Source: an optimization exercise on an open RTL-to-GDS flow (aim: small area). Production flows keep margins and buffers that such runs may drop. In this exercise RTL edits were held to simulation tests only and were not proved equivalent to the original. Some runs may be left out. An edit can pass the tests and still lose a function that they never use.

### design/flow/config.mk
export PLATFORM = sky130hd
export DESIGN_NAME = mtm_Alu
export DESIGN_NICKNAME = mtm_Alu
export VERILOG_FILES = /design/flow/design.v
export SDC_FILE = /design/flow/constraint.sdc
export NUM_CORES = 4
export LEC_CHECK = 0
export CAP_MARGIN = 20
export CORE_MARGIN = 2
export CORE_UTILIZATION = 40
export SLEW_MARGIN = 20
### design/flow/constraint.sdc
create_clock -name core_clock -period 8.0 [get_ports {clk}]
set_input_delay 1.6000 -clock core_clock [delete_from_list [all_inputs] [get_ports {clk}]]
set_output_delay 1.6000 -clock core_clock [all_outputs]
set_load 0.01 [all_outputs]
### design/flow/design.v
module mtm_Alu_deserializer (
    input wire clk,
    input wire rst,
    input wire sin,
    output reg [31:0] A,
	output reg [31:0] B,
	output reg [7:0] CTL
) ;
	reg [3:0] CRC;
	reg [3:0]bit_counter;
	reg [10:0]data_a;
	reg [10:0]data_b;
	reg [10:0]data_ctl;
	reg [3:0] packet_counter;
	reg [1:0] error_data;
	reg [1:0] error;
	reg [1:0] stop;
	reg [31:0] A_nxt;
	reg [31:0] B_nxt;
	always @ (posedge clk) begin
		if (!rst) begin
			bit_counter = 11;
			packet_counter =0;
			error_data = 0;
			error = 0;
			stop = 0;
			data_a = 11'b11111111111;
			data_b = 11'b11111111111;
			data_ctl = 11'b11111111111;
			A_nxt= 32'b11111111111111111111111111111111;
			B_nxt = 32'b11111111111111111111111111111111;
			CTL <= 8'b11111111;
		end 
		else begin
		if((!sin) || (bit_counter < 11)) begin
			if(bit_counter == 11) begin
				bit_counter = 0;
			end
			if (error == 1) begin
				if(bit_counter >0) begin
					bit_counter = bit_counter -1;
				end
				else begin
          				CTL <= 8'b11111111;
					error = 0;
					bit_counter = 11;
					packet_counter = 0;
				end
			end
			else if(stop == 1) begin
				if(bit_counter >0) begin
					bit_counter = bit_counter -1;
				end
				else begin
					CTL <= 8'b11111111;
					stop = 0;
					bit_counter = 11;
					packet_counter = 0;
					data_a = 11'b11111111111;
					data_b = 11'b11111111111;
					data_ctl = 11'b11111111111;
					A_nxt= 32'b11111111111111111111111111111111;
					B_nxt = 32'b11111111111111111111111111111111;
					CTL <= 8'b11111111;
					A<= 32'b11111111111111111111111111111111;
					B <= 32'b11111111111111111111111111111111;
				end
			end
			else if(bit_counter == 0 && sin ==1) begin
				error_data=1;
			end
			else if(bit_counter ==1 && packet_counter <8 && sin == 1) begin
				error_data =1;
			end
			else if(bit_counter ==1 && packet_counter ==8 && sin == 0) begin
				error_data =1;
			end
			else if(bit_counter ==10 && sin != 1) begin
				error_data =1;
			end
			else if(packet_counter <4) begin
				data_a[11-1-bit_counter] = sin;			
				bit_counter = bit_counter + 1;
				if (bit_counter == 11) begin
					packet_counter = packet_counter+1;
					A_nxt= {A_nxt,data_a[8:1]};
				end
			end
			else if( packet_counter<8) begin
				data_b[11-1-bit_counter] = sin;			
				bit_counter = bit_counter + 1;
				if (bit_counter == 11) begin
					packet_counter = packet_counter+1;
					B_nxt= {B_nxt,data_b[8:1]};
				end
			end
			else if(packet_counter == 8) begin
				data_ctl[11-1-bit_counter] = sin;			
				bit_counter = bit_counter + 1;
				if (bit_counter == 11) begin
					CTL <= data_ctl[8:1];
					CRC = nextCRC4_D68({A_nxt[31:0],B_nxt[31:0],1'b1,data_ctl[7:5]}, 4'b0000);
					packet_counter = 0;
					if(CRC == data_ctl[4:1]) begin
						A <= A_nxt;
						B <= B_nxt;
						CTL <= data_ctl[8:1];
						stop = 1;
						bit_counter =1;
					end
					else begin
						CTL <= 8'b10100101;
						error =1;
						bit_counter = 9;
					end
				end
			end
			if ( error_data == 1) begin
				bit_counter =9;
				CTL <= 8'b11001001;
				error= 1;
				error_data =0;
			end
		end
		end
end
function [3:0] nextCRC4_D68;
    input [67:0] Data;
    input [3:0] crc;
    reg [67:0] d;
    reg [3:0] c;
    reg [3:0] newcrc;
  begin
    d = Data;
    c = crc;
    newcrc[0] = d[60] ^ d[56] ^ d[55] ^ d[54] ^ d[53] ^ d[51] ^ d[49] ^ d[48] ^ d[45] ^ d[41] ^ d[40] ^ d[39] ^ d[38] ^ d[36] ^ d[33] ^ d[32] ^ d[31] ^ d[30] ^ d[26] ^ d[25] ^ d[24] ^ d[23] ^ d[21] ^ d[19] ^ d[18] ^ d[15] ^ d[11] ^ d[10] ^ d[9] ^ d[8] ^ d[6] ^ d[4] ^ d[3] ^ d[0] ^ c[0] ^ c[2];
    newcrc[1] = d[60] ^ d[57] ^ d[53] ^ d[52] ^ d[51] ^ d[50] ^ d[48] ^ d[46] ^ d[45] ^ d[42] ^ d[38] ^ d[37] ^ d[36] ^ d[34] ^ d[30] ^ d[29] ^ d[27] ^ d[23] ^ d[22] ^ d[21] ^ d[20] ^ d[18] ^ d[16] ^ d[15] ^ d[12] ^ d[8] ^ d[7] ^ d[6] ^ d[5] ^ d[3] ^ d[1] ^ d[0] ^ c[1] ^ c[2] ^ c[3];
    newcrc[2] = d[58] ^ d[54] ^ d[53] ^ d[52] ^ d[51] ^ d[49] ^ d[47] ^ d[46] ^ d[43] ^ d[39] ^ d[38] ^ d[37] ^ d[36] ^ d[35] ^ d[31] ^ d[30] ^ d[29] ^ d[28] ^ d[24] ^ d[23] ^ d[22] ^ d[21] ^ d[19] ^ d[17] ^ d[16] ^ d[13] ^ d[9] ^ d[8] ^ d[7] ^ d[6] ^ d[4] ^ d[2] ^ d[1] ^ c[0] ^ c[2] ^ c[3];
    newcrc[3] = d[59] ^ d[55] ^ d[54] ^ d[53] ^ d[52] ^ d[50] ^ d[48] ^ d[47] ^ d[44] ^ d[40] ^ d[39] ^ d[38] ^ d[37] ^ d[32] ^ d[31] ^ d[30] ^ d[29] ^ d[25] ^ d[24] ^ d[23] ^ d[22] ^ d[20] ^ d[18] ^ d[17] ^ d[14] ^ d[10] ^ d[9] ^ d[8] ^ d[7] ^ d[5] ^ d[3] ^ d[2] ^ c[1] ^ c[3];
    nextCRC4_D68 = newcrc;
  end
  endfunction
endmodule
module mtm_Alu_core (
    input wire clk,
    input wire rst_n,
    input wire [31:0] A,
    input wire [31:0] B,
    input wire [7:0] CTL_in,
    output reg [31:0] C,
    output reg [7:0] CTL_out
) ;
wire [2:0] OP;
wire [3:0] CRC;
assign OP = CTL_in[6:4];
assign CRC = CTL_in[3:0];
reg [31:0] C_t;
reg [7:0] CTL_out_t;
reg Carry,
	Overflow, 
	Zero, 
	Negative;
localparam 	AND = 3'b000,
			OR = 3'b001,
			ADD = 3'b100,
			SUB = 3'b101;
always @(posedge clk) begin
	C_t = C;
	CTL_out_t = CTL_out;
	if (!rst_n) begin
		Carry = 0; 
		Overflow = 0; 
		Zero = 0; 
		Negative = 0;
		CTL_out_t = 8'b11111111;
		C_t = 0;
	end
	else begin
		if(CTL_in[7] == 0) begin
			case(OP)
				AND: begin						 
					C_t = A & B;					 
					Carry = 0; 
					Overflow = 0; 
					Zero = 0; 
					Negative = 0;
					CTL_out_t = {1'b0,Carry,Overflow,Zero,Negative,nextCRC3_D36({C_t,1'b0,Carry,Overflow,Zero,Negative}, 3'b000)};				 
				end							
				OR: begin
					C_t = A | B;
					Carry = 0; 
					Overflow = 0; 
					Zero = 0; 
					Negative = 0;
					CTL_out_t = {1'b0,Carry,Overflow,Zero,Negative,nextCRC3_D36({C_t,1'b0,Carry,Overflow,Zero,Negative}, 3'b000)};
				end
				ADD: begin
					{Carry,C_t} = A+B;
					Zero = ~(|C_t);
					Overflow = ({Carry,C_t[31]} == 2'b01);
					Negative = (C_t[31] == 1);
					CTL_out_t = {1'b0,Carry,Overflow,Zero,Negative,nextCRC3_D36({C_t,1'b0,Carry,Overflow,Zero,Negative}, 3'b000)};
				end
				SUB: begin
					{Carry,C_t} = A-B;
					Zero = ~(|C_t);
					Overflow = ({Carry,C_t[31]} == 2'b01);
					Negative = (A < B);
					CTL_out_t = {1'b0,Carry,Overflow,Zero,Negative,nextCRC3_D36({C_t,1'b0,Carry,Overflow,Zero,Negative}, 3'b000)};
				end
				default: begin
					CTL_out_t = 8'b10010011;
				end
			endcase
		end
		else if(CTL_in == 8'b10100101 || CTL_in == 8'b11001001) begin
			CTL_out_t = CTL_in;
		end
		else begin
			Carry = 0;
			Overflow =0;
			Zero = 0;
			Negative = 0;
			CTL_out_t = 8'b11111111;
		end
	end
	C <= C_t;
	CTL_out <= CTL_out_t;
end
    function [2:0] nextCRC3_D36;  
        input [35:0] Data;
        input [2:0] crc;
        reg [35:0] d;
        reg [2:0] c;
        reg [2:0] newcrc;
    begin
        d = Data;
        c = crc;
    newcrc[0] = d[35] ^ d[32] ^ d[31] ^ d[30] ^ d[28] ^ d[25] ^ d[24] ^ d[23] ^ d[21] ^ d[18] ^ d[17] ^ d[16] ^ d[14] ^ d[11] ^ d[10] ^ d[9] ^ d[7] ^ d[4] ^ d[3] ^ d[2] ^ d[0] ^ c[2];
    newcrc[1] = d[35] ^ d[33] ^ d[30] ^ d[29] ^ d[28] ^ d[26] ^ d[23] ^ d[22] ^ d[21] ^ d[19] ^ d[16] ^ d[15] ^ d[14] ^ d[12] ^ d[9] ^ d[8] ^ d[7] ^ d[5] ^ d[2] ^ d[1] ^ d[0] ^ c[0] ^ c[2];
    newcrc[2] = d[34] ^ d[31] ^ d[30] ^ d[29] ^ d[27] ^ d[24] ^ d[23] ^ d[22] ^ d[20] ^ d[17] ^ d[16] ^ d[15] ^ d[13] ^ d[10] ^ d[9] ^ d[8] ^ d[6] ^ d[3] ^ d[2] ^ d[1] ^ c[1];
    nextCRC3_D36 = newcrc;
  end
  endfunction
endmodule
module mtm_Alu_serializer(
  input  wire clk,   
  input  wire rst_n,
  input wire [31:0] C,
  input wire [7:0] CTL_out,
  output reg sout
  );
  localparam 	IDLE = 3'b000,  
  	 	TRANSFER_DATA = 3'b001,
	  	TRANSFER_CTL = 3'b010,
  		FIRST_BIT = 3'b011, 
		TRANSFER_OPT = 3'b100, 
  		END = 3'b101;   
  reg [7:0] bit_counter;
  reg [4:0] packet_counter;
  reg [2:0] state;
  reg [31:0] C_nxt;
  reg [7:0] CTL_nxt;
always @(posedge clk) begin
    if (!rst_n) begin
      state = IDLE;
      bit_counter = 0;
      packet_counter = 0;
      CTL_nxt = 0;
      C_nxt = 0;
      sout <= 1;
    end
    else begin
      case(state)
        IDLE: begin
	  if (CTL_out[7] == 0) begin
            C_nxt = C;
            CTL_nxt = CTL_out;
            packet_counter = 0;
            bit_counter = 31;
	    state = FIRST_BIT;
          end
          else if (CTL_out[7:0] == 8'b11001001 || CTL_out[7:0] == 8'b10010011 || CTL_out[7:0] == 8'b10100101) begin
            state = FIRST_BIT;
            C_nxt = C;
            CTL_nxt = CTL_out;
            packet_counter = 4;
          end
          else begin
            sout <= 1;
          end
        end
        FIRST_BIT: begin
          sout <= 0;
	  state = TRANSFER_OPT;
          end
	TRANSFER_OPT: begin  
		if (packet_counter < 4) begin
            sout <= 0;
            state = TRANSFER_DATA;
          end
          else begin
            sout <= 1;
            state = TRANSFER_CTL;
            bit_counter = 7;
          end
        end
        TRANSFER_DATA: begin
          if ((bit_counter+1)% 8 == 1) begin
            sout <= C_nxt[bit_counter];
            state = END;
            packet_counter = packet_counter + 1;
            bit_counter = bit_counter - 1;
          end
          else begin
            sout <= C_nxt[bit_counter];
            bit_counter = bit_counter - 1;
          end
        end
        TRANSFER_CTL: begin
          if (bit_counter == 0) begin
            sout <= CTL_nxt[bit_counter];
            packet_counter = packet_counter + 1;
	    state = END;
          end
          else begin
            sout <= CTL_nxt[bit_counter];
            bit_counter = bit_counter - 1;
          end
        end
        END: begin
          sout <= 1;
	  if (packet_counter == 5) begin
            	state = IDLE;
          end
          else
          	state = FIRST_BIT;
          end
      endcase
    end
  end
endmodule
module mtm_Alu (
    input  wire clk,    
    input  wire rst_n,  
    input  wire sin,    
    output wire sout    
);
wire [31:0] A;
wire [31:0] B;
wire [31:0]	C;
wire [7:0] CTL_in;
wire [7:0] CTL_out;
mtm_Alu_deserializer u_mtm_Alu_deserializer(
	.clk(clk),
	.rst(rst_n),
	.sin(sin),
	.A(A),
	.B(B),
	.CTL(CTL_in)
);
mtm_Alu_core u_mtm_Alu_core(
	.clk(clk),
	.rst_n(rst_n),
	.A(A),
	.B(B),
	.CTL_in(CTL_in),
	.C(C),
	.CTL_out(CTL_out)
);
mtm_Alu_serializer u_mtm_Alu_serializer(
	.clk(clk),
	.rst_n(rst_n),
	.C(C),
	.CTL_out(CTL_out),
	.sout(sout)
);
endmodule
### design/flow/run.sh
#!/bin/bash
# synth_recipe.tcl (not shown) runs the flow's synth.tcl, then flattens the netlist and writes it again
# the make line also repeats each setting of config.mk as NAME=value (left out here)
make -C /OpenROAD-flow-scripts/flow DESIGN_CONFIG=/design/flow/config.mk WORK_HOME=/design/flow/orfs CLKGATE_MAP_FILE= SYNTH_SCRIPT=/design/flow/synth_recipe.tcl finish
==> impl_metrics.toml, run 1 <==
[status]
status = "finished clean"

[synthesis]
yosysMostFrequentCell = "nand2_1"
synthTopCellsByArea = "dfxtp_1 (21%), edfxtp_1 (10%), xnor2_1 (9.5%)"
synth_common_cells = "nand2_1 (342), xnor2_1 (208), dfxtp_1 (205), a21oi_1 (188), nor2_1 (157)"
synth_cell_types = 100
synth-edff-count = 64
ys_async_sr_fraction_pct = 0
yosysTopAreaCell = "dfxtp_1"
yosysSeqAreaShare_pct = 31.30
postSynthCellCount = 2329
dominantRegCellSynth = "dfxtp_1"
yosys_warnings = 3
synth_nets = 2449
netlist_area_um2 = 19250
avgSynthCellArea_um2 = 8.267
synth-seq-cells = 269
synth.top_cell.area_share_pct = 21.31

[grt]
grt_busiest_layer = "met2"
use_met3_pct = 2.634
grt_max_degree = 94
grtUsageMet1_pct = 34.06
antenna_found_initial = 0
grt.met2_usage_pct = 38.95
grt_pass1_vias = 15800
grtUsageTotal_pct = 24.33
grt_overflow = 0
grt_pass1_wl_mm = 94.67

[floorplan]
chipWidth_um = 223.4
die_area_um2 = 49910
die_h_um = 223.4
start_util_pct = 40.41
io_pins = 4
core_area_um2 = 47650
placementRows = 80

[clocking]
clk_latency_ps = 570
tritoncts = "done"
path_clk_slew_ps = 60
hold_buffers = 0
cts_setup_buffers = 0
ctsRootBufferMaster = "clkbuf_16"
cts.path.max_buffers = 3
cts_buffers = 30
cts_sinks = 269
htreeDepth = 1
cts_resized = 0

[cells_and_area]
nets = 2371
final_cell_area_um2 = 20650
final_cells = 2891
syn2layout_area_growth_pct = 7.271
drive_above_1_share_pct = 9.670

[placement]
gp_congestion = 0.9926
place_ws_ps = 1910
numPortBuffers = 3
dpl.hpwl_mm = 47.90
placed_cells = 2834
dpl_cell_area_um2 = 19640

[worst_setup_path]
cp_max_fo = 64
cp.required_ps = 8200
critPathLaunchType = "flip-flop"
arrival_ps = 6400
crit_type = "reg2reg"
endpoint_kind = "flip-flop"

[sta]
finalCritPeriodShare_pct = 77.51
fin_crit_ps = 6201
worst_pin_slew_ps = 1018
tns_ps = 0
max_freq_mhz = 161.3
skew_ps = 32.91
rsz0062_at_grt = "false"
slew_headroom_pct = 32.13
setup_viol = 0
hold_violations = 0
maxSlewViolCount = 0
setup_slack_ps = 1799

[drt]
drt_iter0_drc = 1790
vias = 16720
wl_per_cell_um = 21.48
viasPerCell = 5.783
firstDrtPassIters = 5
wl_mm = 62.10
final_antenna_net_count = 0
drcViolationCount = 0

[worst_hold_path]
hold_path_class = "reg2reg"

[flow_run]
drv_cap = 0
run 1: critical path, stage by stage, from the launching register on:
cell      delay [ps]
dfxtp_1          550
ha_1             330
nand3b_1         130
nand2_1          330
inv_1            220
ha_1             330
or2_1            270
o22ai_1          160
and3_1           200
nand2_1           70
ha_1             270
nand3b_1         200
nor3_1           260
and4_1           300
a21o_1           190
xnor2_1          150
xnor2_1          100
or3_1            420
a22oi_4          260
nand2_2          140
a211oi_4         240
buf_4            650
run 1: worst paths after layout:
path,from,end,slack [ps],cells after the start
worst max-delay path,u_mtm_Alu_deserializer.bit_counter[0]$_SDFFE_PN1N_,u_mtm_Alu_deserializer.A[9]$_SDFFCE_PP1P_,1800,21
worst min-delay path,u_mtm_Alu_core.C[13]$_SDFFE_PN0P_,u_mtm_Alu_serializer.C_nxt[13]$_SDFFE_PN0P_,440,2
worst max register to register,u_mtm_Alu_deserializer.bit_counter[0]$_SDFFE_PN1N_,u_mtm_Alu_deserializer.A[9]$_SDFFCE_PP1P_,1800,21
worst min register to register,u_mtm_Alu_core.C[13]$_SDFFE_PN0P_,u_mtm_Alu_serializer.C_nxt[13]$_SDFFE_PN0P_,440,2
run 1: placed cells by master, fill, tap and decap left out, types with 15 or more instances in the layout:
| cell type | netlist | layout |
|---|---|---|
| clkbuf_16 | 0 | 31 |
| xnor2_1 | 208 | 208 |
| nand4_1 | 24 | 24 |
| a31oi_1 | 21 | 21 |
| or2_2 | 73 | 73 |
| inv_1 | 137 | 136 |
| o21ai_0 | 93 | 92 |
| a21o_1 | 18 | 18 |
| a211oi_1 | 43 | 42 |
| o211ai_1 | 17 | 17 |
| nand3_1 | 86 | 86 |
| and3_1 | 15 | 15 |
| nor3_1 | 38 | 38 |
| nor2_1 | 157 | 154 |
| nand2_1 | 342 | 342 |
| a21oi_1 | 188 | 187 |
| ha_1 | 115 | 115 |
| mux4_2 | 33 | 33 |
| nand2b_1 | 21 | 21 |
| nor2b_1 | 15 | 15 |
| o22ai_1 | 15 | 15 |
| edfxtp_1 | 64 | 64 |
| dfxtp_1 | 205 | 202 |
| o31ai_1 | 21 | 21 |
| buf_4 | 2 | 15 |
| xor2_1 | 36 | 36 |
run 1: per-layer routing:
metal	routed length (µm)	part of all wire (%)
met2	27840	45
met3	3409	5.5
met1	28420	46
met4	2432	3.9
met5	0	0
run 1: per-stage QoR:
step	hold slack, ps	utilization (%)
finish	444.7	43.35
global route	464.5	43.35
CTS	448.2	43.35
detailed placement	445.8	41.22
global placement	434.9	41.22
floorplan	424.0	-
run 1: final cells by class:
class	count	area [µm²]
diodes	1	2.502
clock buffers	43	890.9
fillers	4725	26990
flip-flops and latches	269	6030
inverters	140	525.5
clock inverters	13	122.6
multi-input cells	1793	12180
well taps	615	769.5
repair buffers	17	132.6
run 1: cells by family after synthesis:
family | Yosys count | share of synthesized area (%)
muxes | 49 | 4.744
buffers and inverters | 267 | 5.601
xor gates and xnor gates | 254 | 12.21
DFF | 269 | 31.30
adders and majority gates | 117 | 7.681
and+or+nand+nor | 849 | 20.94
AOI/OAI and AO/OA | 524 | 17.53
run 1: state kept, by name (all words and copies together), names as in the netlist, 32 cells and up:
signal / flops
u_mtm_Alu_core.C: 32
u_mtm_Alu_deserializer.A: 32
u_mtm_Alu_deserializer.A_nxt: 32
u_mtm_Alu_deserializer.B: 32
u_mtm_Alu_deserializer.B_nxt: 32
u_mtm_Alu_serializer.C_nxt: 32
Fig. 1: run 1, floorplan with the power grid
Drawn at 1.5 px/µm. Pins as bars on the die edge.
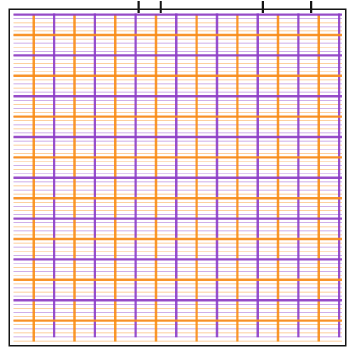
VSS -> orange
VDD -> purple
met4 straps = 16
met1 rails = 81
rows = 80
met5 straps = 16
signal pins = 4

Fig. 2: run 1, cells colored by class
Drawn at 2 px/µm. Fill, decap, tap and diode cells in gray.
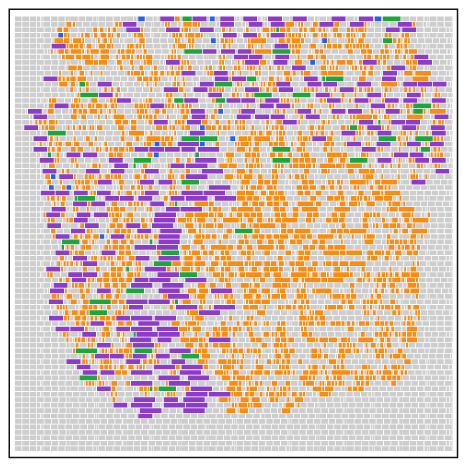
other buffers and delay cells -> blue  # cells 17, share of their area 0.67%
flip-flops -> purple  # cells 269, share of their area 30%
clock drivers and dummy loads -> green  # cells 56, share of their area 5.1%
all other logic -> orange  # cells 1,933, share of their area 64%

Fig. 3: run 1, clock distribution
Drawn at 1.5 px/µm.
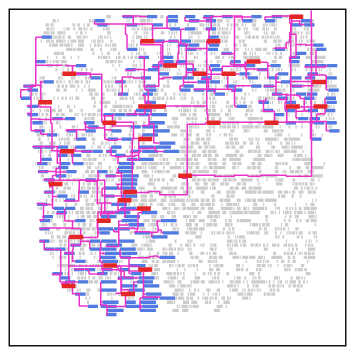
cells driving clock nets -> red  # count 30
clock wires -> magenta  # length 3,650 µm
flip-flops -> blue  # count 269
routed clock nets = 31

==> run 2, diff against run 1 <==
==> design/flow/design.v (replaced) <==
module mtm_Alu (
    input  wire clk,    
    input  wire rst_n,  
    input  wire sin,    
    output reg  sout    
);
reg  [3:0]  bc;       
reg  [3:0]  pc;       
reg         err;      
reg         stp;      
reg         etype;    
reg         err_d, stp_d;
reg  [3:0]  lf;       
reg  [7:0]  cmd;      
reg  [31:0] X;
reg  [31:0] H;        
wire act     = !sin || (bc != 4'd11);
wire [3:0] b = (bc == 4'd11) ? 4'd0 : bc;
wire busy    = err || stp;
wire ferr    = (b == 4'd1 && pc != 4'd8 && sin) || (b == 4'd1 && pc == 4'd8 && !sin) ||
               (b == 4'd10 && !sin);
wire rx      = act && !busy && !ferr;            
wire pay     = rx && b >= 4'd2 && b <= 4'd9;    
wire last    = rx && b == 4'd10;                 
wire cmdstop = act && !busy && pc == 4'd8 && b == 4'd10;
wire        arith = cmd[6];
wire        sub   = cmd[4];
wire [32:0] sum   = {1'b0, X} + {1'b0, H ^ {32{sub}}} + {32'd0, sub};
wire [31:0] R     = arith ? sum[31:0] : (sub ? (X | H) : (X & H));
wire        cyr   = sum[32] ^ sub;
reg        sact;
reg  [2:0] spc;
reg  [3:0] sbc;
reg  [1:0] smode;     
reg  [2:0] oc;        
reg        z;
reg        fC, fR;
wire echoA5 = (cmd == 8'hA5);
wire echoC9 = (cmd == 8'hC9);
wire [2:0] code = err_d ? (etype ? 3'd6 : 3'd7) :
                  stp_d ? (!cmd[7] ? (cmd[5] ? 3'd5 : 3'd4) :
                           echoA5 ? 3'd6 : echoC9 ? 3'd7 : 3'd0) : 3'd0;
wire sdata = sact && spc != 3'd4 && sbc >= 4'd2 && sbc <= 4'd9;
reg  [7:0] cbyte;
always @* begin
    case (smode)
        2'd0: cbyte = {1'b0, fC, !fC && fR, z && arith, sub ? fC : fR, oc[2], oc[2], oc[2]};
        2'd1: cbyte = 8'h93;
        2'd2: cbyte = 8'hA5;
        default: cbyte = 8'hC9;
    endcase
end
wire cbit = cbyte[4'd9 - sbc];
reg  obit;
always @* begin
    if (sbc == 4'd0) obit = 1'b0;
    else if (sbc == 4'd1) obit = (spc == 3'd4);
    else if (sbc == 4'd10) obit = 1'b1;
    else if (spc != 3'd4) obit = H[31];
    else obit = cbit;
end
always @(posedge clk) begin
    if (!rst_n) begin
        bc <= 4'd11; pc <= 4'd0; err <= 1'b0; stp <= 1'b0;
        err_d <= 1'b0; stp_d <= 1'b0;
        sact <= 1'b0; sout <= 1'b1;
    end else begin
        err_d <= err;
        stp_d <= stp;
        if (act) begin
            if (busy) begin
                if (b != 4'd0) bc <= b - 4'd1;
                else begin
                    err <= 1'b0; stp <= 1'b0; bc <= 4'd11; pc <= 4'd0;
                end
            end else if (ferr) begin
                bc <= 4'd9; err <= 1'b1; etype <= 1'b0;
            end else if (b == 4'd10) begin
                bc <= 4'd11;
                if (pc != 4'd8) pc <= pc + 4'd1;
                else begin
                    pc <= 4'd0;
                    if (lf == 4'd0) begin stp <= 1'b1; bc <= 4'd1; end
                    else begin err <= 1'b1; bc <= 4'd9; etype <= 1'b1; end
                end
            end else bc <= b + 4'd1;
        end
        if (!sact) begin
            sout <= 1'b1;
            if (code != 3'd0) begin
                sact <= 1'b1;
                sbc <= 4'd0;
                spc <= (code == 3'd4) ? 3'd0 : 3'd4;
                smode <= code[1:0];
            end
        end else begin
            sout <= obit;
            if (sbc == 4'd10) begin
                sbc <= 4'd0;
                if (spc == 3'd4) sact <= 1'b0;
                else spc <= spc + 3'd1;
            end else sbc <= sbc + 4'd1;
        end
    end
end
always @(posedge clk) begin
    if (pc == 4'd0 && bc < 4'd9)
        lf <= 4'd0;
    else if (pay) begin
        lf <= {lf[2:0], 1'b0} ^ (lf[3] ? 4'b0011 : 4'b0000) ^
              (((pc == 4'd8 && b == 4'd2) || sin) ? ((pc == 4'd4 && b <= 4'd8) ? 4'b1111 : 4'b0011) : 4'b0000);
    end
    if (pay && pc == 4'd8) cmd <= {cmd[6:0], sin};
    if (pay && pc < 4'd4) X <= {X[30:0], sin};
    if (cmdstop) H <= R;
    else if ((pay && pc >= 4'd4 && pc < 4'd8) || sdata) H <= {H[30:0], sin};
    if (cmdstop) begin
        fC <= arith && cyr;
        fR <= arith && R[31];
    end
    if (!sact || (spc == 3'd0 && sbc <= 4'd2)) oc <= 3'd0;
    else if (sdata || (spc == 3'd4 && sbc >= 4'd2 && sbc <= 4'd6))
        oc <= {oc[1:0], 1'b0} ^ ((oc[2] ^ obit) ? 3'b011 : 3'b000);
    else if (spc == 3'd4 && sbc >= 4'd7 && sbc <= 4'd9)
        oc <= {oc[1:0], 1'b0};
    if (!sact) z <= 1'b1;
    else if (sdata) z <= z && !H[31];
end
endmodule
Fig. 4: run 2, clock distribution
Drawn at 3 px/µm.
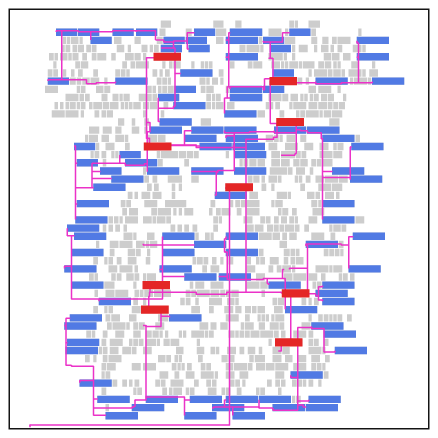
clock wires -> magenta  # length 1,370 µm
flip-flops -> blue  # count 106
cells driving clock nets -> red  # count 9
routed clock nets = 10

Fig. 5: run 2, routed metal, one color a layer
Drawn at 4 px/µm. Only two layers are drawn.
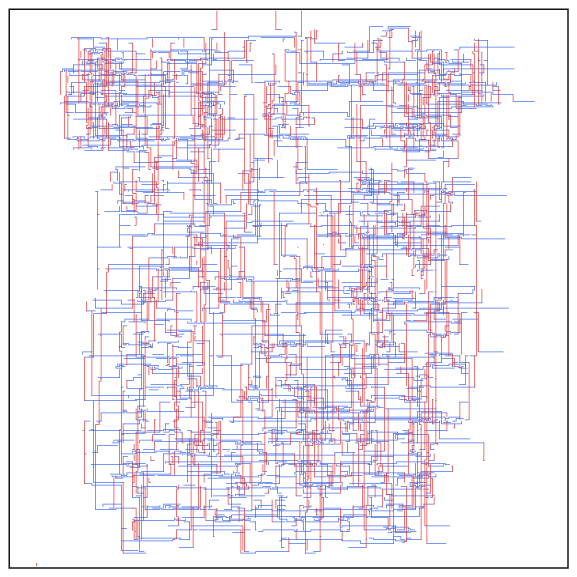
met1 -> blue  # wire length 7,560 µm
met2 -> red  # wire length 6,570 µm

Fig. 6: run 2, cells colored by class
Drawn at 4 px/µm. Fill, decap, tap and diode cells in gray.
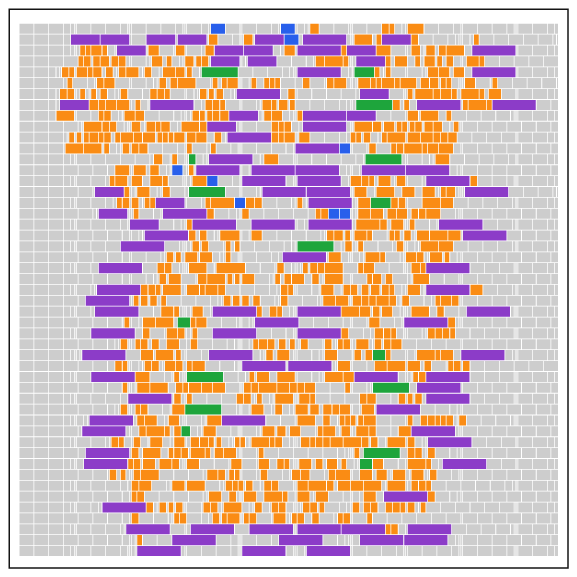
clock drivers and dummy loads -> green  # cells 16, share of their area 3.8%
other buffers and delay cells -> blue  # cells 9, share of their area 0.99%
flip-flops -> purple  # cells 106, share of their area 39%
all other logic -> orange  # cells 681, share of their area 56%

Fig. 7: run 2, routing congestion
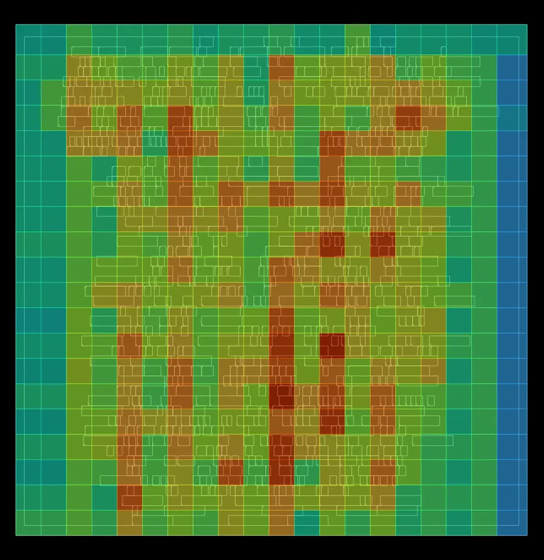
Core Util, Final: 43.66%
GRT Util Overall: 15.60%
busiest grt layer: met2
average routed wire per standard cell: 14.18 µm

==> run 2 against run 1 <==
Against the previous run: critical endpoint is now H[15]$_DFFE_PP_; cell count fell by 64%; register-to-register slack improved by 2600 ps; critical path depth fell by 14; synthesized area fell by 62%; final area fell by 62%; largest cell class unchanged; synthesized cell count fell by 65%; first-iteration DRC count fell by 82%; still clean on timing, DRC and antenna.
==> impl_metrics.toml, run 2 <==
[floorplan]
placementRows = 49
core_area_um2 = 17960
chipWidth_um = 139.3
io_pins = 4
die_h_um = 139.3
die_area_um2 = 19410
start_util_pct = 40.78

[synthesis]
synth-edff-count = 84
postSynthCellCount = 825
ys_async_sr_fraction_pct = 0
synth_nets = 876
yosysMostFrequentCell = "a21oi_1"
synth_cell_types = 71
synth.top_cell.area_share_pct = 34.43
synthTopCellsByArea = "edfxtp_1 (34%), ha_1 (8.0%), a21oi_1 (7.5%)"
avgSynthCellArea_um2 = 8.880
netlist_area_um2 = 7326
synth_common_cells = "a21oi_1 (110), nand2_1 (96), edfxtp_1 (84), o21ai_0 (77), nor2_1 (64)"
yosys_warnings = 1
yosysSeqAreaShare_pct = 40.44
synth-seq-cells = 106
dominantRegCellSynth = "edfxtp_1"
yosysTopAreaCell = "edfxtp_1"

[cells_and_area]
nFillCells = 1726
final_common_cell = "a21oi_1"
reg_top3 = "H: 32 flops, X: 32 flops, cmd: 8 flops"
final_cells = 1041
drive_above_1_share_pct = 5.296
diodes = 0
nets = 858
final_cell_mix = "a21oi_1 (110), nand2_1 (96), edfxtp_1 (84)"
final_cell_area_um2 = 7843
syn2layout_area_growth_pct = 7.054

[worst_setup_path]
critPathLaunchType = "input pin"
cp.required_ps = 8000
cp_max_fo = 32
crit_type = "in2reg"
arrival_ps = 4100
endpoint_kind = "flip-flop"
r2r_cells = 12

[grt]
grt_pass1_wl_mm = 25.41
grt_overflow = 0
grt_pass1_vias = 5293
antenna_found_initial = 0
grt_max_degree = 70

[drt]
drcViolationCount = 0
final_antenna_net_count = 0
wl_mm = 14.76
viasPerCell = 5.499
firstDrtPassIters = 5
vias = 5724
drt_iter0_drc = 331

[sta]
setup_slack_ps = 3899
setup_viol = 0
slew_headroom_pct = 46.21
tns_ps = 0
finalCritPeriodShare_pct = 51.26
worst_pin_slew_ps = 803.9
rsz0062_at_grt = "false"
whs_ps = 455.6
maxSlewViolCount = 0
max_freq_mhz = 243.9
fin_crit_ps = 4101
skew_ps = 6.872
hold_violations = 0

[placement]
placed_cells = 1025
dpl_cell_area_um2 = 7552
numPortBuffers = 3
place_ws_ps = 3551
dpl.hpwl_mm = 10.15
gp_congestion = 0.8398

[clocking]
cts_buffers = 9
cts_sinks = 106
cts_resized = 0
cts.path.max_buffers = 2
hold_buffers = 0
cts_setup_buffers = 0
ctsRootBufferMaster = "clkbuf_16"
clk_latency_ps = 350
tritoncts = "done"
htreeDepth = 3
path_clk_slew_ps = 70

[flow_run]
drv_cap = 0

[worst_hold_path]
hold_path_class = "reg2reg"
holdPathStages = 0

[status]
status = "finished clean"
==> run 2: final cells by class <==
| type | count | area [µm²] | area share (%) |
|---|---|---|---|
| inverters | 29 | 108.9 | 1.388 |
| repair buffers | 9 | 75.07 | 0.9572 |
| clock inverters | 5 | 37.54 | 0.4786 |
| well taps | 229 | 286.5 | 3.653 |
| flip-flops and latches | 106 | 2963 | 37.78 |
| clock buffers | 11 | 252.7 | 3.223 |
| multi-input cells | 652 | 4119 | 52.52 |
==> run 2: metal layers <==
metal | global-route usage (%) | wire, µm | vias to the layer above | part of all wire [%]
met1 | 22.36 | 7560 | 2653 | 51
met2 | 24.36 | 6574 | 100 | 45
li1 | - | - | 2961 | -
met5 | 0 | 0 | - | 0
met3 | 2.478 | 452 | 10 | 3.1
met4 | 4.625 | 174 | 0 | 1.2
==> run 2: path summary, 6_finish.rpt <==
check,start,end,slack (ps)
worst min-delay path,cmd[0]$_DFFE_PP_,cmd[1]$_DFFE_PP_,460
worst max register to register,cmd[4]$_DFFE_PP_,H[27]$_DFFE_PP_,4370
worst min register to register,cmd[0]$_DFFE_PP_,cmd[1]$_DFFE_PP_,460
worst max-delay path,sin,H[15]$_DFFE_PP_,3900
==> run 2: kinds of logic (layout without fill, tap and decap cells) <==
kind of cell,after synthesis,in the layout,share of synthesized area (%)
and+or+nand+nor,255,255,16.07
adders and majority gates,50,50,8.574
muxes,8,8,1.178
DFF,106,106,40.44
buffers and inverters,67,54,3.501
AOI/OAI and AO/OA,273,273,22.34
xor gates and xnor gates,66,66,7.891
==> run 2: critical path, stage by stage <==
cell	delay, ps
clkdlybuf4s50_1	590
xnor2_1	220
and3_1	220
nor2_2	280
nand3_1	390
o311ai_2	330
buf_4	460
==> run 3, diff against run 2 <==
==> design/flow/design.v (replaced) <==
module mtm_Alu (
    input  wire clk,    
    input  wire rst_n,  
    input  wire sin,    
    output reg  sout    
);
reg  [3:0]  bc;
reg  [3:0]  pc;
reg  [1:0]  cd;       
reg  [3:0]  lf;       
reg  [3:0]  M;        
reg         e;        
reg  [31:0] X;
reg  [31:0] H;        
wire busy  = pc[3] & pc[2];
wire pc8   = pc[3] & !pc[2];
wire bc10  = (bc == 4'd10);
wire ferr  = !busy && ((bc == 4'd1 && (pc8 ? !sin : sin)) || (bc10 && !sin));
wire pay   = !busy && bc >= 4'd2 && bc <= 4'd9;
wire ldr   = !busy && pc8 && bc10;               
wire        arith = M[2];
wire        sub   = M[0];
wire [31:0] yb    = H ^ {32{sub}};
wire [32:0] cc;
wire [31:0] sum;
assign cc[0] = sub;
genvar gi;
generate for (gi = 0; gi < 32; gi = gi + 1) begin : rca
    assign sum[gi]  = X[gi] ^ yb[gi] ^ cc[gi];
    assign cc[gi+1] = (X[gi] & yb[gi]) | (X[gi] & cc[gi]) | (yb[gi] & cc[gi]);
end endgenerate
wire [31:0] R     = arith ? sum : (sub ? (X | H) : (X & H));
wire        cyr   = cc[32] ^ sub;
reg  [2:0] spc;
reg  [3:0] sbc;
reg  [2:0] oc;        
reg        z;
reg        fC, fR;
wire sidle = spc[2] & (spc[1] | spc[0]);
wire spc4  = spc[2] & !spc[1] & !spc[0];
wire sdata = !sidle && !spc4 && sbc >= 4'd2 && sbc <= 4'd9;
wire go    = sidle && (cd[1] || (cd[0] && (!M[3] || e)));
reg cbit;
always @* begin
    if (!M[3]) begin
        case (sbc)
            4'd2: cbit = 1'b0;
            4'd3: cbit = fC;
            4'd4: cbit = !fC && fR;
            4'd5: cbit = z;
            4'd6: cbit = sub ? fC : fR;
            default: cbit = oc[2];
        endcase
    end else begin
        case (sbc)
            4'd2: cbit = M[3];
            4'd3: cbit = M[2];
            4'd4: cbit = M[1];
            4'd5: cbit = M[0];
            4'd6: cbit = M[2];
            4'd7: cbit = M[1];
            4'd8: cbit = M[0];
            default: cbit = 1'b1;
        endcase
    end
end
reg  obit;
always @* begin
    if (sbc == 4'd0) obit = 1'b0;
    else if (sbc == 4'd1) obit = spc4;
    else if (sbc == 4'd10) obit = 1'b1;
    else if (!spc4) obit = H[31];
    else obit = cbit;
end
always @(posedge clk) begin
    if (!rst_n) begin
        bc <= 4'd0; pc <= 4'd0; cd <= 2'd0;
        spc <= 3'd7; sout <= 1'b1;
    end else begin
        cd <= busy ? pc[1:0] : 2'd0;
        if (bc != 4'd0 || !sin) begin
            if (ferr) begin
                bc <= 4'd1; pc <= 4'd14;
            end else if (bc10) begin
                bc <= 4'd0;
                if (busy) pc <= 4'd0;
                else if (!pc8) pc <= pc + 4'd1;
                else if (lf == 4'd0) begin pc <= 4'd13; bc <= 4'd9; end
                else begin pc <= 4'd15; bc <= 4'd1; end
            end else bc <= bc + 4'd1;
        end
        if (sidle) begin
            sout <= 1'b1;
            if (go) begin
                sbc <= 4'd0;
                spc <= (cd[1] || M[3] || M[1]) ? 3'd4 : 3'd0;
            end
        end else begin
            sout <= obit;
            if (sbc == 4'd10) begin
                sbc <= 4'd0;
                spc <= spc + 3'd1;
            end else sbc <= sbc + 4'd1;
        end
    end
end
always @(posedge clk) begin
    if (pc == 4'd0 && bc < 4'd9)
        lf <= 4'd0;
    else if (pay) begin
        lf <= {lf[2:0], 1'b0} ^ (lf[3] ? 4'b0011 : 4'b0000) ^
              (((pc8 && bc == 4'd2) || sin) ? ((pc == 4'd4 && bc <= 4'd8) ? 4'b1111 : 4'b0011) : 4'b0000);
    end
    if (go && cd[1]) M <= {1'b1, !cd[0], cd[0], 1'b0};
    else if (go && !M[3] && M[1]) M <= 4'b1001;
    else if (pay && pc8 && bc <= 4'd5) M <= {M[2:0], sin};
    if (pay && pc8) begin
        if (bc == 4'd6) e <= M[3] && (M[2:0] == 3'b010 || M[2:0] == 3'b100) && (sin == M[2]);
        else if (bc == 4'd7) e <= e && (sin == M[1]);
        else if (bc == 4'd8) e <= e && !sin;
        else if (bc == 4'd9) e <= e && sin;
    end
    if (pay && pc[3:2] == 2'b00) X <= {X[30:0], sin};
    if (ldr) H <= R;
    else if ((pay && pc[3:2] == 2'b01) || sdata) H <= {H[30:0], sin};
    if (ldr) begin
        fC <= arith && cyr;
        fR <= arith && R[31];
    end
    if (spc == 3'd0 && sbc == 4'd2) begin
        oc <= 3'd0;
        z <= arith && !H[31];
    end else begin
        if (sdata || (spc4 && sbc >= 4'd2 && sbc <= 4'd6))
            oc <= {oc[1:0], 1'b0} ^ ((oc[2] ^ obit) ? 3'b011 : 3'b000);
        else if (spc4 && sbc >= 4'd7 && sbc <= 4'd9)
            oc <= {oc[1:0], 1'b0};
        if (sdata) z <= z && !H[31];
    end
end
endmodule
Fig. 8: run 3, cells colored by class
Drawn at 4 px/µm. Fill, decap, tap and diode cells in gray.
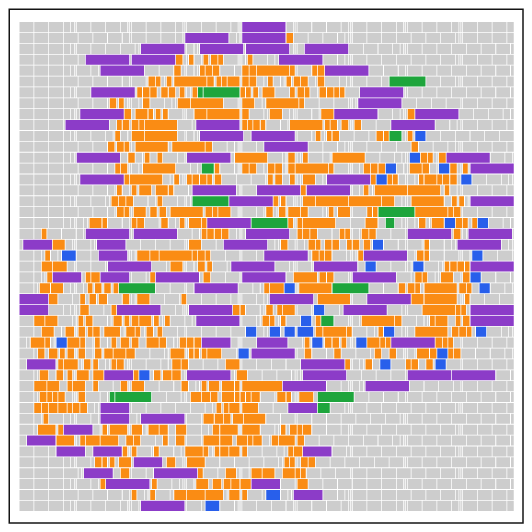
other buffers and delay cells -> blue  # cells 34, share of their area 4.0%
flip-flops -> purple  # cells 97, share of their area 40%
clock drivers and dummy loads -> green  # cells 16, share of their area 4.1%
all other logic -> orange  # cells 529, share of their area 52%

Fig. 9: run 3, routing congestion
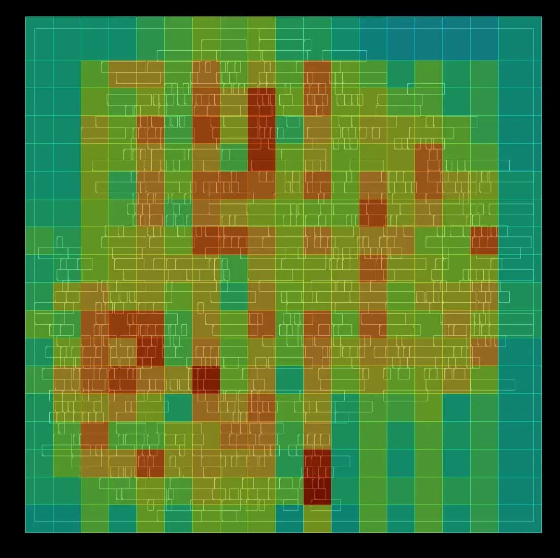
met3 GRT Util: 2.546%
M1 GR Usage: 21.80%

Fig. 10: run 3, clock distribution
Drawn at 3 px/µm.
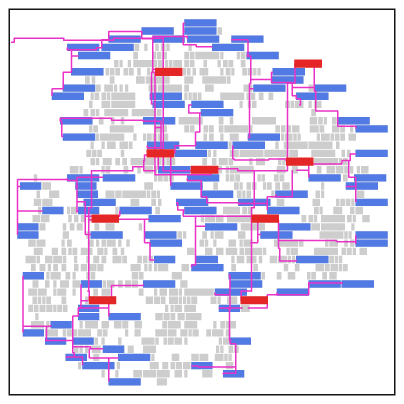
clock wires -> magenta  # length 1,330 µm
cells driving clock nets -> red  # count 9
flip-flops -> blue  # count 97
flops lie = spread over the die

Fig. 11: run 3, floorplan with the power grid
Drawn at 3 px/µm. Pins as bars on the die edge.
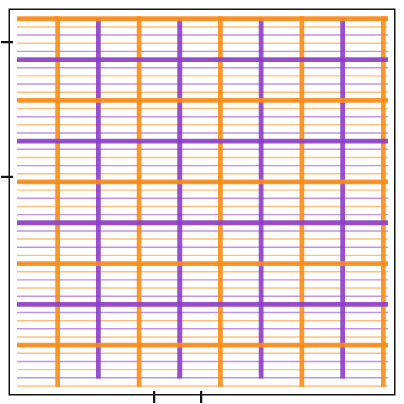
VDD -> purple
VSS -> orange
met5 straps = 9
signal pins = 4
met1 rails = 46

==> run 3 against run 2 <==
Against the previous run: the layout now fails its checks (negative setup slack); register-to-register slack worse by 8300 ps; die area is 16% lower; sequential share of layout area is 1.1 points higher; synthesized area is 16% lower; worst setup slack worse by 7800 ps.
==> impl_metrics.toml, run 3 <==
[worst_setup_path]
cp_max_fo = 4
r2r_start = "H[0]$_DFFE_PP_"
endpoint_kind = "flip-flop"
r2r_cells = 36
critical-path-top-delay-family = "adder cells"
crit_type = "reg2reg"
reg2reg_to = "H[31]$_DFFE_PP_"
critPathLaunchType = "flip-flop"
crit_top_cell = "fa_2"
arrival_ps = 11980
cp.required_ps = 8080
slowest_delay_ps = 530
crit_cells = 36
cpMaxStageDelayCell = "fa_2"
reg2reg_slack_ps = -3900
critPathBufInv = 1

[synthesis]
synthTopCellsByArea = "edfxtp_1 (36%), fa_1 (10%), dfxtp_1 (7.5%)"
yosysSeqAreaShare_pct = 43.59
yosysTopAreaCell = "edfxtp_1"
avgSynthCellArea_um2 = 9.311
yosysMostFrequentCell = "a21oi_1"
synth_cell_types = 58
synth-edff-count = 74
netlist_area_um2 = 6155
synth-seq-cells = 97
ys_async_sr_fraction_pct = 0
postSynthCellCount = 661
synth.top_cell.area_share_pct = 36.10
synth_nets = 703
yosys_warnings = 1
synth_common_cells = "a21oi_1 (82), edfxtp_1 (74), inv_1 (74), nor2_1 (64), nand2_1 (57)"
dominantRegCellSynth = "edfxtp_1"

[flow_run]
drv_cap = 0

[sta]
hold_violations = 0
max_freq_mhz = 84.05
setup_viol = 14
fin_crit_ps = 11900
slew_headroom_pct = 53.72
worst_pin_slew_ps = 694.2
tns_ps = -31040
setup_slack_ps = -3898
maxSlewViolCount = 0
rsz0062_at_grt = "true"
finalCritPeriodShare_pct = 148.7
skew_ps = 5.869

[cells_and_area]
diodes = 0
reg_top3 = "H: 32 flops, X: 32 flops"
multi_input_area_um2 = 3162
final_common_cell = "a21oi_1"
syn2layout_area_growth_pct = 12.16
drive_above_1_share_pct = 13.76
final_cell_mix = "a21oi_1 (82), edfxtp_1 (74), inv_1 (73)"
seqCellArea_um2 = 2684
nets = 713
nFillCells = 1379

[worst_hold_path]
holdPathStages = 2
min_to = "oc[2]$_SDFFE_PP0P_"
hold_path_class = "reg2reg"
min_from = "oc[2]$_SDFFE_PP0P_"

[placement]
dpl.hpwl_mm = 8.353
numPortBuffers = 3
gp_congestion = 0.8513
place_ws_ps = -3990

[drt]
firstDrtPassIters = 4
wl_mm = 12.49
vias = 4552
drcViolationCount = 0
wl_per_cell_um = 14.46
viasPerCell = 5.269
final_antenna_net_count = 0
drt_iter0_drc = 308

[floorplan]
core_area_um2 = 15150
chipWidth_um = 128.0
start_util_pct = 40.64
placementRows = 45
io_pins = 4
die_area_um2 = 16390
die_h_um = 128.0

[grt]
grt_pass1_vias = 4499
grt_overflow = 0
grt_max_degree = 70
antenna_found_initial = 0
grt_busiest_layer = "met2"
grtUsageTotal_pct = 16.32
grt_pass1_wl_mm = 21.51
grt.met2_usage_pct = 26.77

[clocking]
cts.path.max_buffers = 2
tritoncts = "done"
path_clk_slew_ps = 70
htreeDepth = 3
cts_sinks = 97
cts_buffers = 9
clk_latency_ps = 350
ctsRootBufferMaster = "clkbuf_16"

[status]
status = "failed layout checks"
so.violations = "negative setup slack"
## run 3: changes by cell type after synthesis, moves of 16 or more
| cell | previous run | this run |
|---|---|---|
| xor2_1 | 50 | 7 |
| inv_1 | 29 | 74 |
| ha_1 | 47 | 8 |
| o21ai_0 | 77 | 44 |
| nand2_1 | 96 | 57 |
| xnor2_1 | 16 | 37 |
| nand3_1 | 20 | 4 |
| fa_1 | 1 | 31 |
| a21oi_1 | 110 | 82 |
| nor3_1 | 15 | 40 |
| a21o_1 | 18 | 0 |
## run 3: stage by stage
stage                     utilization, %  instances  cell area, µm²  hold WS [ps]
after floorplan                        -        661            6270         436.3
after global placement             43.60        847            6604         449.6
after detailed placement           43.60        847            6604         460.5
after CTS                          45.54        864            6898         468.9
after global routing               45.58        864            6903         492.0
final                              45.58        864            6903         470.0
## run 3: area by class of cell
type / instances / area share, %
Clock buffer: 11 / 3.371
Clock inverter: 5 / 0.5982
Inverter: 75 / 4.078
Multi-Input combinational cell: 454 / 45.80
Sequential cell: 97 / 38.88
Tap cell: 188 / 3.408
Timing Repair Buffer: 34 / 3.861
## run 3: logic make-up after synthesis
logic type	count (synthesis)	synth area share (%)
flip-flops	97	43.59
AO/OA/AOI/OAI	164	15.69
AND/OR/NAND/NOR	202	15.08
adder cells (fa/ha/maj)	39	11.71
multiplexers	5	0.8132
XOR/XNOR	44	6.261
buffers and inverters	110	6.851
## run 3: worst max-delay path by stage
stage / slack, ps / from / end
3_5_place_dp: -3990 / H[0]$_DFFE_PP_ / H[31]$_DFFE_PP_
4_1_cts: -3920 / M[0]$_SDFFE_PP0P_ / H[31]$_DFFE_PP_
2_1_floorplan: -3750 / M[0]$_SDFFE_PP0P_ / H[31]$_DFFE_PP_
3_3_place_gp: -3780 / H[0]$_DFFE_PP_ / H[31]$_DFFE_PP_
6_report: -3900 / H[0]$_DFFE_PP_ / H[31]$_DFFE_PP_
5_1_grt: -4180 / H[0]$_DFFE_PP_ / H[31]$_DFFE_PP_
## run 3: tightest hold or removal path, delay by kind of cell, from the launching register on
family	cells	cell delay, ps
AO/OA/AOI/OAI	1	60
flip-flops	1	320
AND/OR/NAND/NOR	1	50
## run 3: layer usage
layer  vias to the layer above  part of all wire, %
li1                       2286                    -
met1                      2199                   48
met2                        48                   48
met3                        19                  2.4
met4                         0                  1.8
met5                         -                    0
## run 3: repair_timing
item | 4_1_cts | 5_1_grt
gates cloned | 0 | 0
setup endpoints to repair | 14 | 14
hold buffers | 0 | 0
pin swaps | 3 | 1
buffers inserted | 1 | 0
resized for setup | 7 | 0
==> run 4, diff against run 3 <==
--- a/design/flow/design.v
+++ b/design/flow/design.v
@@ -20,17 +20,20 @@
 wire ldr   = !busy && pc8 && bc10;               
 wire        arith = M[2];
 wire        sub   = M[0];
+reg         c16;
 wire [31:0] yb    = H ^ {32{sub}};
 wire [32:0] cc;
 wire [31:0] sum;
-assign cc[0] = sub;
+assign cc[0]  = sub;
 genvar gi;
 generate for (gi = 0; gi < 32; gi = gi + 1) begin : rca
-    assign sum[gi]  = X[gi] ^ yb[gi] ^ cc[gi];
-    assign cc[gi+1] = (X[gi] & yb[gi]) | (X[gi] & cc[gi]) | (yb[gi] & cc[gi]);
+    wire ci = (gi == 16) ? c16 : cc[gi];
+    assign sum[gi]  = X[gi] ^ yb[gi] ^ ci;
+    assign cc[gi+1] = (X[gi] & yb[gi]) | (X[gi] & ci) | (yb[gi] & ci);
 end endgenerate
 wire [31:0] R     = arith ? sum : (sub ? (X | H) : (X & H));
 wire        cyr   = cc[32] ^ sub;
+wire        ldh   = (pc == 4'd13) && bc[0];      
 reg  [2:0] spc;
 reg  [3:0] sbc;
 reg  [2:0] oc;        
@@ -121,9 +124,12 @@
         else if (bc == 4'd9) e <= e && sin;
     end
     if (pay && pc[3:2] == 2'b00) X <= {X[30:0], sin};
-    if (ldr) H <= R;
+    if (ldr) begin
+        H[15:0] <= R[15:0];
+        c16 <= cc[16];
+    end else if (ldh) H[31:16] <= R[31:16];
     else if ((pay && pc[3:2] == 2'b01) || sdata) H <= {H[30:0], sin};
-    if (ldr) begin
+    if (ldh) begin
         fC <= arith && cyr;
         fR <= arith && R[31];
     end
--- a/design/flow/config.mk
+++ b/design/flow/config.mk
@@ -8,4 +8,5 @@
 export CAP_MARGIN = 20
 export CORE_MARGIN = 2
 export CORE_UTILIZATION = 40
+export CTS_BUF_LIST = sky130_fd_sc_hd__clkbuf_8
 export SLEW_MARGIN = 20
Fig. 12: run 4, routing congestion
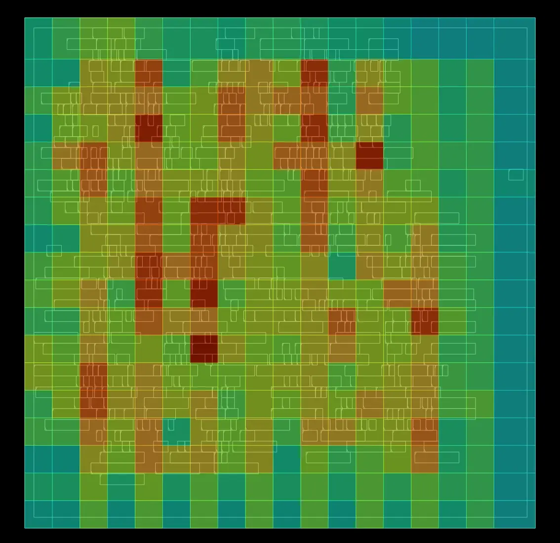
average routed wire per standard cell: 14.97 µm
met2 usage: 24.35%
M1 GR Usage: 21.72%

Fig. 13: run 4, floorplan with the power grid
Drawn at 3 px/µm. Pins as bars on the die edge.
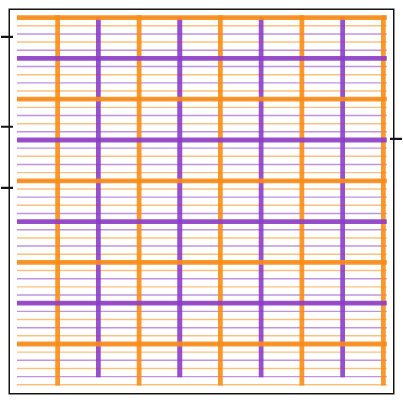
VDD -> purple
VSS -> orange
signal pins = 4
rows = 45

Fig. 14: run 4, clock distribution
Drawn at 3 px/µm.
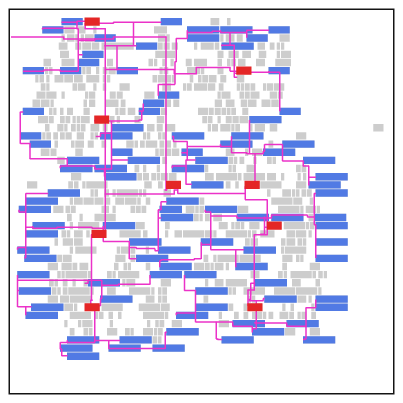
clock wires -> magenta  # length 1,330 µm
flip-flops -> blue  # count 98
cells driving clock nets -> red  # count 9
flops lie = spread over the die
routed clock nets = 10

Fig. 15: run 4, routed metal, one color a layer
Drawn at 4 px/µm. Only two layers are drawn.
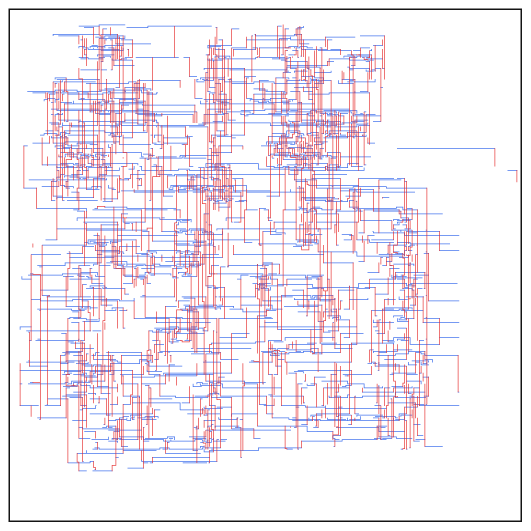
met2 -> red  # wire length 5,510 µm
met1 -> blue  # wire length 5,730 µm

==> run 4 against run 3 <==
Against the previous run: the run now finishes clean; cell count is 8.3% lower; non-clock buffer count is 23 lower; hold slack gained 19 ps; critical path depth fell by 15; via count down 6.5%; fmax is 60% higher; critical path type unchanged; sequential share of layout area rose by 2.9 points; first-iteration DRC count is 11% lower.
==> impl_metrics.toml, run 4 <==
[clocking]
cts_sinks = 98
path_clk_slew_ps = 90
tritoncts = "done"
cts_setup_buffers = 0
ctsRootBufferMaster = "clkbuf_8"
cts.path.max_buffers = 2
cts_resized = 0
hold_buffers = 0
htreeDepth = 3

[worst_setup_path]
crit_type = "reg2reg"
r2r_start = "H[16]$_DFFE_PP_"
reg2reg_to = "H[31]$_DFFE_PP_"
reg2reg_slack_ps = 560
arrival_ps = 7560
crit_start = "H[16]$_DFFE_PP_"
endpoint_kind = "flip-flop"
cp.required_ps = 8120
cp_max_fo = 4

[sta]
skew_ps = 12.76
slew_headroom_pct = 57.09
max_freq_mhz = 134.5
setup_viol = 0
tns_ps = 0
finalCritPeriodShare_pct = 92.94
maxSlewViolCount = 0
whs_ps = 488.9
worst_pin_slew_ps = 643.7

[floorplan]
start_util_pct = 40.53
die_area_um2 = 16290
placementRows = 45
die_h_um = 127.7
core_area_um2 = 15090
chipWidth_um = 127.7

[drt]
vias = 4255
drt_iter0_drc = 274
viasPerCell = 5.372
final_antenna_net_count = 0

[synthesis]
avgSynthCellArea_um2 = 10.03
synth_top_family_by_area = "adder cells"
synth-edff-count = 75
synth_common_cells = "edfxtp_1 (75), nor2_1 (63), nand2_1 (56), a21oi_1 (51), inv_1 (46)"
postSynthCellCount = 610
synth_compound_area_share_pct = 13.22
synth-seq-cells = 98
synth_fa_ha_area_share_pct = 16.41
synth_xor_area_share_pct = 6.301
yosys_warnings = 1
yosysMostFrequentCell = "edfxtp_1"
synth_cell_types = 58
synth.top_cell.area_share_pct = 36.82
yosysSeqAreaShare_pct = 44.35

[grt]
grt_pass1_wl_mm = 20.30
grt_max_degree = 59
grt_pass1_vias = 4191
grt_overflow = 0
antenna_found_initial = 0

[cells_and_area]
reg_top3 = "H: 32 flops, X: 32 flops"
syn2layout_area_growth_pct = 6.219
diodes = 0

[placement]
gp_congestion = 0.8581

[flow_run]
drv_cap = 0

[worst_hold_path]
min_from = "oc[0]$_SDFFE_PP0P_"
hold_path_class = "reg2reg"

[status]
status = "finished clean"
==> run 4: cell count changes in the layout (fill, tap and decap cells not counted), moves of 4 or more <==
cell / delta
clkbuf_16: -9
inv_1: -24
xor2_1: +4
fa_2: -31
buf_4: -22
maj3_1: +27
nand3_1: +6
clkinv_4: -4
a21oi_1: -31
nor3_1: -26
fa_1: +31
clkbuf_8: +10
==> run 4: critical path, cell delays in order (launching register included) <==
cell and delay (ps):
edfxtp_1 440, xor2_1 200, fa_1 200, inv_1 50, fa_1 390, fa_1 390
fa_1 400, fa_1 410, fa_1 410, fa_1 410, fa_1 400, fa_1 400
fa_1 400, fa_1 390, fa_1 390, fa_1 390, fa_1 390, fa_1 390
fa_1 490, nor2_1 50, nor2_1 120, o21ai_0 90
==> run 4: kinds of logic (layout without fill, tap and decap cells) <==
family | Yosys count | in the layout
mux | 8 | 8
simple gates | 178 | 178
flops | 98 | 98
fa+ha+maj | 67 | 67
compound gates | 136 | 136
buf+inv | 79 | 73
xor+xnor | 44 | 44
==> run 4: cell type report <==
| cell class | instances | area (µm²) |
|---|---|---|
| clock buffer | 10 | 137.6 |
| timing repair buffer | 11 | 90.09 |
| fill | 1444 | 8593 |
| inverter | 46 | 172.7 |
| sequential | 98 | 2714 |
| clock inverter | 6 | 52.55 |
| multi-input combinational | 433 | 3094 |
| tap | 188 | 235.2 |
==> run 4: worst max-delay path by stage <==
stage | to | slack [ps] | depth (start not counted)
after floorplan | H[31]$_DFFE_PP_ | 590 | 22
after detailed placement | H[31]$_DFFE_PP_ | 650 | 21
after global routing | H[31]$_DFFE_PP_ | 220 | 21
after global placement | H[31]$_DFFE_PP_ | 690 | 21
after CTS | H[31]$_DFFE_PP_ | 590 | 21
final | H[31]$_DFFE_PP_ | 560 | 21
==> run 4: through the flow <==
step / setup WS, ps / std cells / instance area (µm²)
floorplan: 585.6 / 610 / 6116
global placement: 688.0 / 776 / 6306
CTS: 590.1 / 792 / 6496
detailed placement: 650.7 / 776 / 6306
finish: 564.6 / 792 / 6496
global route: 224.1 / 792 / 6496
==> run 4: routing by layer <==
layer  vias to the layer above  GRT usage (%)  share of wire [%]
met2                        77          24.35                 46
met1                      2077          21.72                 48
met5                         -              0                  0
met4                         0          5.882                1.7
met3                        14          3.172                3.4
li1                       2087              -                  -
==> run 5, diff against run 4 <==
--- a/design/flow/config.mk
+++ b/design/flow/config.mk
@@ -8,5 +8,4 @@
 export CAP_MARGIN = 20
 export CORE_MARGIN = 2
 export CORE_UTILIZATION = 40
-export CTS_BUF_LIST = sky130_fd_sc_hd__clkbuf_8
 export SLEW_MARGIN = 20
Fig. 16: run 5, routed metal, one color a layer
Drawn at 4 px/µm. Only two layers are drawn.
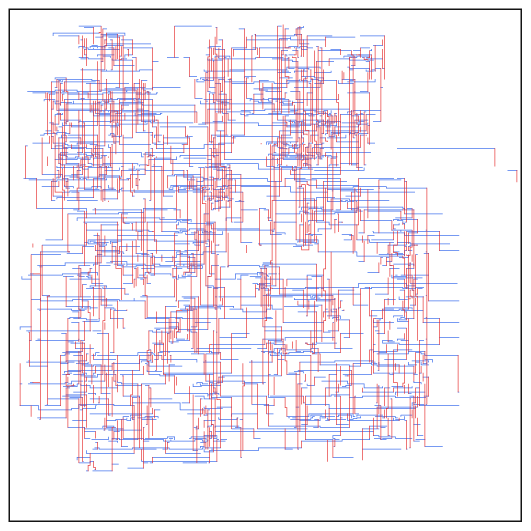
met2 -> red  # wire length 5,490 µm
met1 -> blue  # wire length 5,810 µm

Fig. 17: run 5, routing congestion
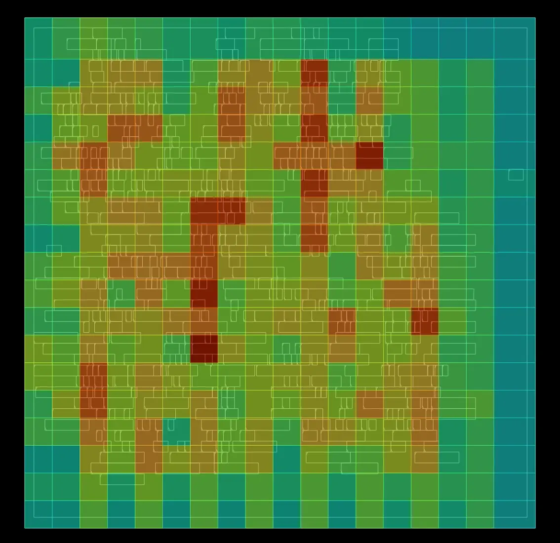
Core Util, Final: 43.72%
GRT Util Overall: 15.62%
M1 GR Usage: 21.45%
met2 usage: 24.57%
average routed wire per standard cell: 14.92 µm

Fig. 18: run 5, cells colored by class
Drawn at 4 px/µm. Fill, decap, tap and diode cells in gray.
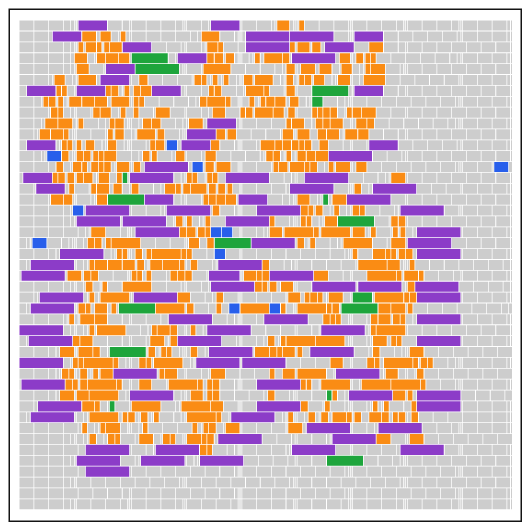
other buffers and delay cells -> blue  # cells 11, share of their area 1.4%
flip-flops -> purple  # cells 98, share of their area 43%
clock drivers and dummy loads -> green  # cells 16, share of their area 4.6%
all other logic -> orange  # cells 479, share of their area 51%

Fig. 19: run 5, clock distribution
Drawn at 3 px/µm.
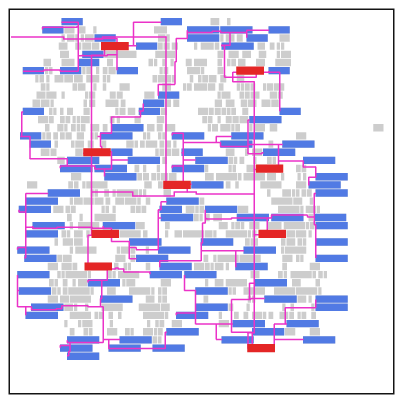
cells driving clock nets -> red  # count 9
flip-flops -> blue  # count 98
clock wires -> magenta  # length 1,320 µm
flops lie = spread over the die

==> run 5 against run 4 <==
Against the previous run: non-clock buffer count stayed put; count of clock-buffer cells in the layout is 4 higher; core utilization is 0.67 points higher; worst setup slack better by 3.4 ps; fmax hardly changed; critical path type unchanged; highest routed layer unchanged.
==> impl_metrics.toml, run 5 <==
[clocking]
clk_latency_ps = 350
cts_sinks = 98
path_clk_slew_ps = 60
ctsRootBufferMaster = "clkbuf_16"
cts.path.max_buffers = 2
cts_setup_buffers = 0
cts_resized = 0
hold_buffers = 0
tritoncts = "done"

[synthesis]
synth_nets = 653
postSynthCellCount = 610
synth.top_cell.area_share_pct = 36.82
synth_cell_types = 58
ys_async_sr_fraction_pct = 0
netlist_area_um2 = 6116
yosysTopAreaCell = "edfxtp_1"
dominantRegCellSynth = "edfxtp_1"
synth_compound_area_share_pct = 13.22
avgSynthCellArea_um2 = 10.03
yosysMostFrequentCell = "edfxtp_1"
synth-seq-cells = 98
synth_xor_area_share_pct = 6.301
synth_common_cells = "edfxtp_1 (75), nor2_1 (63), nand2_1 (56), a21oi_1 (51), inv_1 (46)"
synthMuxAreaShare_pct = 1.432

[worst_setup_path]
reg2reg_to = "H[31]$_DFFE_PP_"
cp.required_ps = 8080
critPathBufInv = 1
critical-path-top-delay-family = "adder cells"
path_cells = "xor2_1, fa_1, inv_1, fa_1, fa_1, fa_1, fa_1, fa_1, fa_1, fa_1, fa_1, fa_1, fa_1, fa_1, fa_1, fa_1, fa_1, fa_1, nor2_1, nor2_1, o21ai_0"
crit_top_cell = "fa_1"
r2r_start = "H[16]$_DFFE_PP_"
critPathLaunchType = "flip-flop"
r2r_cells = 21
cpMaxStageDelayCell = "fa_1"
endpoint_kind = "flip-flop"
arrival_ps = 7510
crit_type = "reg2reg"

[sta]
fin_crit_ps = 7432
tns_ps = 0
maxSlewViolCount = 0
finalCritPeriodShare_pct = 92.90
max_freq_mhz = 134.6
rsz0062_at_grt = "false"
slew_headroom_pct = 56.94

[grt]
grt_busiest_layer = "met2"
use_met3_pct = 2.546
antenna_found_initial = 0
grt_pass1_vias = 4218
grt_overflow = 0
grt_max_degree = 59
grt_pass1_wl_mm = 20.29

[drt]
final_antenna_net_count = 0
vias = 4205
viasPerCell = 5.309
firstDrtPassIters = 5
drt_iter0_drc = 242
drcViolationCount = 0

[placement]
dpl_cell_area_um2 = 6306

[floorplan]
die_h_um = 127.7
chipWidth_um = 127.7
io_pins = 4

[cells_and_area]
nets = 642
final_common_cell = "edfxtp_1"
syn2layout_area_growth_pct = 7.876
final_cell_mix = "edfxtp_1 (75), nor2_1 (63), nand2_1 (56)"
drive_above_1_share_pct = 4.801

[worst_hold_path]
hold_path_class = "reg2reg"
holdPathStages = 1

[flow_run]
drv_cap = 0

[status]
status = "finished clean"
-- run 5: cell counts after synthesis --
No cell type changed its count.
-- run 5: stage by stage --
stage	hold slack (ps)	setup WS, ps	instances	util, %
2_1_floorplan	448.6	585.6	610	-
3_3_place_gp	462.6	688.0	776	41.79
3_5_place_dp	470.3	650.7	776	41.79
4_1_cts	485.6	586.6	792	43.72
5_1_grt	504.1	226.4	792	43.72
6_report	483.0	568.1	792	43.72
-- run 5: worst register-to-register path, delay by kind of cell, from the launching register on --
kind            cells  cell delay (ps)
buf+inv             1               50
flops               1              430
xor+xnor            1              200
compound gates      1               90
fa+ha+maj          16             6240
simple gates        2              170
-- run 5: worst max path at each step --
| stage | startpoint | end | depth (start not counted) |
|---|---|---|---|
| floorplan | M[0]$_SDFFE_PP0P_ | H[31]$_DFFE_PP_ | 22 |
| global placement | H[16]$_DFFE_PP_ | H[31]$_DFFE_PP_ | 21 |
| detailed placement | H[16]$_DFFE_PP_ | H[31]$_DFFE_PP_ | 21 |
| CTS | H[16]$_DFFE_PP_ | H[31]$_DFFE_PP_ | 21 |
| finish | H[16]$_DFFE_PP_ | H[31]$_DFFE_PP_ | 21 |
| global route | H[16]$_DFFE_PP_ | H[31]$_DFFE_PP_ | 21 |
-- run 5: kinds of logic after synthesis --
group | Yosys count
fa+ha+maj | 67
xor+xnor | 44
compound gates | 136
mux | 8
buf+inv | 79
flops | 98
simple gates | 178
-- run 5: cell type report --
class,count,area (µm²)
Sequential cell,98,2714
Inverter,46,172.7
Timing Repair Buffer,11,90.09
Clock buffer,14,254.0
Multi-Input combinational cell,433,3094
Fill cell,1432,8492
Clock inverter,2,37.54
Tap cell,188,235.2
-- run 5: per-layer routing --
metal,up-vias,routed length (µm)
li1,2090,-
met1,2044,5809
met2,57,5487
met3,14,285
met4,0,237
met5,-,0
==> run 6, diff against run 5 <==
--- a/design/flow/config.mk
+++ b/design/flow/config.mk
@@ -8,4 +8,5 @@
 export CAP_MARGIN = 20
 export CORE_MARGIN = 2
 export CORE_UTILIZATION = 40
+export CTS_BUF_LIST = sky130_fd_sc_hd__clkbuf_8 sky130_fd_sc_hd__clkbuf_4
 export SLEW_MARGIN = 20
Fig. 20: run 6, cells colored by class
Drawn at 4 px/µm. Fill, decap, tap and diode cells in gray.
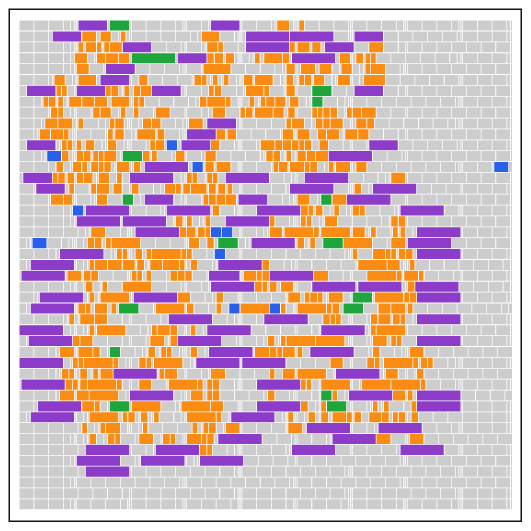
clock drivers and dummy loads -> green  # cells 16, share of their area 3.3%
all other logic -> orange  # cells 479, share of their area 52%
flip-flops -> purple  # cells 98, share of their area 43%
other buffers and delay cells -> blue  # cells 11, share of their area 1.4%

Fig. 21: run 6, clock distribution
Drawn at 3 px/µm.
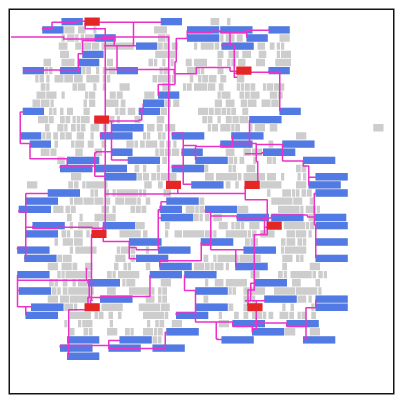
clock wires -> magenta  # length 1,340 µm
cells driving clock nets -> red  # count 9
flip-flops -> blue  # count 98
routed clock nets = 10

Fig. 22: run 6, routed metal, one color a layer
Drawn at 4 px/µm. Only two layers are drawn.
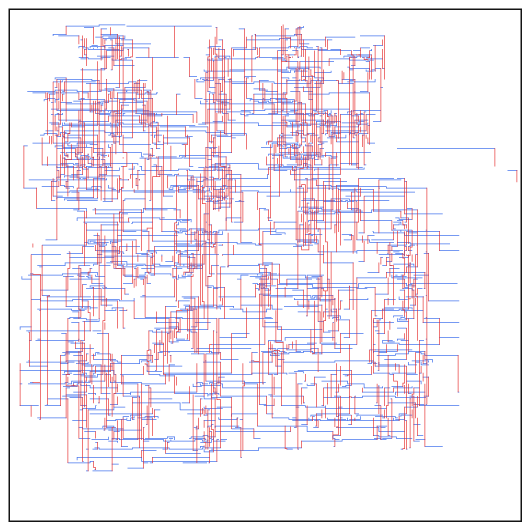
met1 -> blue  # wire length 5,750 µm
met2 -> red  # wire length 5,520 µm

Fig. 23: run 6, routing congestion
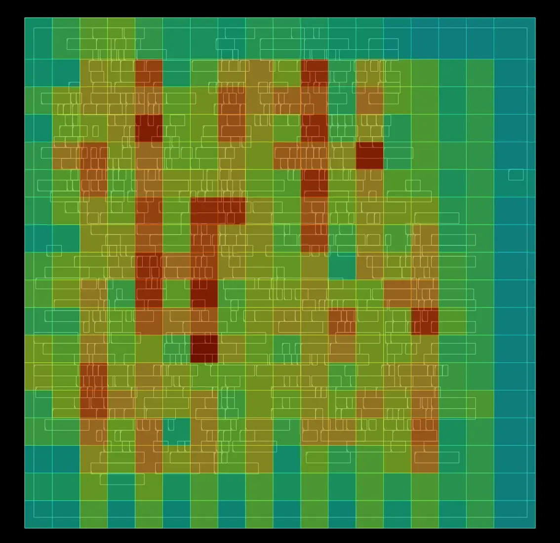
met3 GRT Util: 3.172%
Core Util, Final: 43.15%

==> run 6 against run 5 <==
Against the previous run: first-iteration DRC count is 4.1% higher; cell count is the same; hold slack better by 5.9 ps; final area decreased by 1.3%; count of clock-buffer cells in the layout stayed put; still clean on timing, DRC and antenna.
==> impl_metrics.toml, run 6 <==
[sta]
finalCritPeriodShare_pct = 92.94
maxSlewViolCount = 0
hold_violations = 0
slew_headroom_pct = 57.80
max_freq_mhz = 134.5
fin_crit_ps = 7436
worst_pin_slew_ps = 633.1
skew_ps = 16.02

[clocking]
cts_setup_buffers = 0
cts_buffers = 9
clk_latency_ps = 390
cts.path.max_buffers = 2
ctsRootBufferMaster = "clkbuf_8"

[worst_setup_path]
r2r_start = "H[16]$_DFFE_PP_"
cp.required_ps = 8120
crit_type = "reg2reg"
critPathLaunchType = "flip-flop"
arrival_ps = 7560
endpoint_kind = "flip-flop"
r2r_cells = 21

[grt]
grt_busiest_layer = "met2"
grt_pass1_vias = 4210
antenna_found_initial = 0
grt_overflow = 0
grtUsageMet1_pct = 21.48
grt.met2_usage_pct = 24.63
grt_max_degree = 59

[drt]
firstDrtPassIters = 5
viasPerCell = 5.343
vias = 4232
drt_iter0_drc = 252
drcViolationCount = 0

[floorplan]
io_pins = 4
die_h_um = 127.7
die_area_um2 = 16290
chipWidth_um = 127.7
placementRows = 45
start_util_pct = 40.53
core_area_um2 = 15090

[cells_and_area]
diodes = 0
reg_top3 = "H: 32 flops, X: 32 flops"
syn2layout_area_growth_pct = 6.465
final_cell_mix = "edfxtp_1 (75), nor2_1 (63), nand2_1 (56)"
final_common_cell = "edfxtp_1"

[synthesis]
synth_cell_types = 58
synthTopCellsByArea = "edfxtp_1 (37%), fa_1 (10%), dfxtp_1 (7.5%)"
synth-edff-count = 75
synth_common_cells = "edfxtp_1 (75), nor2_1 (63), nand2_1 (56), a21oi_1 (51), inv_1 (46)"
ys_async_sr_fraction_pct = 0
dominantRegCellSynth = "edfxtp_1"
synth-seq-cells = 98
yosys_warnings = 1
synth_nets = 653
yosysTopAreaCell = "edfxtp_1"
postSynthCellCount = 610
yosysSeqAreaShare_pct = 44.35
yosysMostFrequentCell = "edfxtp_1"

[worst_hold_path]
min_from = "oc[0]$_SDFFE_PP0P_"
holdPathStages = 1
hold_path_class = "reg2reg"

[placement]
dpl.hpwl_mm = 7.839
numPortBuffers = 3

[status]
status = "finished clean"
run 6: cell counts after synthesis:
No cell type changed its count.
run 6: metal layers:
| metal | share of wire [%] | routed length, µm |
|---|---|---|
| met5 | 0 | 0 |
| met4 | 1.7 | 202 |
| met3 | 3.2 | 385 |
| met2 | 47 | 5516 |
| met1 | 48 | 5749 |
run 6: layout make-up:
type	count	area (µm²)
flip-flops and latches	98	2714
repair buffers	11	90.09
clock buffers	14	167.7
clock inverters	2	37.54
fillers	1444	8578
multi-input cells	433	3094
well taps	188	235.2
inverters	46	172.7
run 6: logic make-up (layout without fill, tap and decap cells):
family,count (synthesis),in the layout,share of synthesized area [%]
multiplexers,8,8,1.432
AO/OA/AOI/OAI,136,136,13.22
flip-flops,98,98,44.35
AND/OR/NAND/NOR,178,178,13.15
XOR/XNOR,44,44,6.301
buffers and inverters,79,73,5.135
adder cells (fa/ha/maj),67,67,16.41
run 6: path summary, 6_finish.rpt:
path,end,slack (ps)
worst min-delay path,oc[0]$_SDFFE_PP0P_,490
worst max-delay path,H[31]$_DFFE_PP_,560
worst max register to register,H[31]$_DFFE_PP_,560
worst min register to register,oc[0]$_SDFFE_PP0P_,490
run 6: worst max-delay path, cell delays in order (launching register included):
cell      delay, ps
edfxtp_1        440
xor2_1          200
fa_1            200
inv_1            50
fa_1            390
fa_1            390
fa_1            400
fa_1            410
fa_1            410
fa_1            410
fa_1            400
fa_1            400
fa_1            400
fa_1            390
fa_1            390
fa_1            390
fa_1            390
fa_1            390
fa_1            490
nor2_1           50
nor2_1          130
o21ai_0          90
run 6: per-stage QoR:
stage	hold WS (ps)	instances	util [%]	cell area, µm²	setup WS, ps
3_5_place_dp	470.3	776	41.79	6306	650.7
3_3_place_gp	462.6	776	41.79	6306	688.0
4_1_cts	491.9	792	43.15	6511	589.9
2_1_floorplan	448.6	610	-	6116	585.6
6_report	488.9	792	43.15	6511	564.5
5_1_grt	511.5	792	43.15	6511	223.8
==> run 7, diff against run 6 <==
==> design/flow/design.v (replaced) <==
module mtm_Alu (
    input  wire clk,    
    input  wire rst_n,  
    input  wire sin,    
    output wire sout    
);
reg  [3:0]  bc;
reg  [3:0]  pc;
reg  [1:0]  cd;       
reg  [3:0]  lf;       
reg  [3:0]  M;
reg  [31:0] X;
reg  [31:0] H;        
wire busy  = pc[3] & pc[2];
wire pc8   = pc[3] & !pc[2];
wire bc10  = (bc == 4'd10);
wire ferr  = !busy && ((bc == 4'd1 && (pc8 ? !sin : sin)) || (bc10 && !sin));
wire pay   = !busy && bc >= 4'd2 && bc <= 4'd9;
wire ldr   = !busy && pc8 && bc10;               
wire ldh   = (pc == 4'd13) && bc[0];             
reg         c16;
wire        arith = M[2];
wire        sub   = M[0];
wire [31:0] yb    = H ^ {32{sub}};
wire [32:0] cc;
wire [31:0] sum;
assign cc[0]  = sub;
genvar gi;
generate for (gi = 0; gi < 32; gi = gi + 1) begin : rca
    wire ci = (gi == 16) ? c16 : cc[gi];
    assign sum[gi]  = X[gi] ^ yb[gi] ^ ci;
    assign cc[gi+1] = (X[gi] & yb[gi]) | (X[gi] & ci) | (yb[gi] & ci);
end endgenerate
wire [31:0] R     = arith ? sum : (sub ? (X | H) : (X & H));
reg  [2:0] spc;
reg  [3:0] sbc;
reg  [2:0] oc;        
reg        z;        
wire spc4  = spc[2];
wire sidle = spc4 && bc10s;
wire bc10s = (sbc == 4'd10);
wire spay  = sbc >= 4'd2 && sbc <= 4'd9;
wire sdata = !spc4 && spay;
wire go    = sidle && (cd[1] || (cd[0] && (!M[3] || M == 4'b1010 || M == 4'b1100)));
wire cy    = c16 ^ sub;
reg  obit;
always @* begin
    if (sbc == 4'd0) obit = 1'b0;
    else if (sbc == 4'd1) obit = spc4;
    else if (!spay) obit = 1'b1;
    else if (!spc4) obit = H[31];
    else if (sbc <= 4'd6) obit = M[3];
    else obit = oc[2];
end
assign sout = obit;
always @(posedge clk) begin
    if (!rst_n) begin
        bc <= 4'd0; pc <= 4'd0; cd <= 2'd0;
        spc <= 3'd4; sbc <= 4'd10;
    end else begin
        cd <= busy ? pc[1:0] : 2'd0;
        if (bc != 4'd0 || !sin) begin
            if (ferr) begin
                bc <= 4'd1; pc <= 4'd14;
            end else if (bc10) begin
                bc <= 4'd0;
                if (busy) pc <= 4'd0;
                else if (!pc8) pc <= pc + 4'd1;
                else if (lf == 4'd0) begin pc <= 4'd13; bc <= 4'd9; end
                else begin pc <= 4'd15; bc <= 4'd1; end
            end else bc <= bc + 4'd1;
        end
        if (go) begin
            sbc <= 4'd15;
            spc <= (cd[1] || M[3] || M[1]) ? 3'd4 : 3'd0;
        end else if (!sidle) begin
            if (bc10s) begin
                sbc <= 4'd0;
                spc <= spc + 3'd1;
            end else sbc <= sbc + 4'd1;
        end
    end
end
always @(posedge clk) begin
    if (pc == 4'd0 && bc < 4'd9)
        lf <= 4'd0;
    else if (pay) begin
        lf <= {lf[2:0], 1'b0} ^ (lf[3] ? 4'b0011 : 4'b0000) ^
              (((pc8 && bc == 4'd2) || sin) ? ((pc == 4'd4 && bc <= 4'd8) ? 4'b1111 : 4'b0011) : 4'b0000);
    end
    if (go) begin
        if (cd[1]) begin                                       
            M <= cd[0] ? 4'b1010 : 4'b1100;
            z <= !cd[0];
            oc <= cd[0] ? 3'b111 : 3'b101;
        end else if (M[3]) begin                               
            z <= M[2];
            oc <= M[2] ? 3'b101 : 3'b111;
        end else if (M[1]) begin                               
            M <= 4'b1001;
            z <= 1'b0;
            oc <= 3'b110;
        end else begin                                         
            M <= {1'b0, arith && cy, arith && !cy && H[31], arith};
            z <= arith && (sub ? cy : H[31]);
        end
    end else begin
        if (pay && pc8) begin
            if (bc <= 4'd5) M <= {M[2:0], sin};
            else if (M[3] && (sin != (bc == 4'd6 ? M[2] : bc == 4'd7 ? M[1] : bc == 4'd9)))
                M <= 4'b1000;
        end else if (spc4 && spay) M <= {M[2:0], z};
        else if (sdata) M[0] <= M[0] && !H[31];
        if (spc == 3'd0 && sbc == 4'd2) oc <= 3'd0;
        else if (spay) oc <= {oc[1:0], 1'b0} ^ ((oc[2] ^ obit) ? 3'b011 : 3'b000);
    end
    if (pay && pc[3:2] == 2'b00) X <= {X[30:0], sin};
    if (ldr) begin
        H[15:0] <= R[15:0];
        c16 <= cc[16];
    end else if (ldh) begin
        H[31:16] <= R[31:16];
        c16 <= cc[32];
    end else if ((pay && pc[3:2] == 2'b01) || sdata) H <= {H[30:0], sin};
end
endmodule
--- a/design/flow/config.mk
+++ b/design/flow/config.mk
@@ -8,5 +8,5 @@
 export CAP_MARGIN = 20
 export CORE_MARGIN = 2
 export CORE_UTILIZATION = 40
-export CTS_BUF_LIST = sky130_fd_sc_hd__clkbuf_8 sky130_fd_sc_hd__clkbuf_4
+export CTS_BUF_LIST = sky130_fd_sc_hd__clkbuf_8
 export SLEW_MARGIN = 20
Fig. 24: run 7, cells colored by class
Drawn at 4 px/µm. Fill, decap, tap and diode cells in gray.
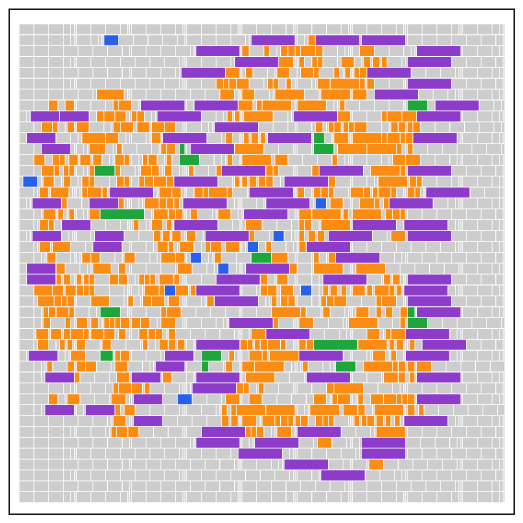
all other logic -> orange  # cells 464, share of their area 52%
clock drivers and dummy loads -> green  # cells 16, share of their area 3.5%
flip-flops -> purple  # cells 94, share of their area 43%
other buffers and delay cells -> blue  # cells 10, share of their area 1.4%

Fig. 25: run 7, routed metal, one color a layer
Drawn at 6 px/µm. Only two layers are drawn.
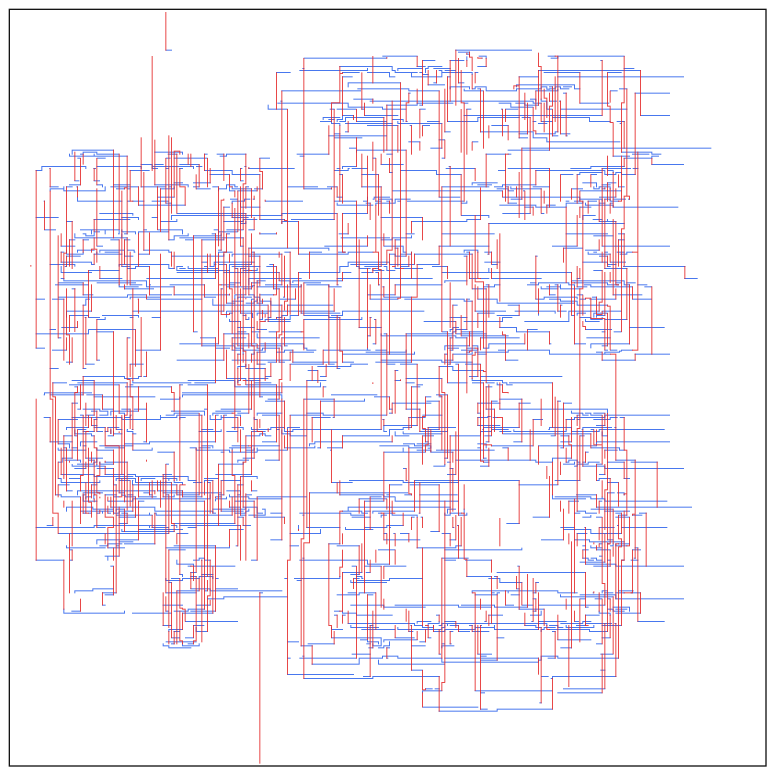
met2 -> red  # wire length 5,190 µm
met1 -> blue  # wire length 5,410 µm

Fig. 26: run 7, clock distribution
Drawn at 3 px/µm.
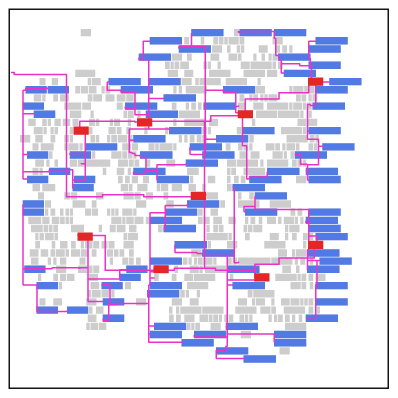
flip-flops -> blue  # count 94
cells driving clock nets -> red  # count 9
clock wires -> magenta  # length 1,270 µm
routed clock nets = 10
flops lie = spread over the die

Fig. 27: run 7, routing congestion
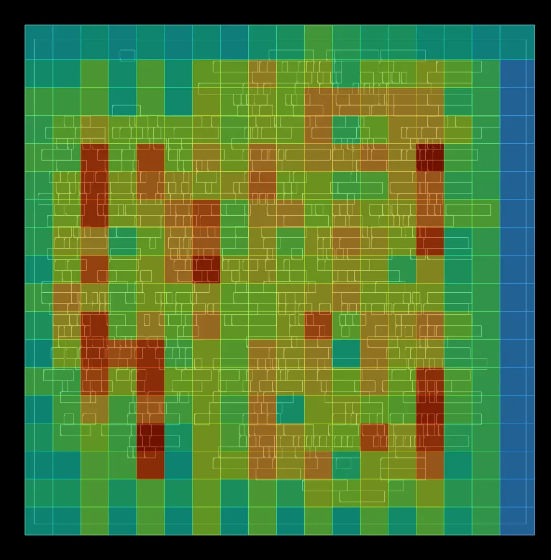
GRT Util Overall: 14.82%
met3 GRT Util: 4.078%

==> run 7 against run 6 <==
Against the previous run: die area is 2.8% lower; via count is 3.5% lower; critical endpoint is now H[15]$_DFFE_PP_; non-clock buffer count is 1 lower; flip-flop and latch count is 4 lower; synthesized cell count is 2.8% lower; core utilization is 0.37 points higher; cell count is 3.0% lower.
==> impl_metrics.toml, run 7 <==
[worst_setup_path]
crit_cells = 19
crit_top_cell = "fa_1"
slowest_delay_ps = 520
r2r_cells = 19
cp.required_ps = 8100
path_cells = "buf_4, xnor2_1, fa_1, fa_1, fa_1, fa_1, fa_1, fa_1, fa_1, fa_1, fa_1, fa_1, fa_1, fa_1, fa_1, inv_1, fa_1, a21oi_1, o21ai_0"
crit_type = "reg2reg"
endpoint_kind = "flip-flop"
critPathBufInv = 2
arrival_ps = 7420
critPathLaunchType = "flip-flop"

[synthesis]
synthTopCellsByArea = "edfxtp_1 (37%), fa_1 (10%), dfxtp_1 (7.1%)"
ys_async_sr_fraction_pct = 0
dominantRegCellSynth = "edfxtp_1"
synth_top_family_by_area = "adder cells"
synth_common_cells = "edfxtp_1 (73), nand2_1 (61), nor2_1 (53), o21ai_0 (46)"
yosys.area_share.simple_pct = 12.95
synth_xor_area_share_pct = 6.045
yosys_warnings = 1
synth_compound_area_share_pct = 13.61
yosysTopAreaCell = "edfxtp_1"
synthMuxAreaShare_pct = 1.896
synth-edff-count = 73
synth_nets = 633

[clocking]
htreeDepth = 3
tritoncts = "done"
path_clk_slew_ps = 100
cts_setup_buffers = 0
cts_sinks = 94
cts_resized = 0
cts.path.max_buffers = 2
ctsRootBufferMaster = "clkbuf_8"

[sta]
tns_ps = 0
whs_ps = 490.7
slew_headroom_pct = 43.97
hold_violations = 0
finalCritPeriodShare_pct = 91.54
setup_viol = 0

[drt]
viasPerCell = 5.319
wl_mm = 11.19
firstDrtPassIters = 5
final_antenna_net_count = 0
vias = 4085
drcViolationCount = 0

[cells_and_area]
final_common_cell = "edfxtp_1"
final_cell_mix = "edfxtp_1 (73), nand2_1 (60), nor2_1 (53)"
nets = 619
drive_above_1_share_pct = 5.822

[placement]
numPortBuffers = 3
gp_congestion = 0.8110
dpl.hpwl_mm = 7.529

[floorplan]
start_util_pct = 40.87
core_area_um2 = 14530
io_pins = 4

[grt]
grtUsageMet1_pct = 19.88
grt_pass1_vias = 4047
grt_pass1_wl_mm = 19.34
grt.met2_usage_pct = 23.66
grt_overflow = 0

[worst_hold_path]
hold_path_class = "reg2reg"

[status]
status = "finished clean"

[flow_run]
drv_cap = 0
[run 7: final timing paths]
kind	from	endpoint	slack, ps
worst max-delay path	M[0]$_DFFE_PP_	H[15]$_DFFE_PP_	680
worst min-delay path	X[6]$_DFFE_PP_	X[7]$_DFFE_PP_	490
worst max register to register	M[0]$_DFFE_PP_	H[15]$_DFFE_PP_	680
worst min register to register	X[6]$_DFFE_PP_	X[7]$_DFFE_PP_	490
[run 7: kinds of logic (layout without fill, tap and decap cells)]
| kind of cell | count (synthesis) | in the layout |
|---|---|---|
| buffers and inverters | 81 | 72 |
| AOI/OAI and AO/OA | 135 | 135 |
| and+or+nand+nor | 168 | 168 |
| adders and majority gates | 63 | 63 |
| DFF | 94 | 94 |
| muxes | 11 | 11 |
| xor gates and xnor gates | 41 | 41 |
[run 7: worst register-to-register path: cells and delay by family (launching register included)]
kind,cells,cell delay (ps)
AOI/OAI and AO/OA,2,250
xor gates and xnor gates,1,160
adders and majority gates,14,5610
buffers and inverters,2,510
DFF,1,520
[run 7: area by class of cell]
cell class	instances	area [µm²]	share of cell area (%)
inverters	46	172.7	2.730
flip-flops and latches	94	2613	41.31
repair buffers	10	82.58	1.306
clock buffers	9	123.9	1.958
well taps	184	230.2	3.640
clock inverters	7	90.09	1.424
multi-input cells	418	3013	47.64
[run 7: metrics by stage]
stage	util, %	area, µm²
CTS	43.50	6322
detailed placement	42.03	6108
floorplan	-	5941
global placement	42.03	6108
global route	43.52	6325
finish	43.52	6325
[run 7: metal layers]
| layer | part of all wire (%) | vias up | routed length (µm) |
|---|---|---|---|
| met4 | 1.3 | 0 | 150 |
| met1 | 48 | 1964 | 5410 |
| met5 | 0 | - | 0 |
| met2 | 46 | 89 | 5189 |
| li1 | - | 2019 | - |
| met3 | 3.9 | 13 | 436 |
==> run 8, diff against run 7 <==
--- a/design/flow/design.v
+++ b/design/flow/design.v
@@ -16,22 +16,30 @@
 wire bc10  = (bc == 4'd10);
 wire ferr  = !busy && ((bc == 4'd1 && (pc8 ? !sin : sin)) || (bc10 && !sin));
 wire pay   = !busy && bc >= 4'd2 && bc <= 4'd9;
-wire ldr   = !busy && pc8 && bc10;               
-wire ldh   = (pc == 4'd13) && bc[0];             
-reg         c16;
+reg         c8;
 wire        arith = M[2];
 wire        sub   = M[0];
-wire [31:0] yb    = H ^ {32{sub}};
-wire [32:0] cc;
-wire [31:0] sum;
-assign cc[0]  = sub;
+wire [1:0]  ck    = {bc[3], bc[0]};                  
+wire        ldc   = pay && pc8 && bc >= 4'd6;
+reg  [7:0]  xa, ha;
+always @* begin
+    case (ck)
+        2'd0: begin xa = X[7:0];   ha = H[7:0];   end
+        2'd1: begin xa = X[15:8];  ha = H[15:8];  end
+        2'd2: begin xa = X[23:16]; ha = H[23:16]; end
+        default: begin xa = X[31:24]; ha = H[31:24]; end
+    endcase
+end
+wire [7:0]  yb    = ha ^ {8{sub}};
+wire [8:0]  cc;
+wire [7:0]  sum;
+assign cc[0] = (ck == 2'd0) ? sub : c8;
 genvar gi;
-generate for (gi = 0; gi < 32; gi = gi + 1) begin : rca
-    wire ci = (gi == 16) ? c16 : cc[gi];
-    assign sum[gi]  = X[gi] ^ yb[gi] ^ ci;
-    assign cc[gi+1] = (X[gi] & yb[gi]) | (X[gi] & ci) | (yb[gi] & ci);
+generate for (gi = 0; gi < 8; gi = gi + 1) begin : rca
+    assign sum[gi]  = xa[gi] ^ yb[gi] ^ cc[gi];
+    assign cc[gi+1] = (xa[gi] & yb[gi]) | (xa[gi] & cc[gi]) | (yb[gi] & cc[gi]);
 end endgenerate
-wire [31:0] R     = arith ? sum : (sub ? (X | H) : (X & H));
+wire [7:0]  R     = arith ? sum : (sub ? (xa | ha) : (xa & ha));
 reg  [2:0] spc;
 reg  [3:0] sbc;
 reg  [2:0] oc;        
@@ -42,7 +50,7 @@
 wire spay  = sbc >= 4'd2 && sbc <= 4'd9;
 wire sdata = !spc4 && spay;
 wire go    = sidle && (cd[1] || (cd[0] && (!M[3] || M == 4'b1010 || M == 4'b1100)));
-wire cy    = c16 ^ sub;
+wire cy    = c8 ^ sub;
 reg  obit;
 always @* begin
     if (sbc == 4'd0) obit = 1'b0;
@@ -115,12 +123,14 @@
         else if (spay) oc <= {oc[1:0], 1'b0} ^ ((oc[2] ^ obit) ? 3'b011 : 3'b000);
     end
     if (pay && pc[3:2] == 2'b00) X <= {X[30:0], sin};
-    if (ldr) begin
-        H[15:0] <= R[15:0];
-        c16 <= cc[16];
-    end else if (ldh) begin
-        H[31:16] <= R[31:16];
-        c16 <= cc[32];
+    if (ldc) begin
+        case (ck)
+            2'd0: H[7:0]   <= R;
+            2'd1: H[15:8]  <= R;
+            2'd2: H[23:16] <= R;
+            default: H[31:24] <= R;
+        endcase
+        c8 <= cc[8];
     end else if ((pay && pc[3:2] == 2'b01) || sdata) H <= {H[30:0], sin};
 end
 endmodule
Fig. 28: run 8, clock distribution
Drawn at 3 px/µm.
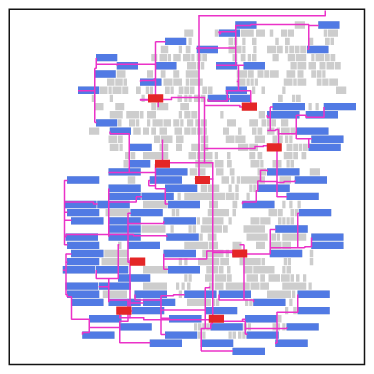
flip-flops -> blue  # count 94
cells driving clock nets -> red  # count 9
clock wires -> magenta  # length 1,220 µm
flops lie = spread over the die
routed clock nets = 10

Fig. 29: run 8, floorplan with the power grid
Drawn at 3 px/µm. Pins as bars on the die edge.
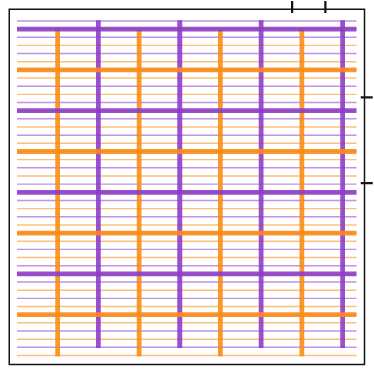
VSS -> orange
VDD -> purple
met4 straps = 8
rows = 41
met1 rails = 42
signal pins = 4
met5 straps = 8

Fig. 30: run 8, routed metal, one color a layer
Drawn at 6 px/µm. Only two layers are drawn.
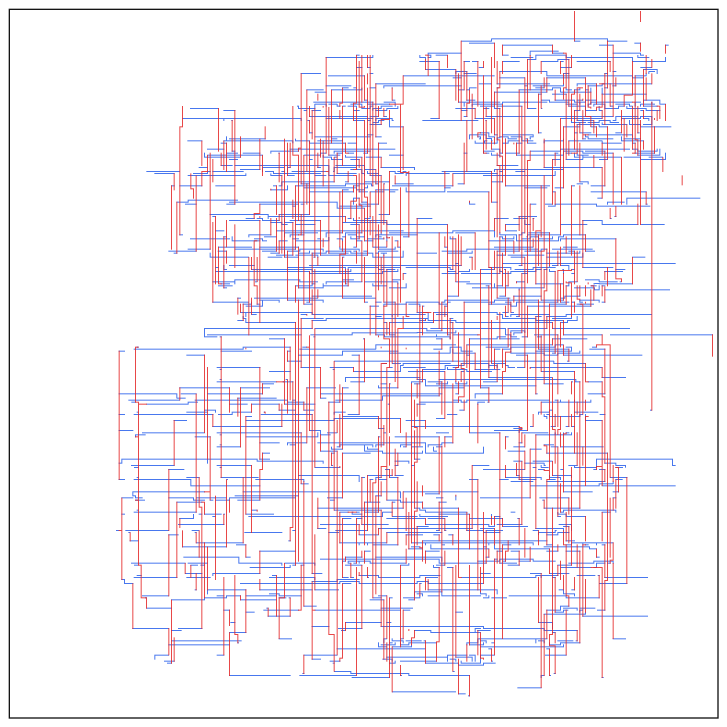
met2 -> red  # wire length 4,800 µm
met1 -> blue  # wire length 5,120 µm

Fig. 31: run 8, cells colored by class
Drawn at 4 px/µm. Fill, decap, tap and diode cells in gray.
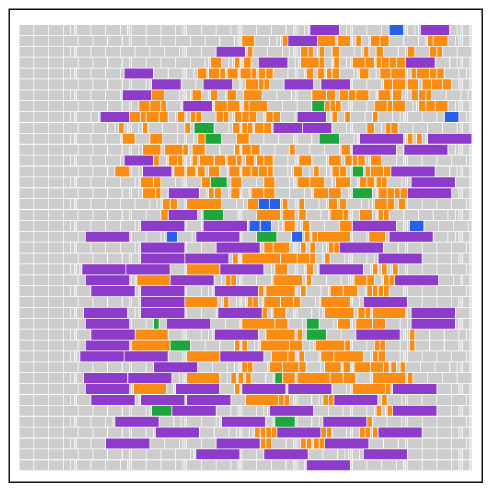
other buffers and delay cells -> blue  # cells 9, share of their area 1.4%
all other logic -> orange  # cells 346, share of their area 46%
flip-flops -> purple  # cells 94, share of their area 49%
clock drivers and dummy loads -> green  # cells 16, share of their area 3.4%

==> run 8 against run 7 <==
Against the previous run: clock skew hardly changed; first-iteration DRC count rose by 4.0%; cell count is 17% lower; via count is 14% lower; sequential share of layout area rose by 6.2 points; hold slack got worse by 37 ps; global-route usage rose by 0.95 points; die area shrank 12%; synthesized area decreased by 13%; critical endpoint unchanged.
==> impl_metrics.toml, run 8 <==
[floorplan]
core_area_um2 = 12620
die_area_um2 = 13900
die_h_um = 117.9
io_pins = 4
start_util_pct = 41.11
placementRows = 41
chipWidth_um = 117.9

[sta]
whs_ps = 453.9
worst_pin_slew_ps = 1022
finalCritPeriodShare_pct = 71.00
setup_viol = 0
maxSlewViolCount = 0
tns_ps = 0
rsz0062_at_grt = "false"
hold_violations = 0
slew_headroom_pct = 31.44
skew_ps = 12.28
fin_crit_ps = 5680

[synthesis]
ys_async_sr_fraction_pct = 0
synth_nets = 484
synth-seq-cells = 94
dominantRegCellSynth = "edfxtp_1"
synth.top_cell.area_share_pct = 42.26
avgSynthCellArea_um2 = 11.06
synth_common_cells = "nand2_1 (82), edfxtp_1 (73), nor2_1 (25), a21oi_1 (24), inv_1 (23)"
yosysTopAreaCell = "edfxtp_1"
netlist_area_um2 = 5187
yosysSeqAreaShare_pct = 50.36
synth_cell_types = 69
synth-edff-count = 73
yosys_warnings = 1
postSynthCellCount = 469
yosysMostFrequentCell = "nand2_1"
synthTopCellsByArea = "edfxtp_1 (42%), dfxtp_1 (8.1%), mux4_2 (6.1%)"

[grt]
use_met3_pct = 3.391
grt_max_degree = 43
grtUsageTotal_pct = 15.77
grt_pass1_vias = 3374
grt_pass1_wl_mm = 17.48
antenna_found_initial = 0
grt_overflow = 0
grt_busiest_layer = "met2"
grt.met2_usage_pct = 23.47
grtUsageMet1_pct = 22.77

[clocking]
ctsRootBufferMaster = "clkbuf_8"
clk_latency_ps = 380
cts.path.max_buffers = 2
hold_buffers = 0
htreeDepth = 3
cts_buffers = 9
path_clk_slew_ps = 100
cts_setup_buffers = 0
cts_resized = 0
tritoncts = "done"

[placement]
numPortBuffers = 3
dpl.hpwl_mm = 7.143
dpl_cell_area_um2 = 5325
gp_congestion = 0.8067
place_ws_ps = 2348

[flow_run]
drv_cap = 0

[cells_and_area]
utilization_pct = 43.62
diodes = 0
final_common_cell = "nand2_1"
nets = 475
reg_top3 = "H: 32 flops, X: 32 flops"
final_cell_mix = "nand2_1 (82), edfxtp_1 (73), nor2_1 (25)"
final_cell_area_um2 = 5505
syn2layout_area_growth_pct = 6.126
drive_above_1_share_pct = 13.76

[worst_setup_path]
arrival_ps = 5810
crit_top_cell = "fa_1"
critical-path-top-delay-family = "adder cells"
path_cells = "mux4_1, xnor2_1, fa_1, fa_1, fa_1, fa_1, fa_1, fa_1, fa_1, fa_1, inv_1, a21oi_1, o21ai_2, nand2_1"
endpoint_kind = "flip-flop"
cp.required_ps = 8130
crit_type = "reg2reg"
slowest_delay_ps = 940
cpMaxStageDelayCell = "dfxtp_2"
cp_max_fo = 32
critPathLaunchType = "flip-flop"
critPathBufInv = 1

[drt]
drt_iter0_drc = 310
final_antenna_net_count = 0
wl_per_cell_um = 16.48
wl_mm = 10.50
vias = 3501

[worst_hold_path]
hold_path_class = "reg2reg"

[status]
status = "finished clean"
## run 8: layout make-up
cell class / instances / area (µm²)
fill: 1189 / 7114
sequential: 94 / 2614
multi-input combinational: 320 / 2323
tap: 172 / 215.2
clock buffer: 9 / 123.9
inverter: 26 / 97.59
timing repair buffer: 9 / 75.07
clock inverter: 7 / 56.30
## run 8: metrics by stage
| stage | cells |
|---|---|
| 2_1_floorplan | 469 |
| 5_1_grt | 637 |
| 6_report | 637 |
| 3_3_place_gp | 621 |
| 4_1_cts | 637 |
| 3_5_place_dp | 621 |
## run 8: worst register-to-register path: cells and delay by family, from the launching register on
kind / cells / cell delay (ps)
muxes: 1 / 710
AOI/OAI and AO/OA: 2 / 210
DFF: 1 / 940
buffers and inverters: 1 / 60
and+or+nand+nor: 1 / 80
xor gates and xnor gates: 1 / 170
adders and majority gates: 8 / 3280
## run 8: worst paths after layout
kind | start | to | slack [ps] | cells past startpoint
max | bc[0]$_SDFFE_PN0P_ | H[15]$_DFFE_PP_ | 2320 | 14
min | X[28]$_DFFE_PP_ | X[29]$_DFFE_PP_ | 450 | 0
max reg2reg | bc[0]$_SDFFE_PN0P_ | H[15]$_DFFE_PP_ | 2320 | 14
min reg2reg | X[28]$_DFFE_PP_ | X[29]$_DFFE_PP_ | 450 | 0
## run 8: metal layers
layer	vias to the layer above	part of all wire, %
met5	-	0
met4	0	2.0
met3	18	3.6
met2	63	46
met1	1720	49
li1	1700	-
## run 8: logic make-up after synthesis
| family | count (synthesis) | share of synthesized area (%) |
|---|---|---|
| adders and majority gates | 20 | 5.765 |
| and+or+nand+nor | 162 | 14.62 |
| DFF | 94 | 50.36 |
| xor gates and xnor gates | 17 | 2.870 |
| AOI/OAI and AO/OA | 99 | 13.00 |
| muxes | 22 | 8.297 |
| buffers and inverters | 55 | 5.089 |
==> run 9, diff against run 8 <==
--- a/design/flow/design.v
+++ b/design/flow/design.v
@@ -111,6 +111,7 @@
         end else begin                                         
             M <= {1'b0, arith && cy, arith && !cy && H[31], arith};
             z <= arith && (sub ? cy : H[31]);
+            oc <= {H[31], 2'b00};
         end
     end else begin
         if (pay && pc8) begin
@@ -119,8 +120,7 @@
                 M <= 4'b1000;
         end else if (spc4 && spay) M <= {M[2:0], z};
         else if (sdata) M[0] <= M[0] && !H[31];
-        if (spc == 3'd0 && sbc == 4'd2) oc <= 3'd0;
-        else if (spay) oc <= {oc[1:0], 1'b0} ^ ((oc[2] ^ obit) ? 3'b011 : 3'b000);
+        if (spay) oc <= {oc[1:0], 1'b0} ^ ((oc[2] ^ obit) ? 3'b011 : 3'b000);
     end
     if (pay && pc[3:2] == 2'b00) X <= {X[30:0], sin};
     if (ldc) begin
==> design/flow/flow/run.sh (new file) <==
#!/bin/bash
set -euo pipefail
cd "$(dirname "$0")/.."
rm -rf scripts_area
cp -r "$FLOW_HOME/scripts" scripts_area
cp flow/abc_area.script scripts_area/abc_area.script
export SCRIPTS_DIR="$PWD/scripts_area"
export CTS_ARGS="-sink_clustering_enable -repair_clock_nets -buf_list sky130_fd_sc_hd__clkbuf_8 -dont_use_dummy_load"
bash standard.sh > standard_flow.log 2>&1
==> design/flow/flow/abc_area.script (new file) <==
strash
&get -n
&deepsyn -T 30
&put
dch -f
amap
==> design/flow/standard.sh (new file) <==
#!/bin/bash
# synth_recipe.tcl (not shown) runs the flow's synth.tcl, then flattens the netlist and writes it again
# the make line also repeats each setting of config.mk as NAME=value (left out here)
make -C /OpenROAD-flow-scripts/flow DESIGN_CONFIG=/design/flow/config.mk WORK_HOME=/design/flow/orfs CLKGATE_MAP_FILE= SYNTH_SCRIPT=/design/flow/synth_recipe.tcl "${@:-finish}"
--- a/design/flow/config.mk
+++ b/design/flow/config.mk
@@ -5,6 +5,7 @@
 export SDC_FILE = /design/flow/constraint.sdc
 export NUM_CORES = 4
 export LEC_CHECK = 0
+export ABC_AREA = 1
 export CAP_MARGIN = 20
 export CORE_MARGIN = 2
 export CORE_UTILIZATION = 40
removed: design/flow/run.sh
Fig. 32: run 9, floorplan with the power grid
Drawn at 3 px/µm. Pins as bars on the die edge.
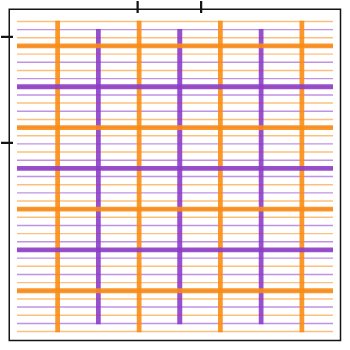
VDD -> purple
VSS -> orange
met4 straps = 7
signal pins = 4
rows = 38
met5 straps = 7

Fig. 33: run 9, routed metal, one color a layer
Drawn at 6 px/µm. Only two layers are drawn.
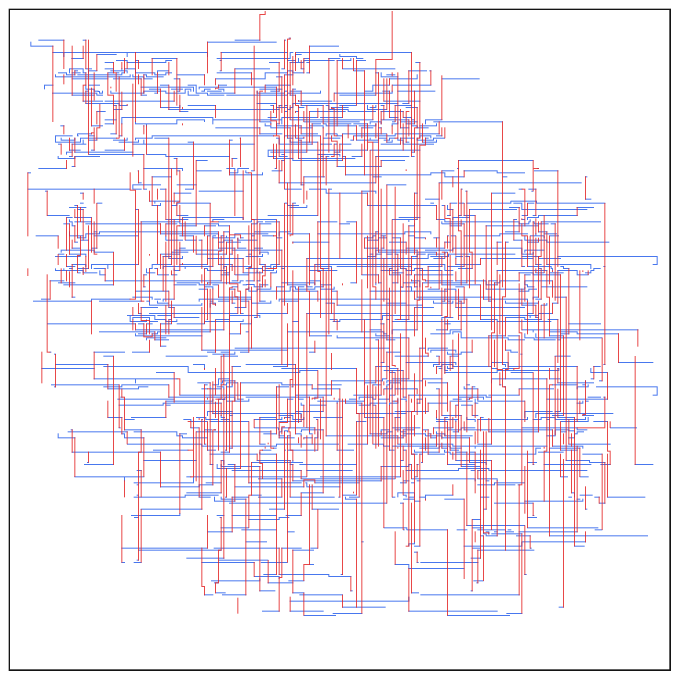
met2 -> red  # wire length 4,850 µm
met1 -> blue  # wire length 4,910 µm

Fig. 34: run 9, cells colored by class
Drawn at 4 px/µm. Fill, decap, tap and diode cells in gray.
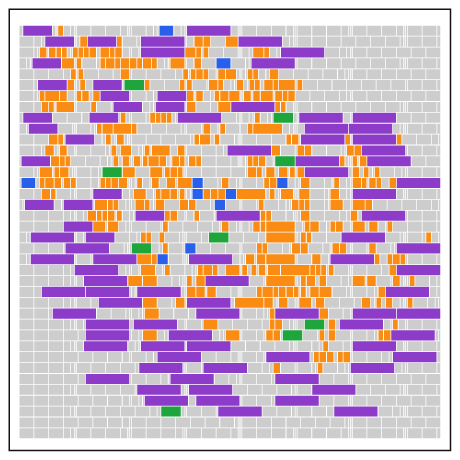
other buffers and delay cells -> blue  # cells 10, share of their area 1.8%
cells driving clock nets -> green  # cells 9, share of their area 2.6%
all other logic -> orange  # cells 338, share of their area 40%
flip-flops -> purple  # cells 94, share of their area 56%

Fig. 35: run 9, routing congestion
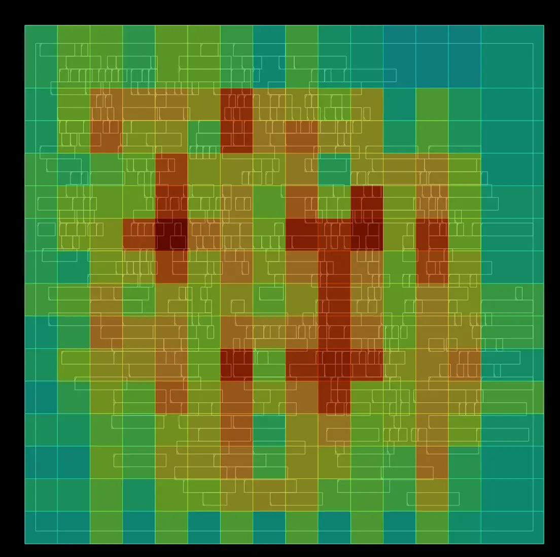
met2 usage: 28.70%
GRT Util Overall: 19.37%
met3 GRT Util: 3.853%
Core Util, Final: 44.78%
M1 GR Usage: 27.70%

==> run 9 against run 8 <==
Against the previous run: still clean on timing, DRC and antenna; final area fell by 11%; critical path depth grew 1; first-iteration DRC count up 41%; sequential share of layout area increased by 6.1 points; hold slack got worse by 15 ps; critical endpoint is now H[31]$_DFFE_PP_; highest routed layer unchanged.
==> impl_metrics.toml, run 9 <==
[sta]
hold_violations = 0
setup_slack_ps = 1499
rsz0062_at_grt = "false"
skew_ps = 45.28
maxSlewViolCount = 0
fin_crit_ps = 6501
worst_pin_slew_ps = 970.7
max_freq_mhz = 153.8
whs_ps = 438.8
tns_ps = 0
setup_viol = 0
finalCritPeriodShare_pct = 81.26
slew_headroom_pct = 34.85

[cells_and_area]
nets = 467
reg_top3 = "H: 32 flops, X: 32 flops"
diodes = 0
nFillCells = 1019
final_common_cell = "edfxtp_1"
seqCellArea_um2 = 2613
syn2layout_area_growth_pct = 8.673
final_cell_area_um2 = 4876
final_cell_mix = "edfxtp_1 (73), clkinv_1 (69), nor2_1 (64)"
drive_above_1_share_pct = 3.991
multi_input_area_um2 = 1623

[synthesis]
yosys_warnings = 1
ys_async_sr_fraction_pct = 0
yosysTopAreaCell = "edfxtp_1"
synth-seq-cells = 94
synth_common_cells = "edfxtp_1 (73), clkinv_1 (69), nor2_1 (65), o21ai_0 (57), o22ai_1 (27)"
dominantRegCellSynth = "edfxtp_1"
yosysMostFrequentCell = "edfxtp_1"
synth-edff-count = 73
synth_cell_types = 32
yosysSeqAreaShare_pct = 58.23
synthTopCellsByArea = "edfxtp_1 (49%), dfxtp_1 (9.4%), o21ai_0 (6.4%)"
synth_nets = 446
synth.top_cell.area_share_pct = 48.86
netlist_area_um2 = 4487

[grt]
antenna_found_initial = 0
grt_overflow = 0
grt_pass1_vias = 3294
grt_max_degree = 46

[worst_setup_path]
endpoint_kind = "flip-flop"
reg2reg_to = "H[31]$_DFFE_PP_"
cp.required_ps = 8070
crit_type = "reg2reg"
crit_path_end = "H[31]$_DFFE_PP_"
cpMaxStageDelayCell = "nor2_1"
r2r_start = "bc[3]$_SDFFE_PN0P_"
crit_start = "bc[3]$_SDFFE_PN0P_"
arrival_ps = 6580
slowest_delay_ps = 690
cp_max_fo = 13
path_cells = "clkinv_1, nor2_1, clkinv_1, o22ai_1, nor2_1, fa_1, fa_1, fa_1, fa_1, fa_1, fa_1, fa_1, fa_1, a31oi_1, o21ai_0"

[floorplan]
chipWidth_um = 109.9
start_util_pct = 41.21
placementRows = 38
core_area_um2 = 10890
die_area_um2 = 12080
io_pins = 4

[clocking]
cts_sinks = 94
cts_setup_buffers = 0
cts.path.max_buffers = 2
cts_resized = 0
ctsRootBufferMaster = "clkbuf_8"
tritoncts = "done"
clk_latency_ps = 380
cts_buffers = 9

[status]
status = "finished clean"

[drt]
dr_wl_met2_mm = 4.852
wl_met3_um = 858
drt-met1-wl_mm = 4.906
vias = 3468
wl_per_cell_um = 18.32
routed.top_layer = "met4"
drcViolationCount = 0
drt_iter0_drc = 437
firstDrtPassIters = 5
viasPerCell = 5.868
final_antenna_net_count = 0

[placement]
numPortBuffers = 3
dpl_cell_area_um2 = 4752
placed_cells = 582
gp_congestion = 0.9251
dpl.hpwl_mm = 7.723
place_ws_ps = 1683

[flow_run]
drv_cap = 0

[worst_hold_path]
hold_path_class = "reg2reg"
==> run 9: changes by cell type in the layout (fill, tap and decap cells not counted), moves of 14 or more <==
cell	before	now
o22ai_1	1	27
clkinv_1	1	69
o21ai_0	10	56
a21oi_1	24	10
mux4_2	14	0
inv_1	24	0
nor2_1	25	64
nand2_1	82	14
==> run 9: cell type report <==
cell class	count	share of cell area (%)
tap	140	3.593
sequential	94	53.58
multi-input combinational	269	33.28
inverter	69	5.312
timing repair buffer	10	1.694
clock buffer	9	2.540
==> run 9: cell families (layout without fill, tap and decap cells) <==
family	count (synthesis)	after routing	synth area share (%)
flops	94	94	58.23
fa+ha+maj	11	11	4.406
buf+inv	69	88	5.772
simple gates	110	110	10.40
compound gates	148	148	21.19
==> run 9: critical path: cells and delay by family (launching register included) <==
family,cells,cell delay [ps]
adders and majority gates,8,3330
and+or+nand+nor,2,810
buffers and inverters,2,770
AOI/OAI and AO/OA,3,750
DFF,1,560
==> run 9: how the worst min path moves through the flow <==
stage	startpoint	end	slack (ps)	cells after the start
2_1_floorplan	X[0]$_DFFE_PP_	X[1]$_DFFE_PP_	430	0
3_3_place_gp	X[18]$_DFFE_PP_	X[19]$_DFFE_PP_	440	0
3_5_place_dp	X[3]$_DFFE_PP_	X[4]$_DFFE_PP_	440	0
4_1_cts	X[27]$_DFFE_PP_	X[28]$_DFFE_PP_	450	0
5_1_grt	X[27]$_DFFE_PP_	X[28]$_DFFE_PP_	450	0
6_report	X[27]$_DFFE_PP_	X[28]$_DFFE_PP_	440	0
==> run 9: routing by layer <==
metal,global-route usage [%],up-vias
met2,28.70,155
met3,3.853,14
met4,7.957,0
li1,-,1653
met5,0,-
met1,27.70,1646
==> run 10, diff against run 9 <==
--- a/design/flow/flow/run.sh
+++ b/design/flow/flow/run.sh
@@ -6,4 +6,5 @@
 cp flow/abc_area.script scripts_area/abc_area.script
 export SCRIPTS_DIR="$PWD/scripts_area"
 export CTS_ARGS="-sink_clustering_enable -repair_clock_nets -buf_list sky130_fd_sc_hd__clkbuf_8 -dont_use_dummy_load"
+export BUFFER_PORTS_ARGS="-buffer_cell sky130_fd_sc_hd__buf_1"
 bash standard.sh > standard_flow.log 2>&1
Fig. 36: run 10, routed metal, one color a layer
Drawn at 6 px/µm. Only two layers are drawn.
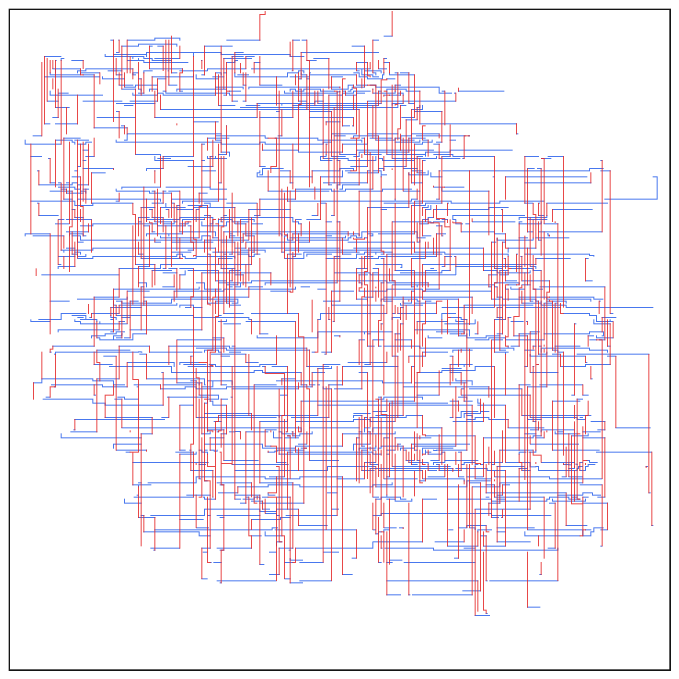
met1 -> blue  # wire length 5,110 µm
met2 -> red  # wire length 4,790 µm

Fig. 37: run 10, cells colored by class
Drawn at 4 px/µm. Fill, decap, tap and diode cells in gray.
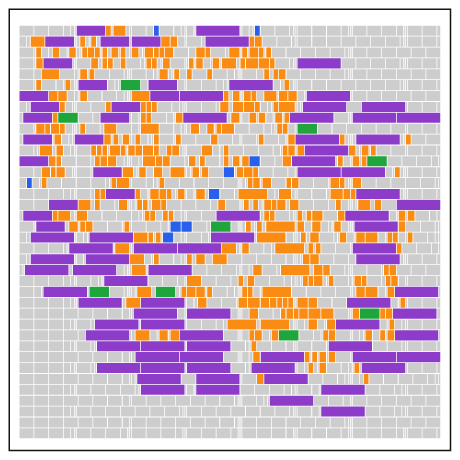
other buffers and delay cells -> blue  # cells 9, share of their area 1.2%
cells driving clock nets -> green  # cells 9, share of their area 2.6%
all other logic -> orange  # cells 338, share of their area 40%
flip-flops -> purple  # cells 94, share of their area 56%

Fig. 38: run 10, routing congestion
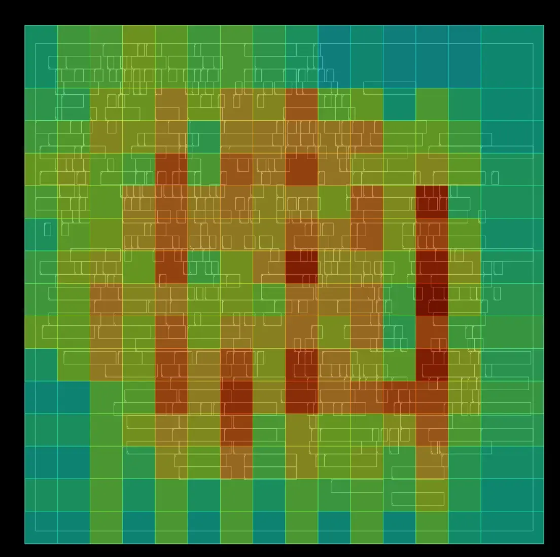
GRT Util Overall: 19.37%
M1 GR Usage: 27.97%
average routed wire per standard cell: 18.16 µm
met3 GRT Util: 5.157%

Fig. 39: run 10, clock distribution
Drawn at 3 px/µm.
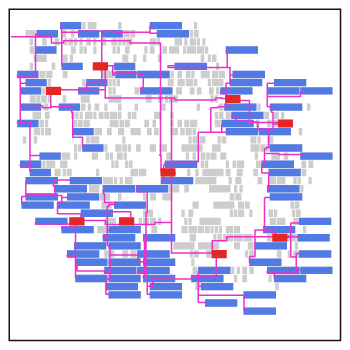
flip-flops -> blue  # count 94
clock wires -> magenta  # length 1,140 µm
cells driving clock nets -> red  # count 9
routed clock nets = 10

==> run 10 against run 9 <==
Against the previous run: fmax decreased by 0.12%; count of clock-buffer cells in the layout unchanged; highest routed layer unchanged; critical endpoint unchanged; hold slack improved by 10 ps; routed wire length decreased by 1.1%; non-clock buffer count decreased by 1; flip-flop and latch count unchanged; via count decreased by 0.17%; critical path type unchanged; first-iteration DRC count decreased by 30%; still clean on timing, DRC and antenna.
==> impl_metrics.toml, run 10 <==
[clocking]
cts_buffers = 9
htreeDepth = 3
cts_setup_buffers = 0
path_clk_slew_ps = 90
ctsRootBufferMaster = "clkbuf_8"
cts_sinks = 94

[worst_setup_path]
cp.required_ps = 8100
cpMaxStageDelayCell = "nor2_1"
endpoint_kind = "flip-flop"
critPathLaunchType = "flip-flop"

[synthesis]
dominantRegCellSynth = "edfxtp_1"
ys_async_sr_fraction_pct = 0
synth_common_cells = "edfxtp_1 (73), clkinv_1 (69), nor2_1 (65), o21ai_0 (57), o22ai_1 (27)"
synth_nets = 446
yosysSeqAreaShare_pct = 58.23
yosysTopAreaCell = "edfxtp_1"
yosysMostFrequentCell = "edfxtp_1"
synthTopCellsByArea = "edfxtp_1 (49%), dfxtp_1 (9.4%), o21ai_0 (6.4%)"

[grt]
antenna_found_initial = 0
grt_pass1_vias = 3298
grt_busiest_layer = "met2"

[cells_and_area]
drive_above_1_share_pct = 3.778
final_cell_mix = "edfxtp_1 (73), clkinv_1 (69), nor2_1 (64)"
syn2layout_area_growth_pct = 8.087
final_common_cell = "edfxtp_1"
nets = 466
diodes = 0

[sta]
tns_ps = 0
rsz0062_at_grt = "false"
maxSlewViolCount = 0
max_freq_mhz = 153.6
skew_ps = 16.98
setup_viol = 0
hold_violations = 0

[worst_hold_path]
hold_path_class = "reg2reg"

[status]
status = "finished clean"

[floorplan]
io_pins = 4
die_h_um = 109.9

[drt]
firstDrtPassIters = 5
vias = 3462
wl_mm = 10.71
viasPerCell = 5.868
drcViolationCount = 0
-- run 10: changes by cell type in the layout (fill, tap and decap cells not counted) --
cell / before / now
buf_1: 0 / 3
o21ai_1: 1 / 2
buf_4: 7 / 6
clkdlybuf4s50_1: 3 / 0
o21ai_0: 56 / 55
-- run 10: final timing paths --
| check | start | endpoint | slack (ps) | cells past startpoint |
|---|---|---|---|---|
| max reg2reg | bc[3]$_SDFFE_PN0P_ | H[31]$_DFFE_PP_ | 1490 | 15 |
| min reg2reg | X[30]$_DFFE_PP_ | X[31]$_DFFE_PP_ | 450 | 0 |
| min | X[30]$_DFFE_PP_ | X[31]$_DFFE_PP_ | 450 | 0 |
| max | bc[3]$_SDFFE_PN0P_ | H[31]$_DFFE_PP_ | 1490 | 15 |
-- run 10: metal layers --
layer  vias to the layer above  routed length, µm
met5                         -                  0
met4                         0                116
met3                        11                699
met2                       109               4785
met1                      1697               5113
li1                       1645                  -
-- run 10: kinds of logic after synthesis --
logic type                 count (synthesis)  synth area share (%)
buffers and inverters                     69                 5.772
AOI/OAI and AO/OA                        148                 21.19
and+or+nand+nor                          110                 10.40
DFF                                       94                 58.23
adders and majority gates                 11                 4.406
-- run 10: final cells by class --
class | instances | area (µm²)
Clock buffer | 9 | 123.9
Fill cell | 1033 | 6038
Inverter | 69 | 259.0
Multi-Input combinational cell | 269 | 1623
Sequential cell | 94 | 2613
Tap cell | 140 | 175.2
Timing Repair Buffer | 9 | 56.30
-- run 10: critical path: cells and delay by family, from the launching register on --
kind	cells	cell delay [ps]
compound gates	3	740
fa+ha+maj	8	3300
buf+inv	2	800
flops	1	570
simple gates	2	850
-- run 10: metrics by stage --
| stage | cell area [µm²] | worst slack [ps] | std cells | util [%] | hold WS (ps) |
|---|---|---|---|---|---|
| after CTS | 4850 | 1572 | 590 | 44.54 | 451.1 |
| after detailed placement | 4726 | 1634 | 581 | 43.40 | 439.5 |
| final | 4850 | 1491 | 590 | 44.54 | 449.2 |
| after global routing | 4850 | 1159 | 590 | 44.54 | 459.0 |
| after global placement | 4726 | 1843 | 581 | 43.40 | 438.1 |
| after floorplan | 4487 | 2541 | 432 | - | 426.8 |

what the ideal ports hide:
The results above use ideal ports. As a check the final layouts listed here were re-extracted and re-timed, cells and wires unchanged. Step 1 assumes that a clkbuf_16 drives the clock port and a buf_2 every other input. Step 2 times the ports against the registers' clock, not the clock port: input delays grow and output delays shrink by t, the midpoint of the rising clock arrivals with the driver on. Three values: ideal, step 1, step 2; two values: the first two.
run | shift t [ns] | setup WS [ns] | pins driven straight from the clock port
run 1 | 0.619 | 1.799 / 1.799 / 1.799 | 1
run 2 | 0.392 | 3.899 / 3.923 / 3.532 | 1
run 3 | 0.385 | -3.898 / -3.898 / -3.898 | 1
run 4 | 0.414 | 0.565 / 0.565 / 0.565 | 1
run 5 | 0.387 | 0.568 / 0.568 / 0.568 | 1
run 6 | 0.413 | 0.564 / 0.564 / 0.564 | 1
run 7 | 0.407 | 0.677 / 0.677 / 0.677 | 1
run 8 | 0.404 | 2.320 / 2.320 / 2.320 | 1
run 9 | 0.398 | 1.499 / 1.499 / 1.499 | 1
run 10 | 0.400 | 1.491 / 1.491 / 1.491 | 1
For run 2, which loses most, drivers alone change the setup slack by +0.024 ns; drivers and shift together by -0.367 ns.
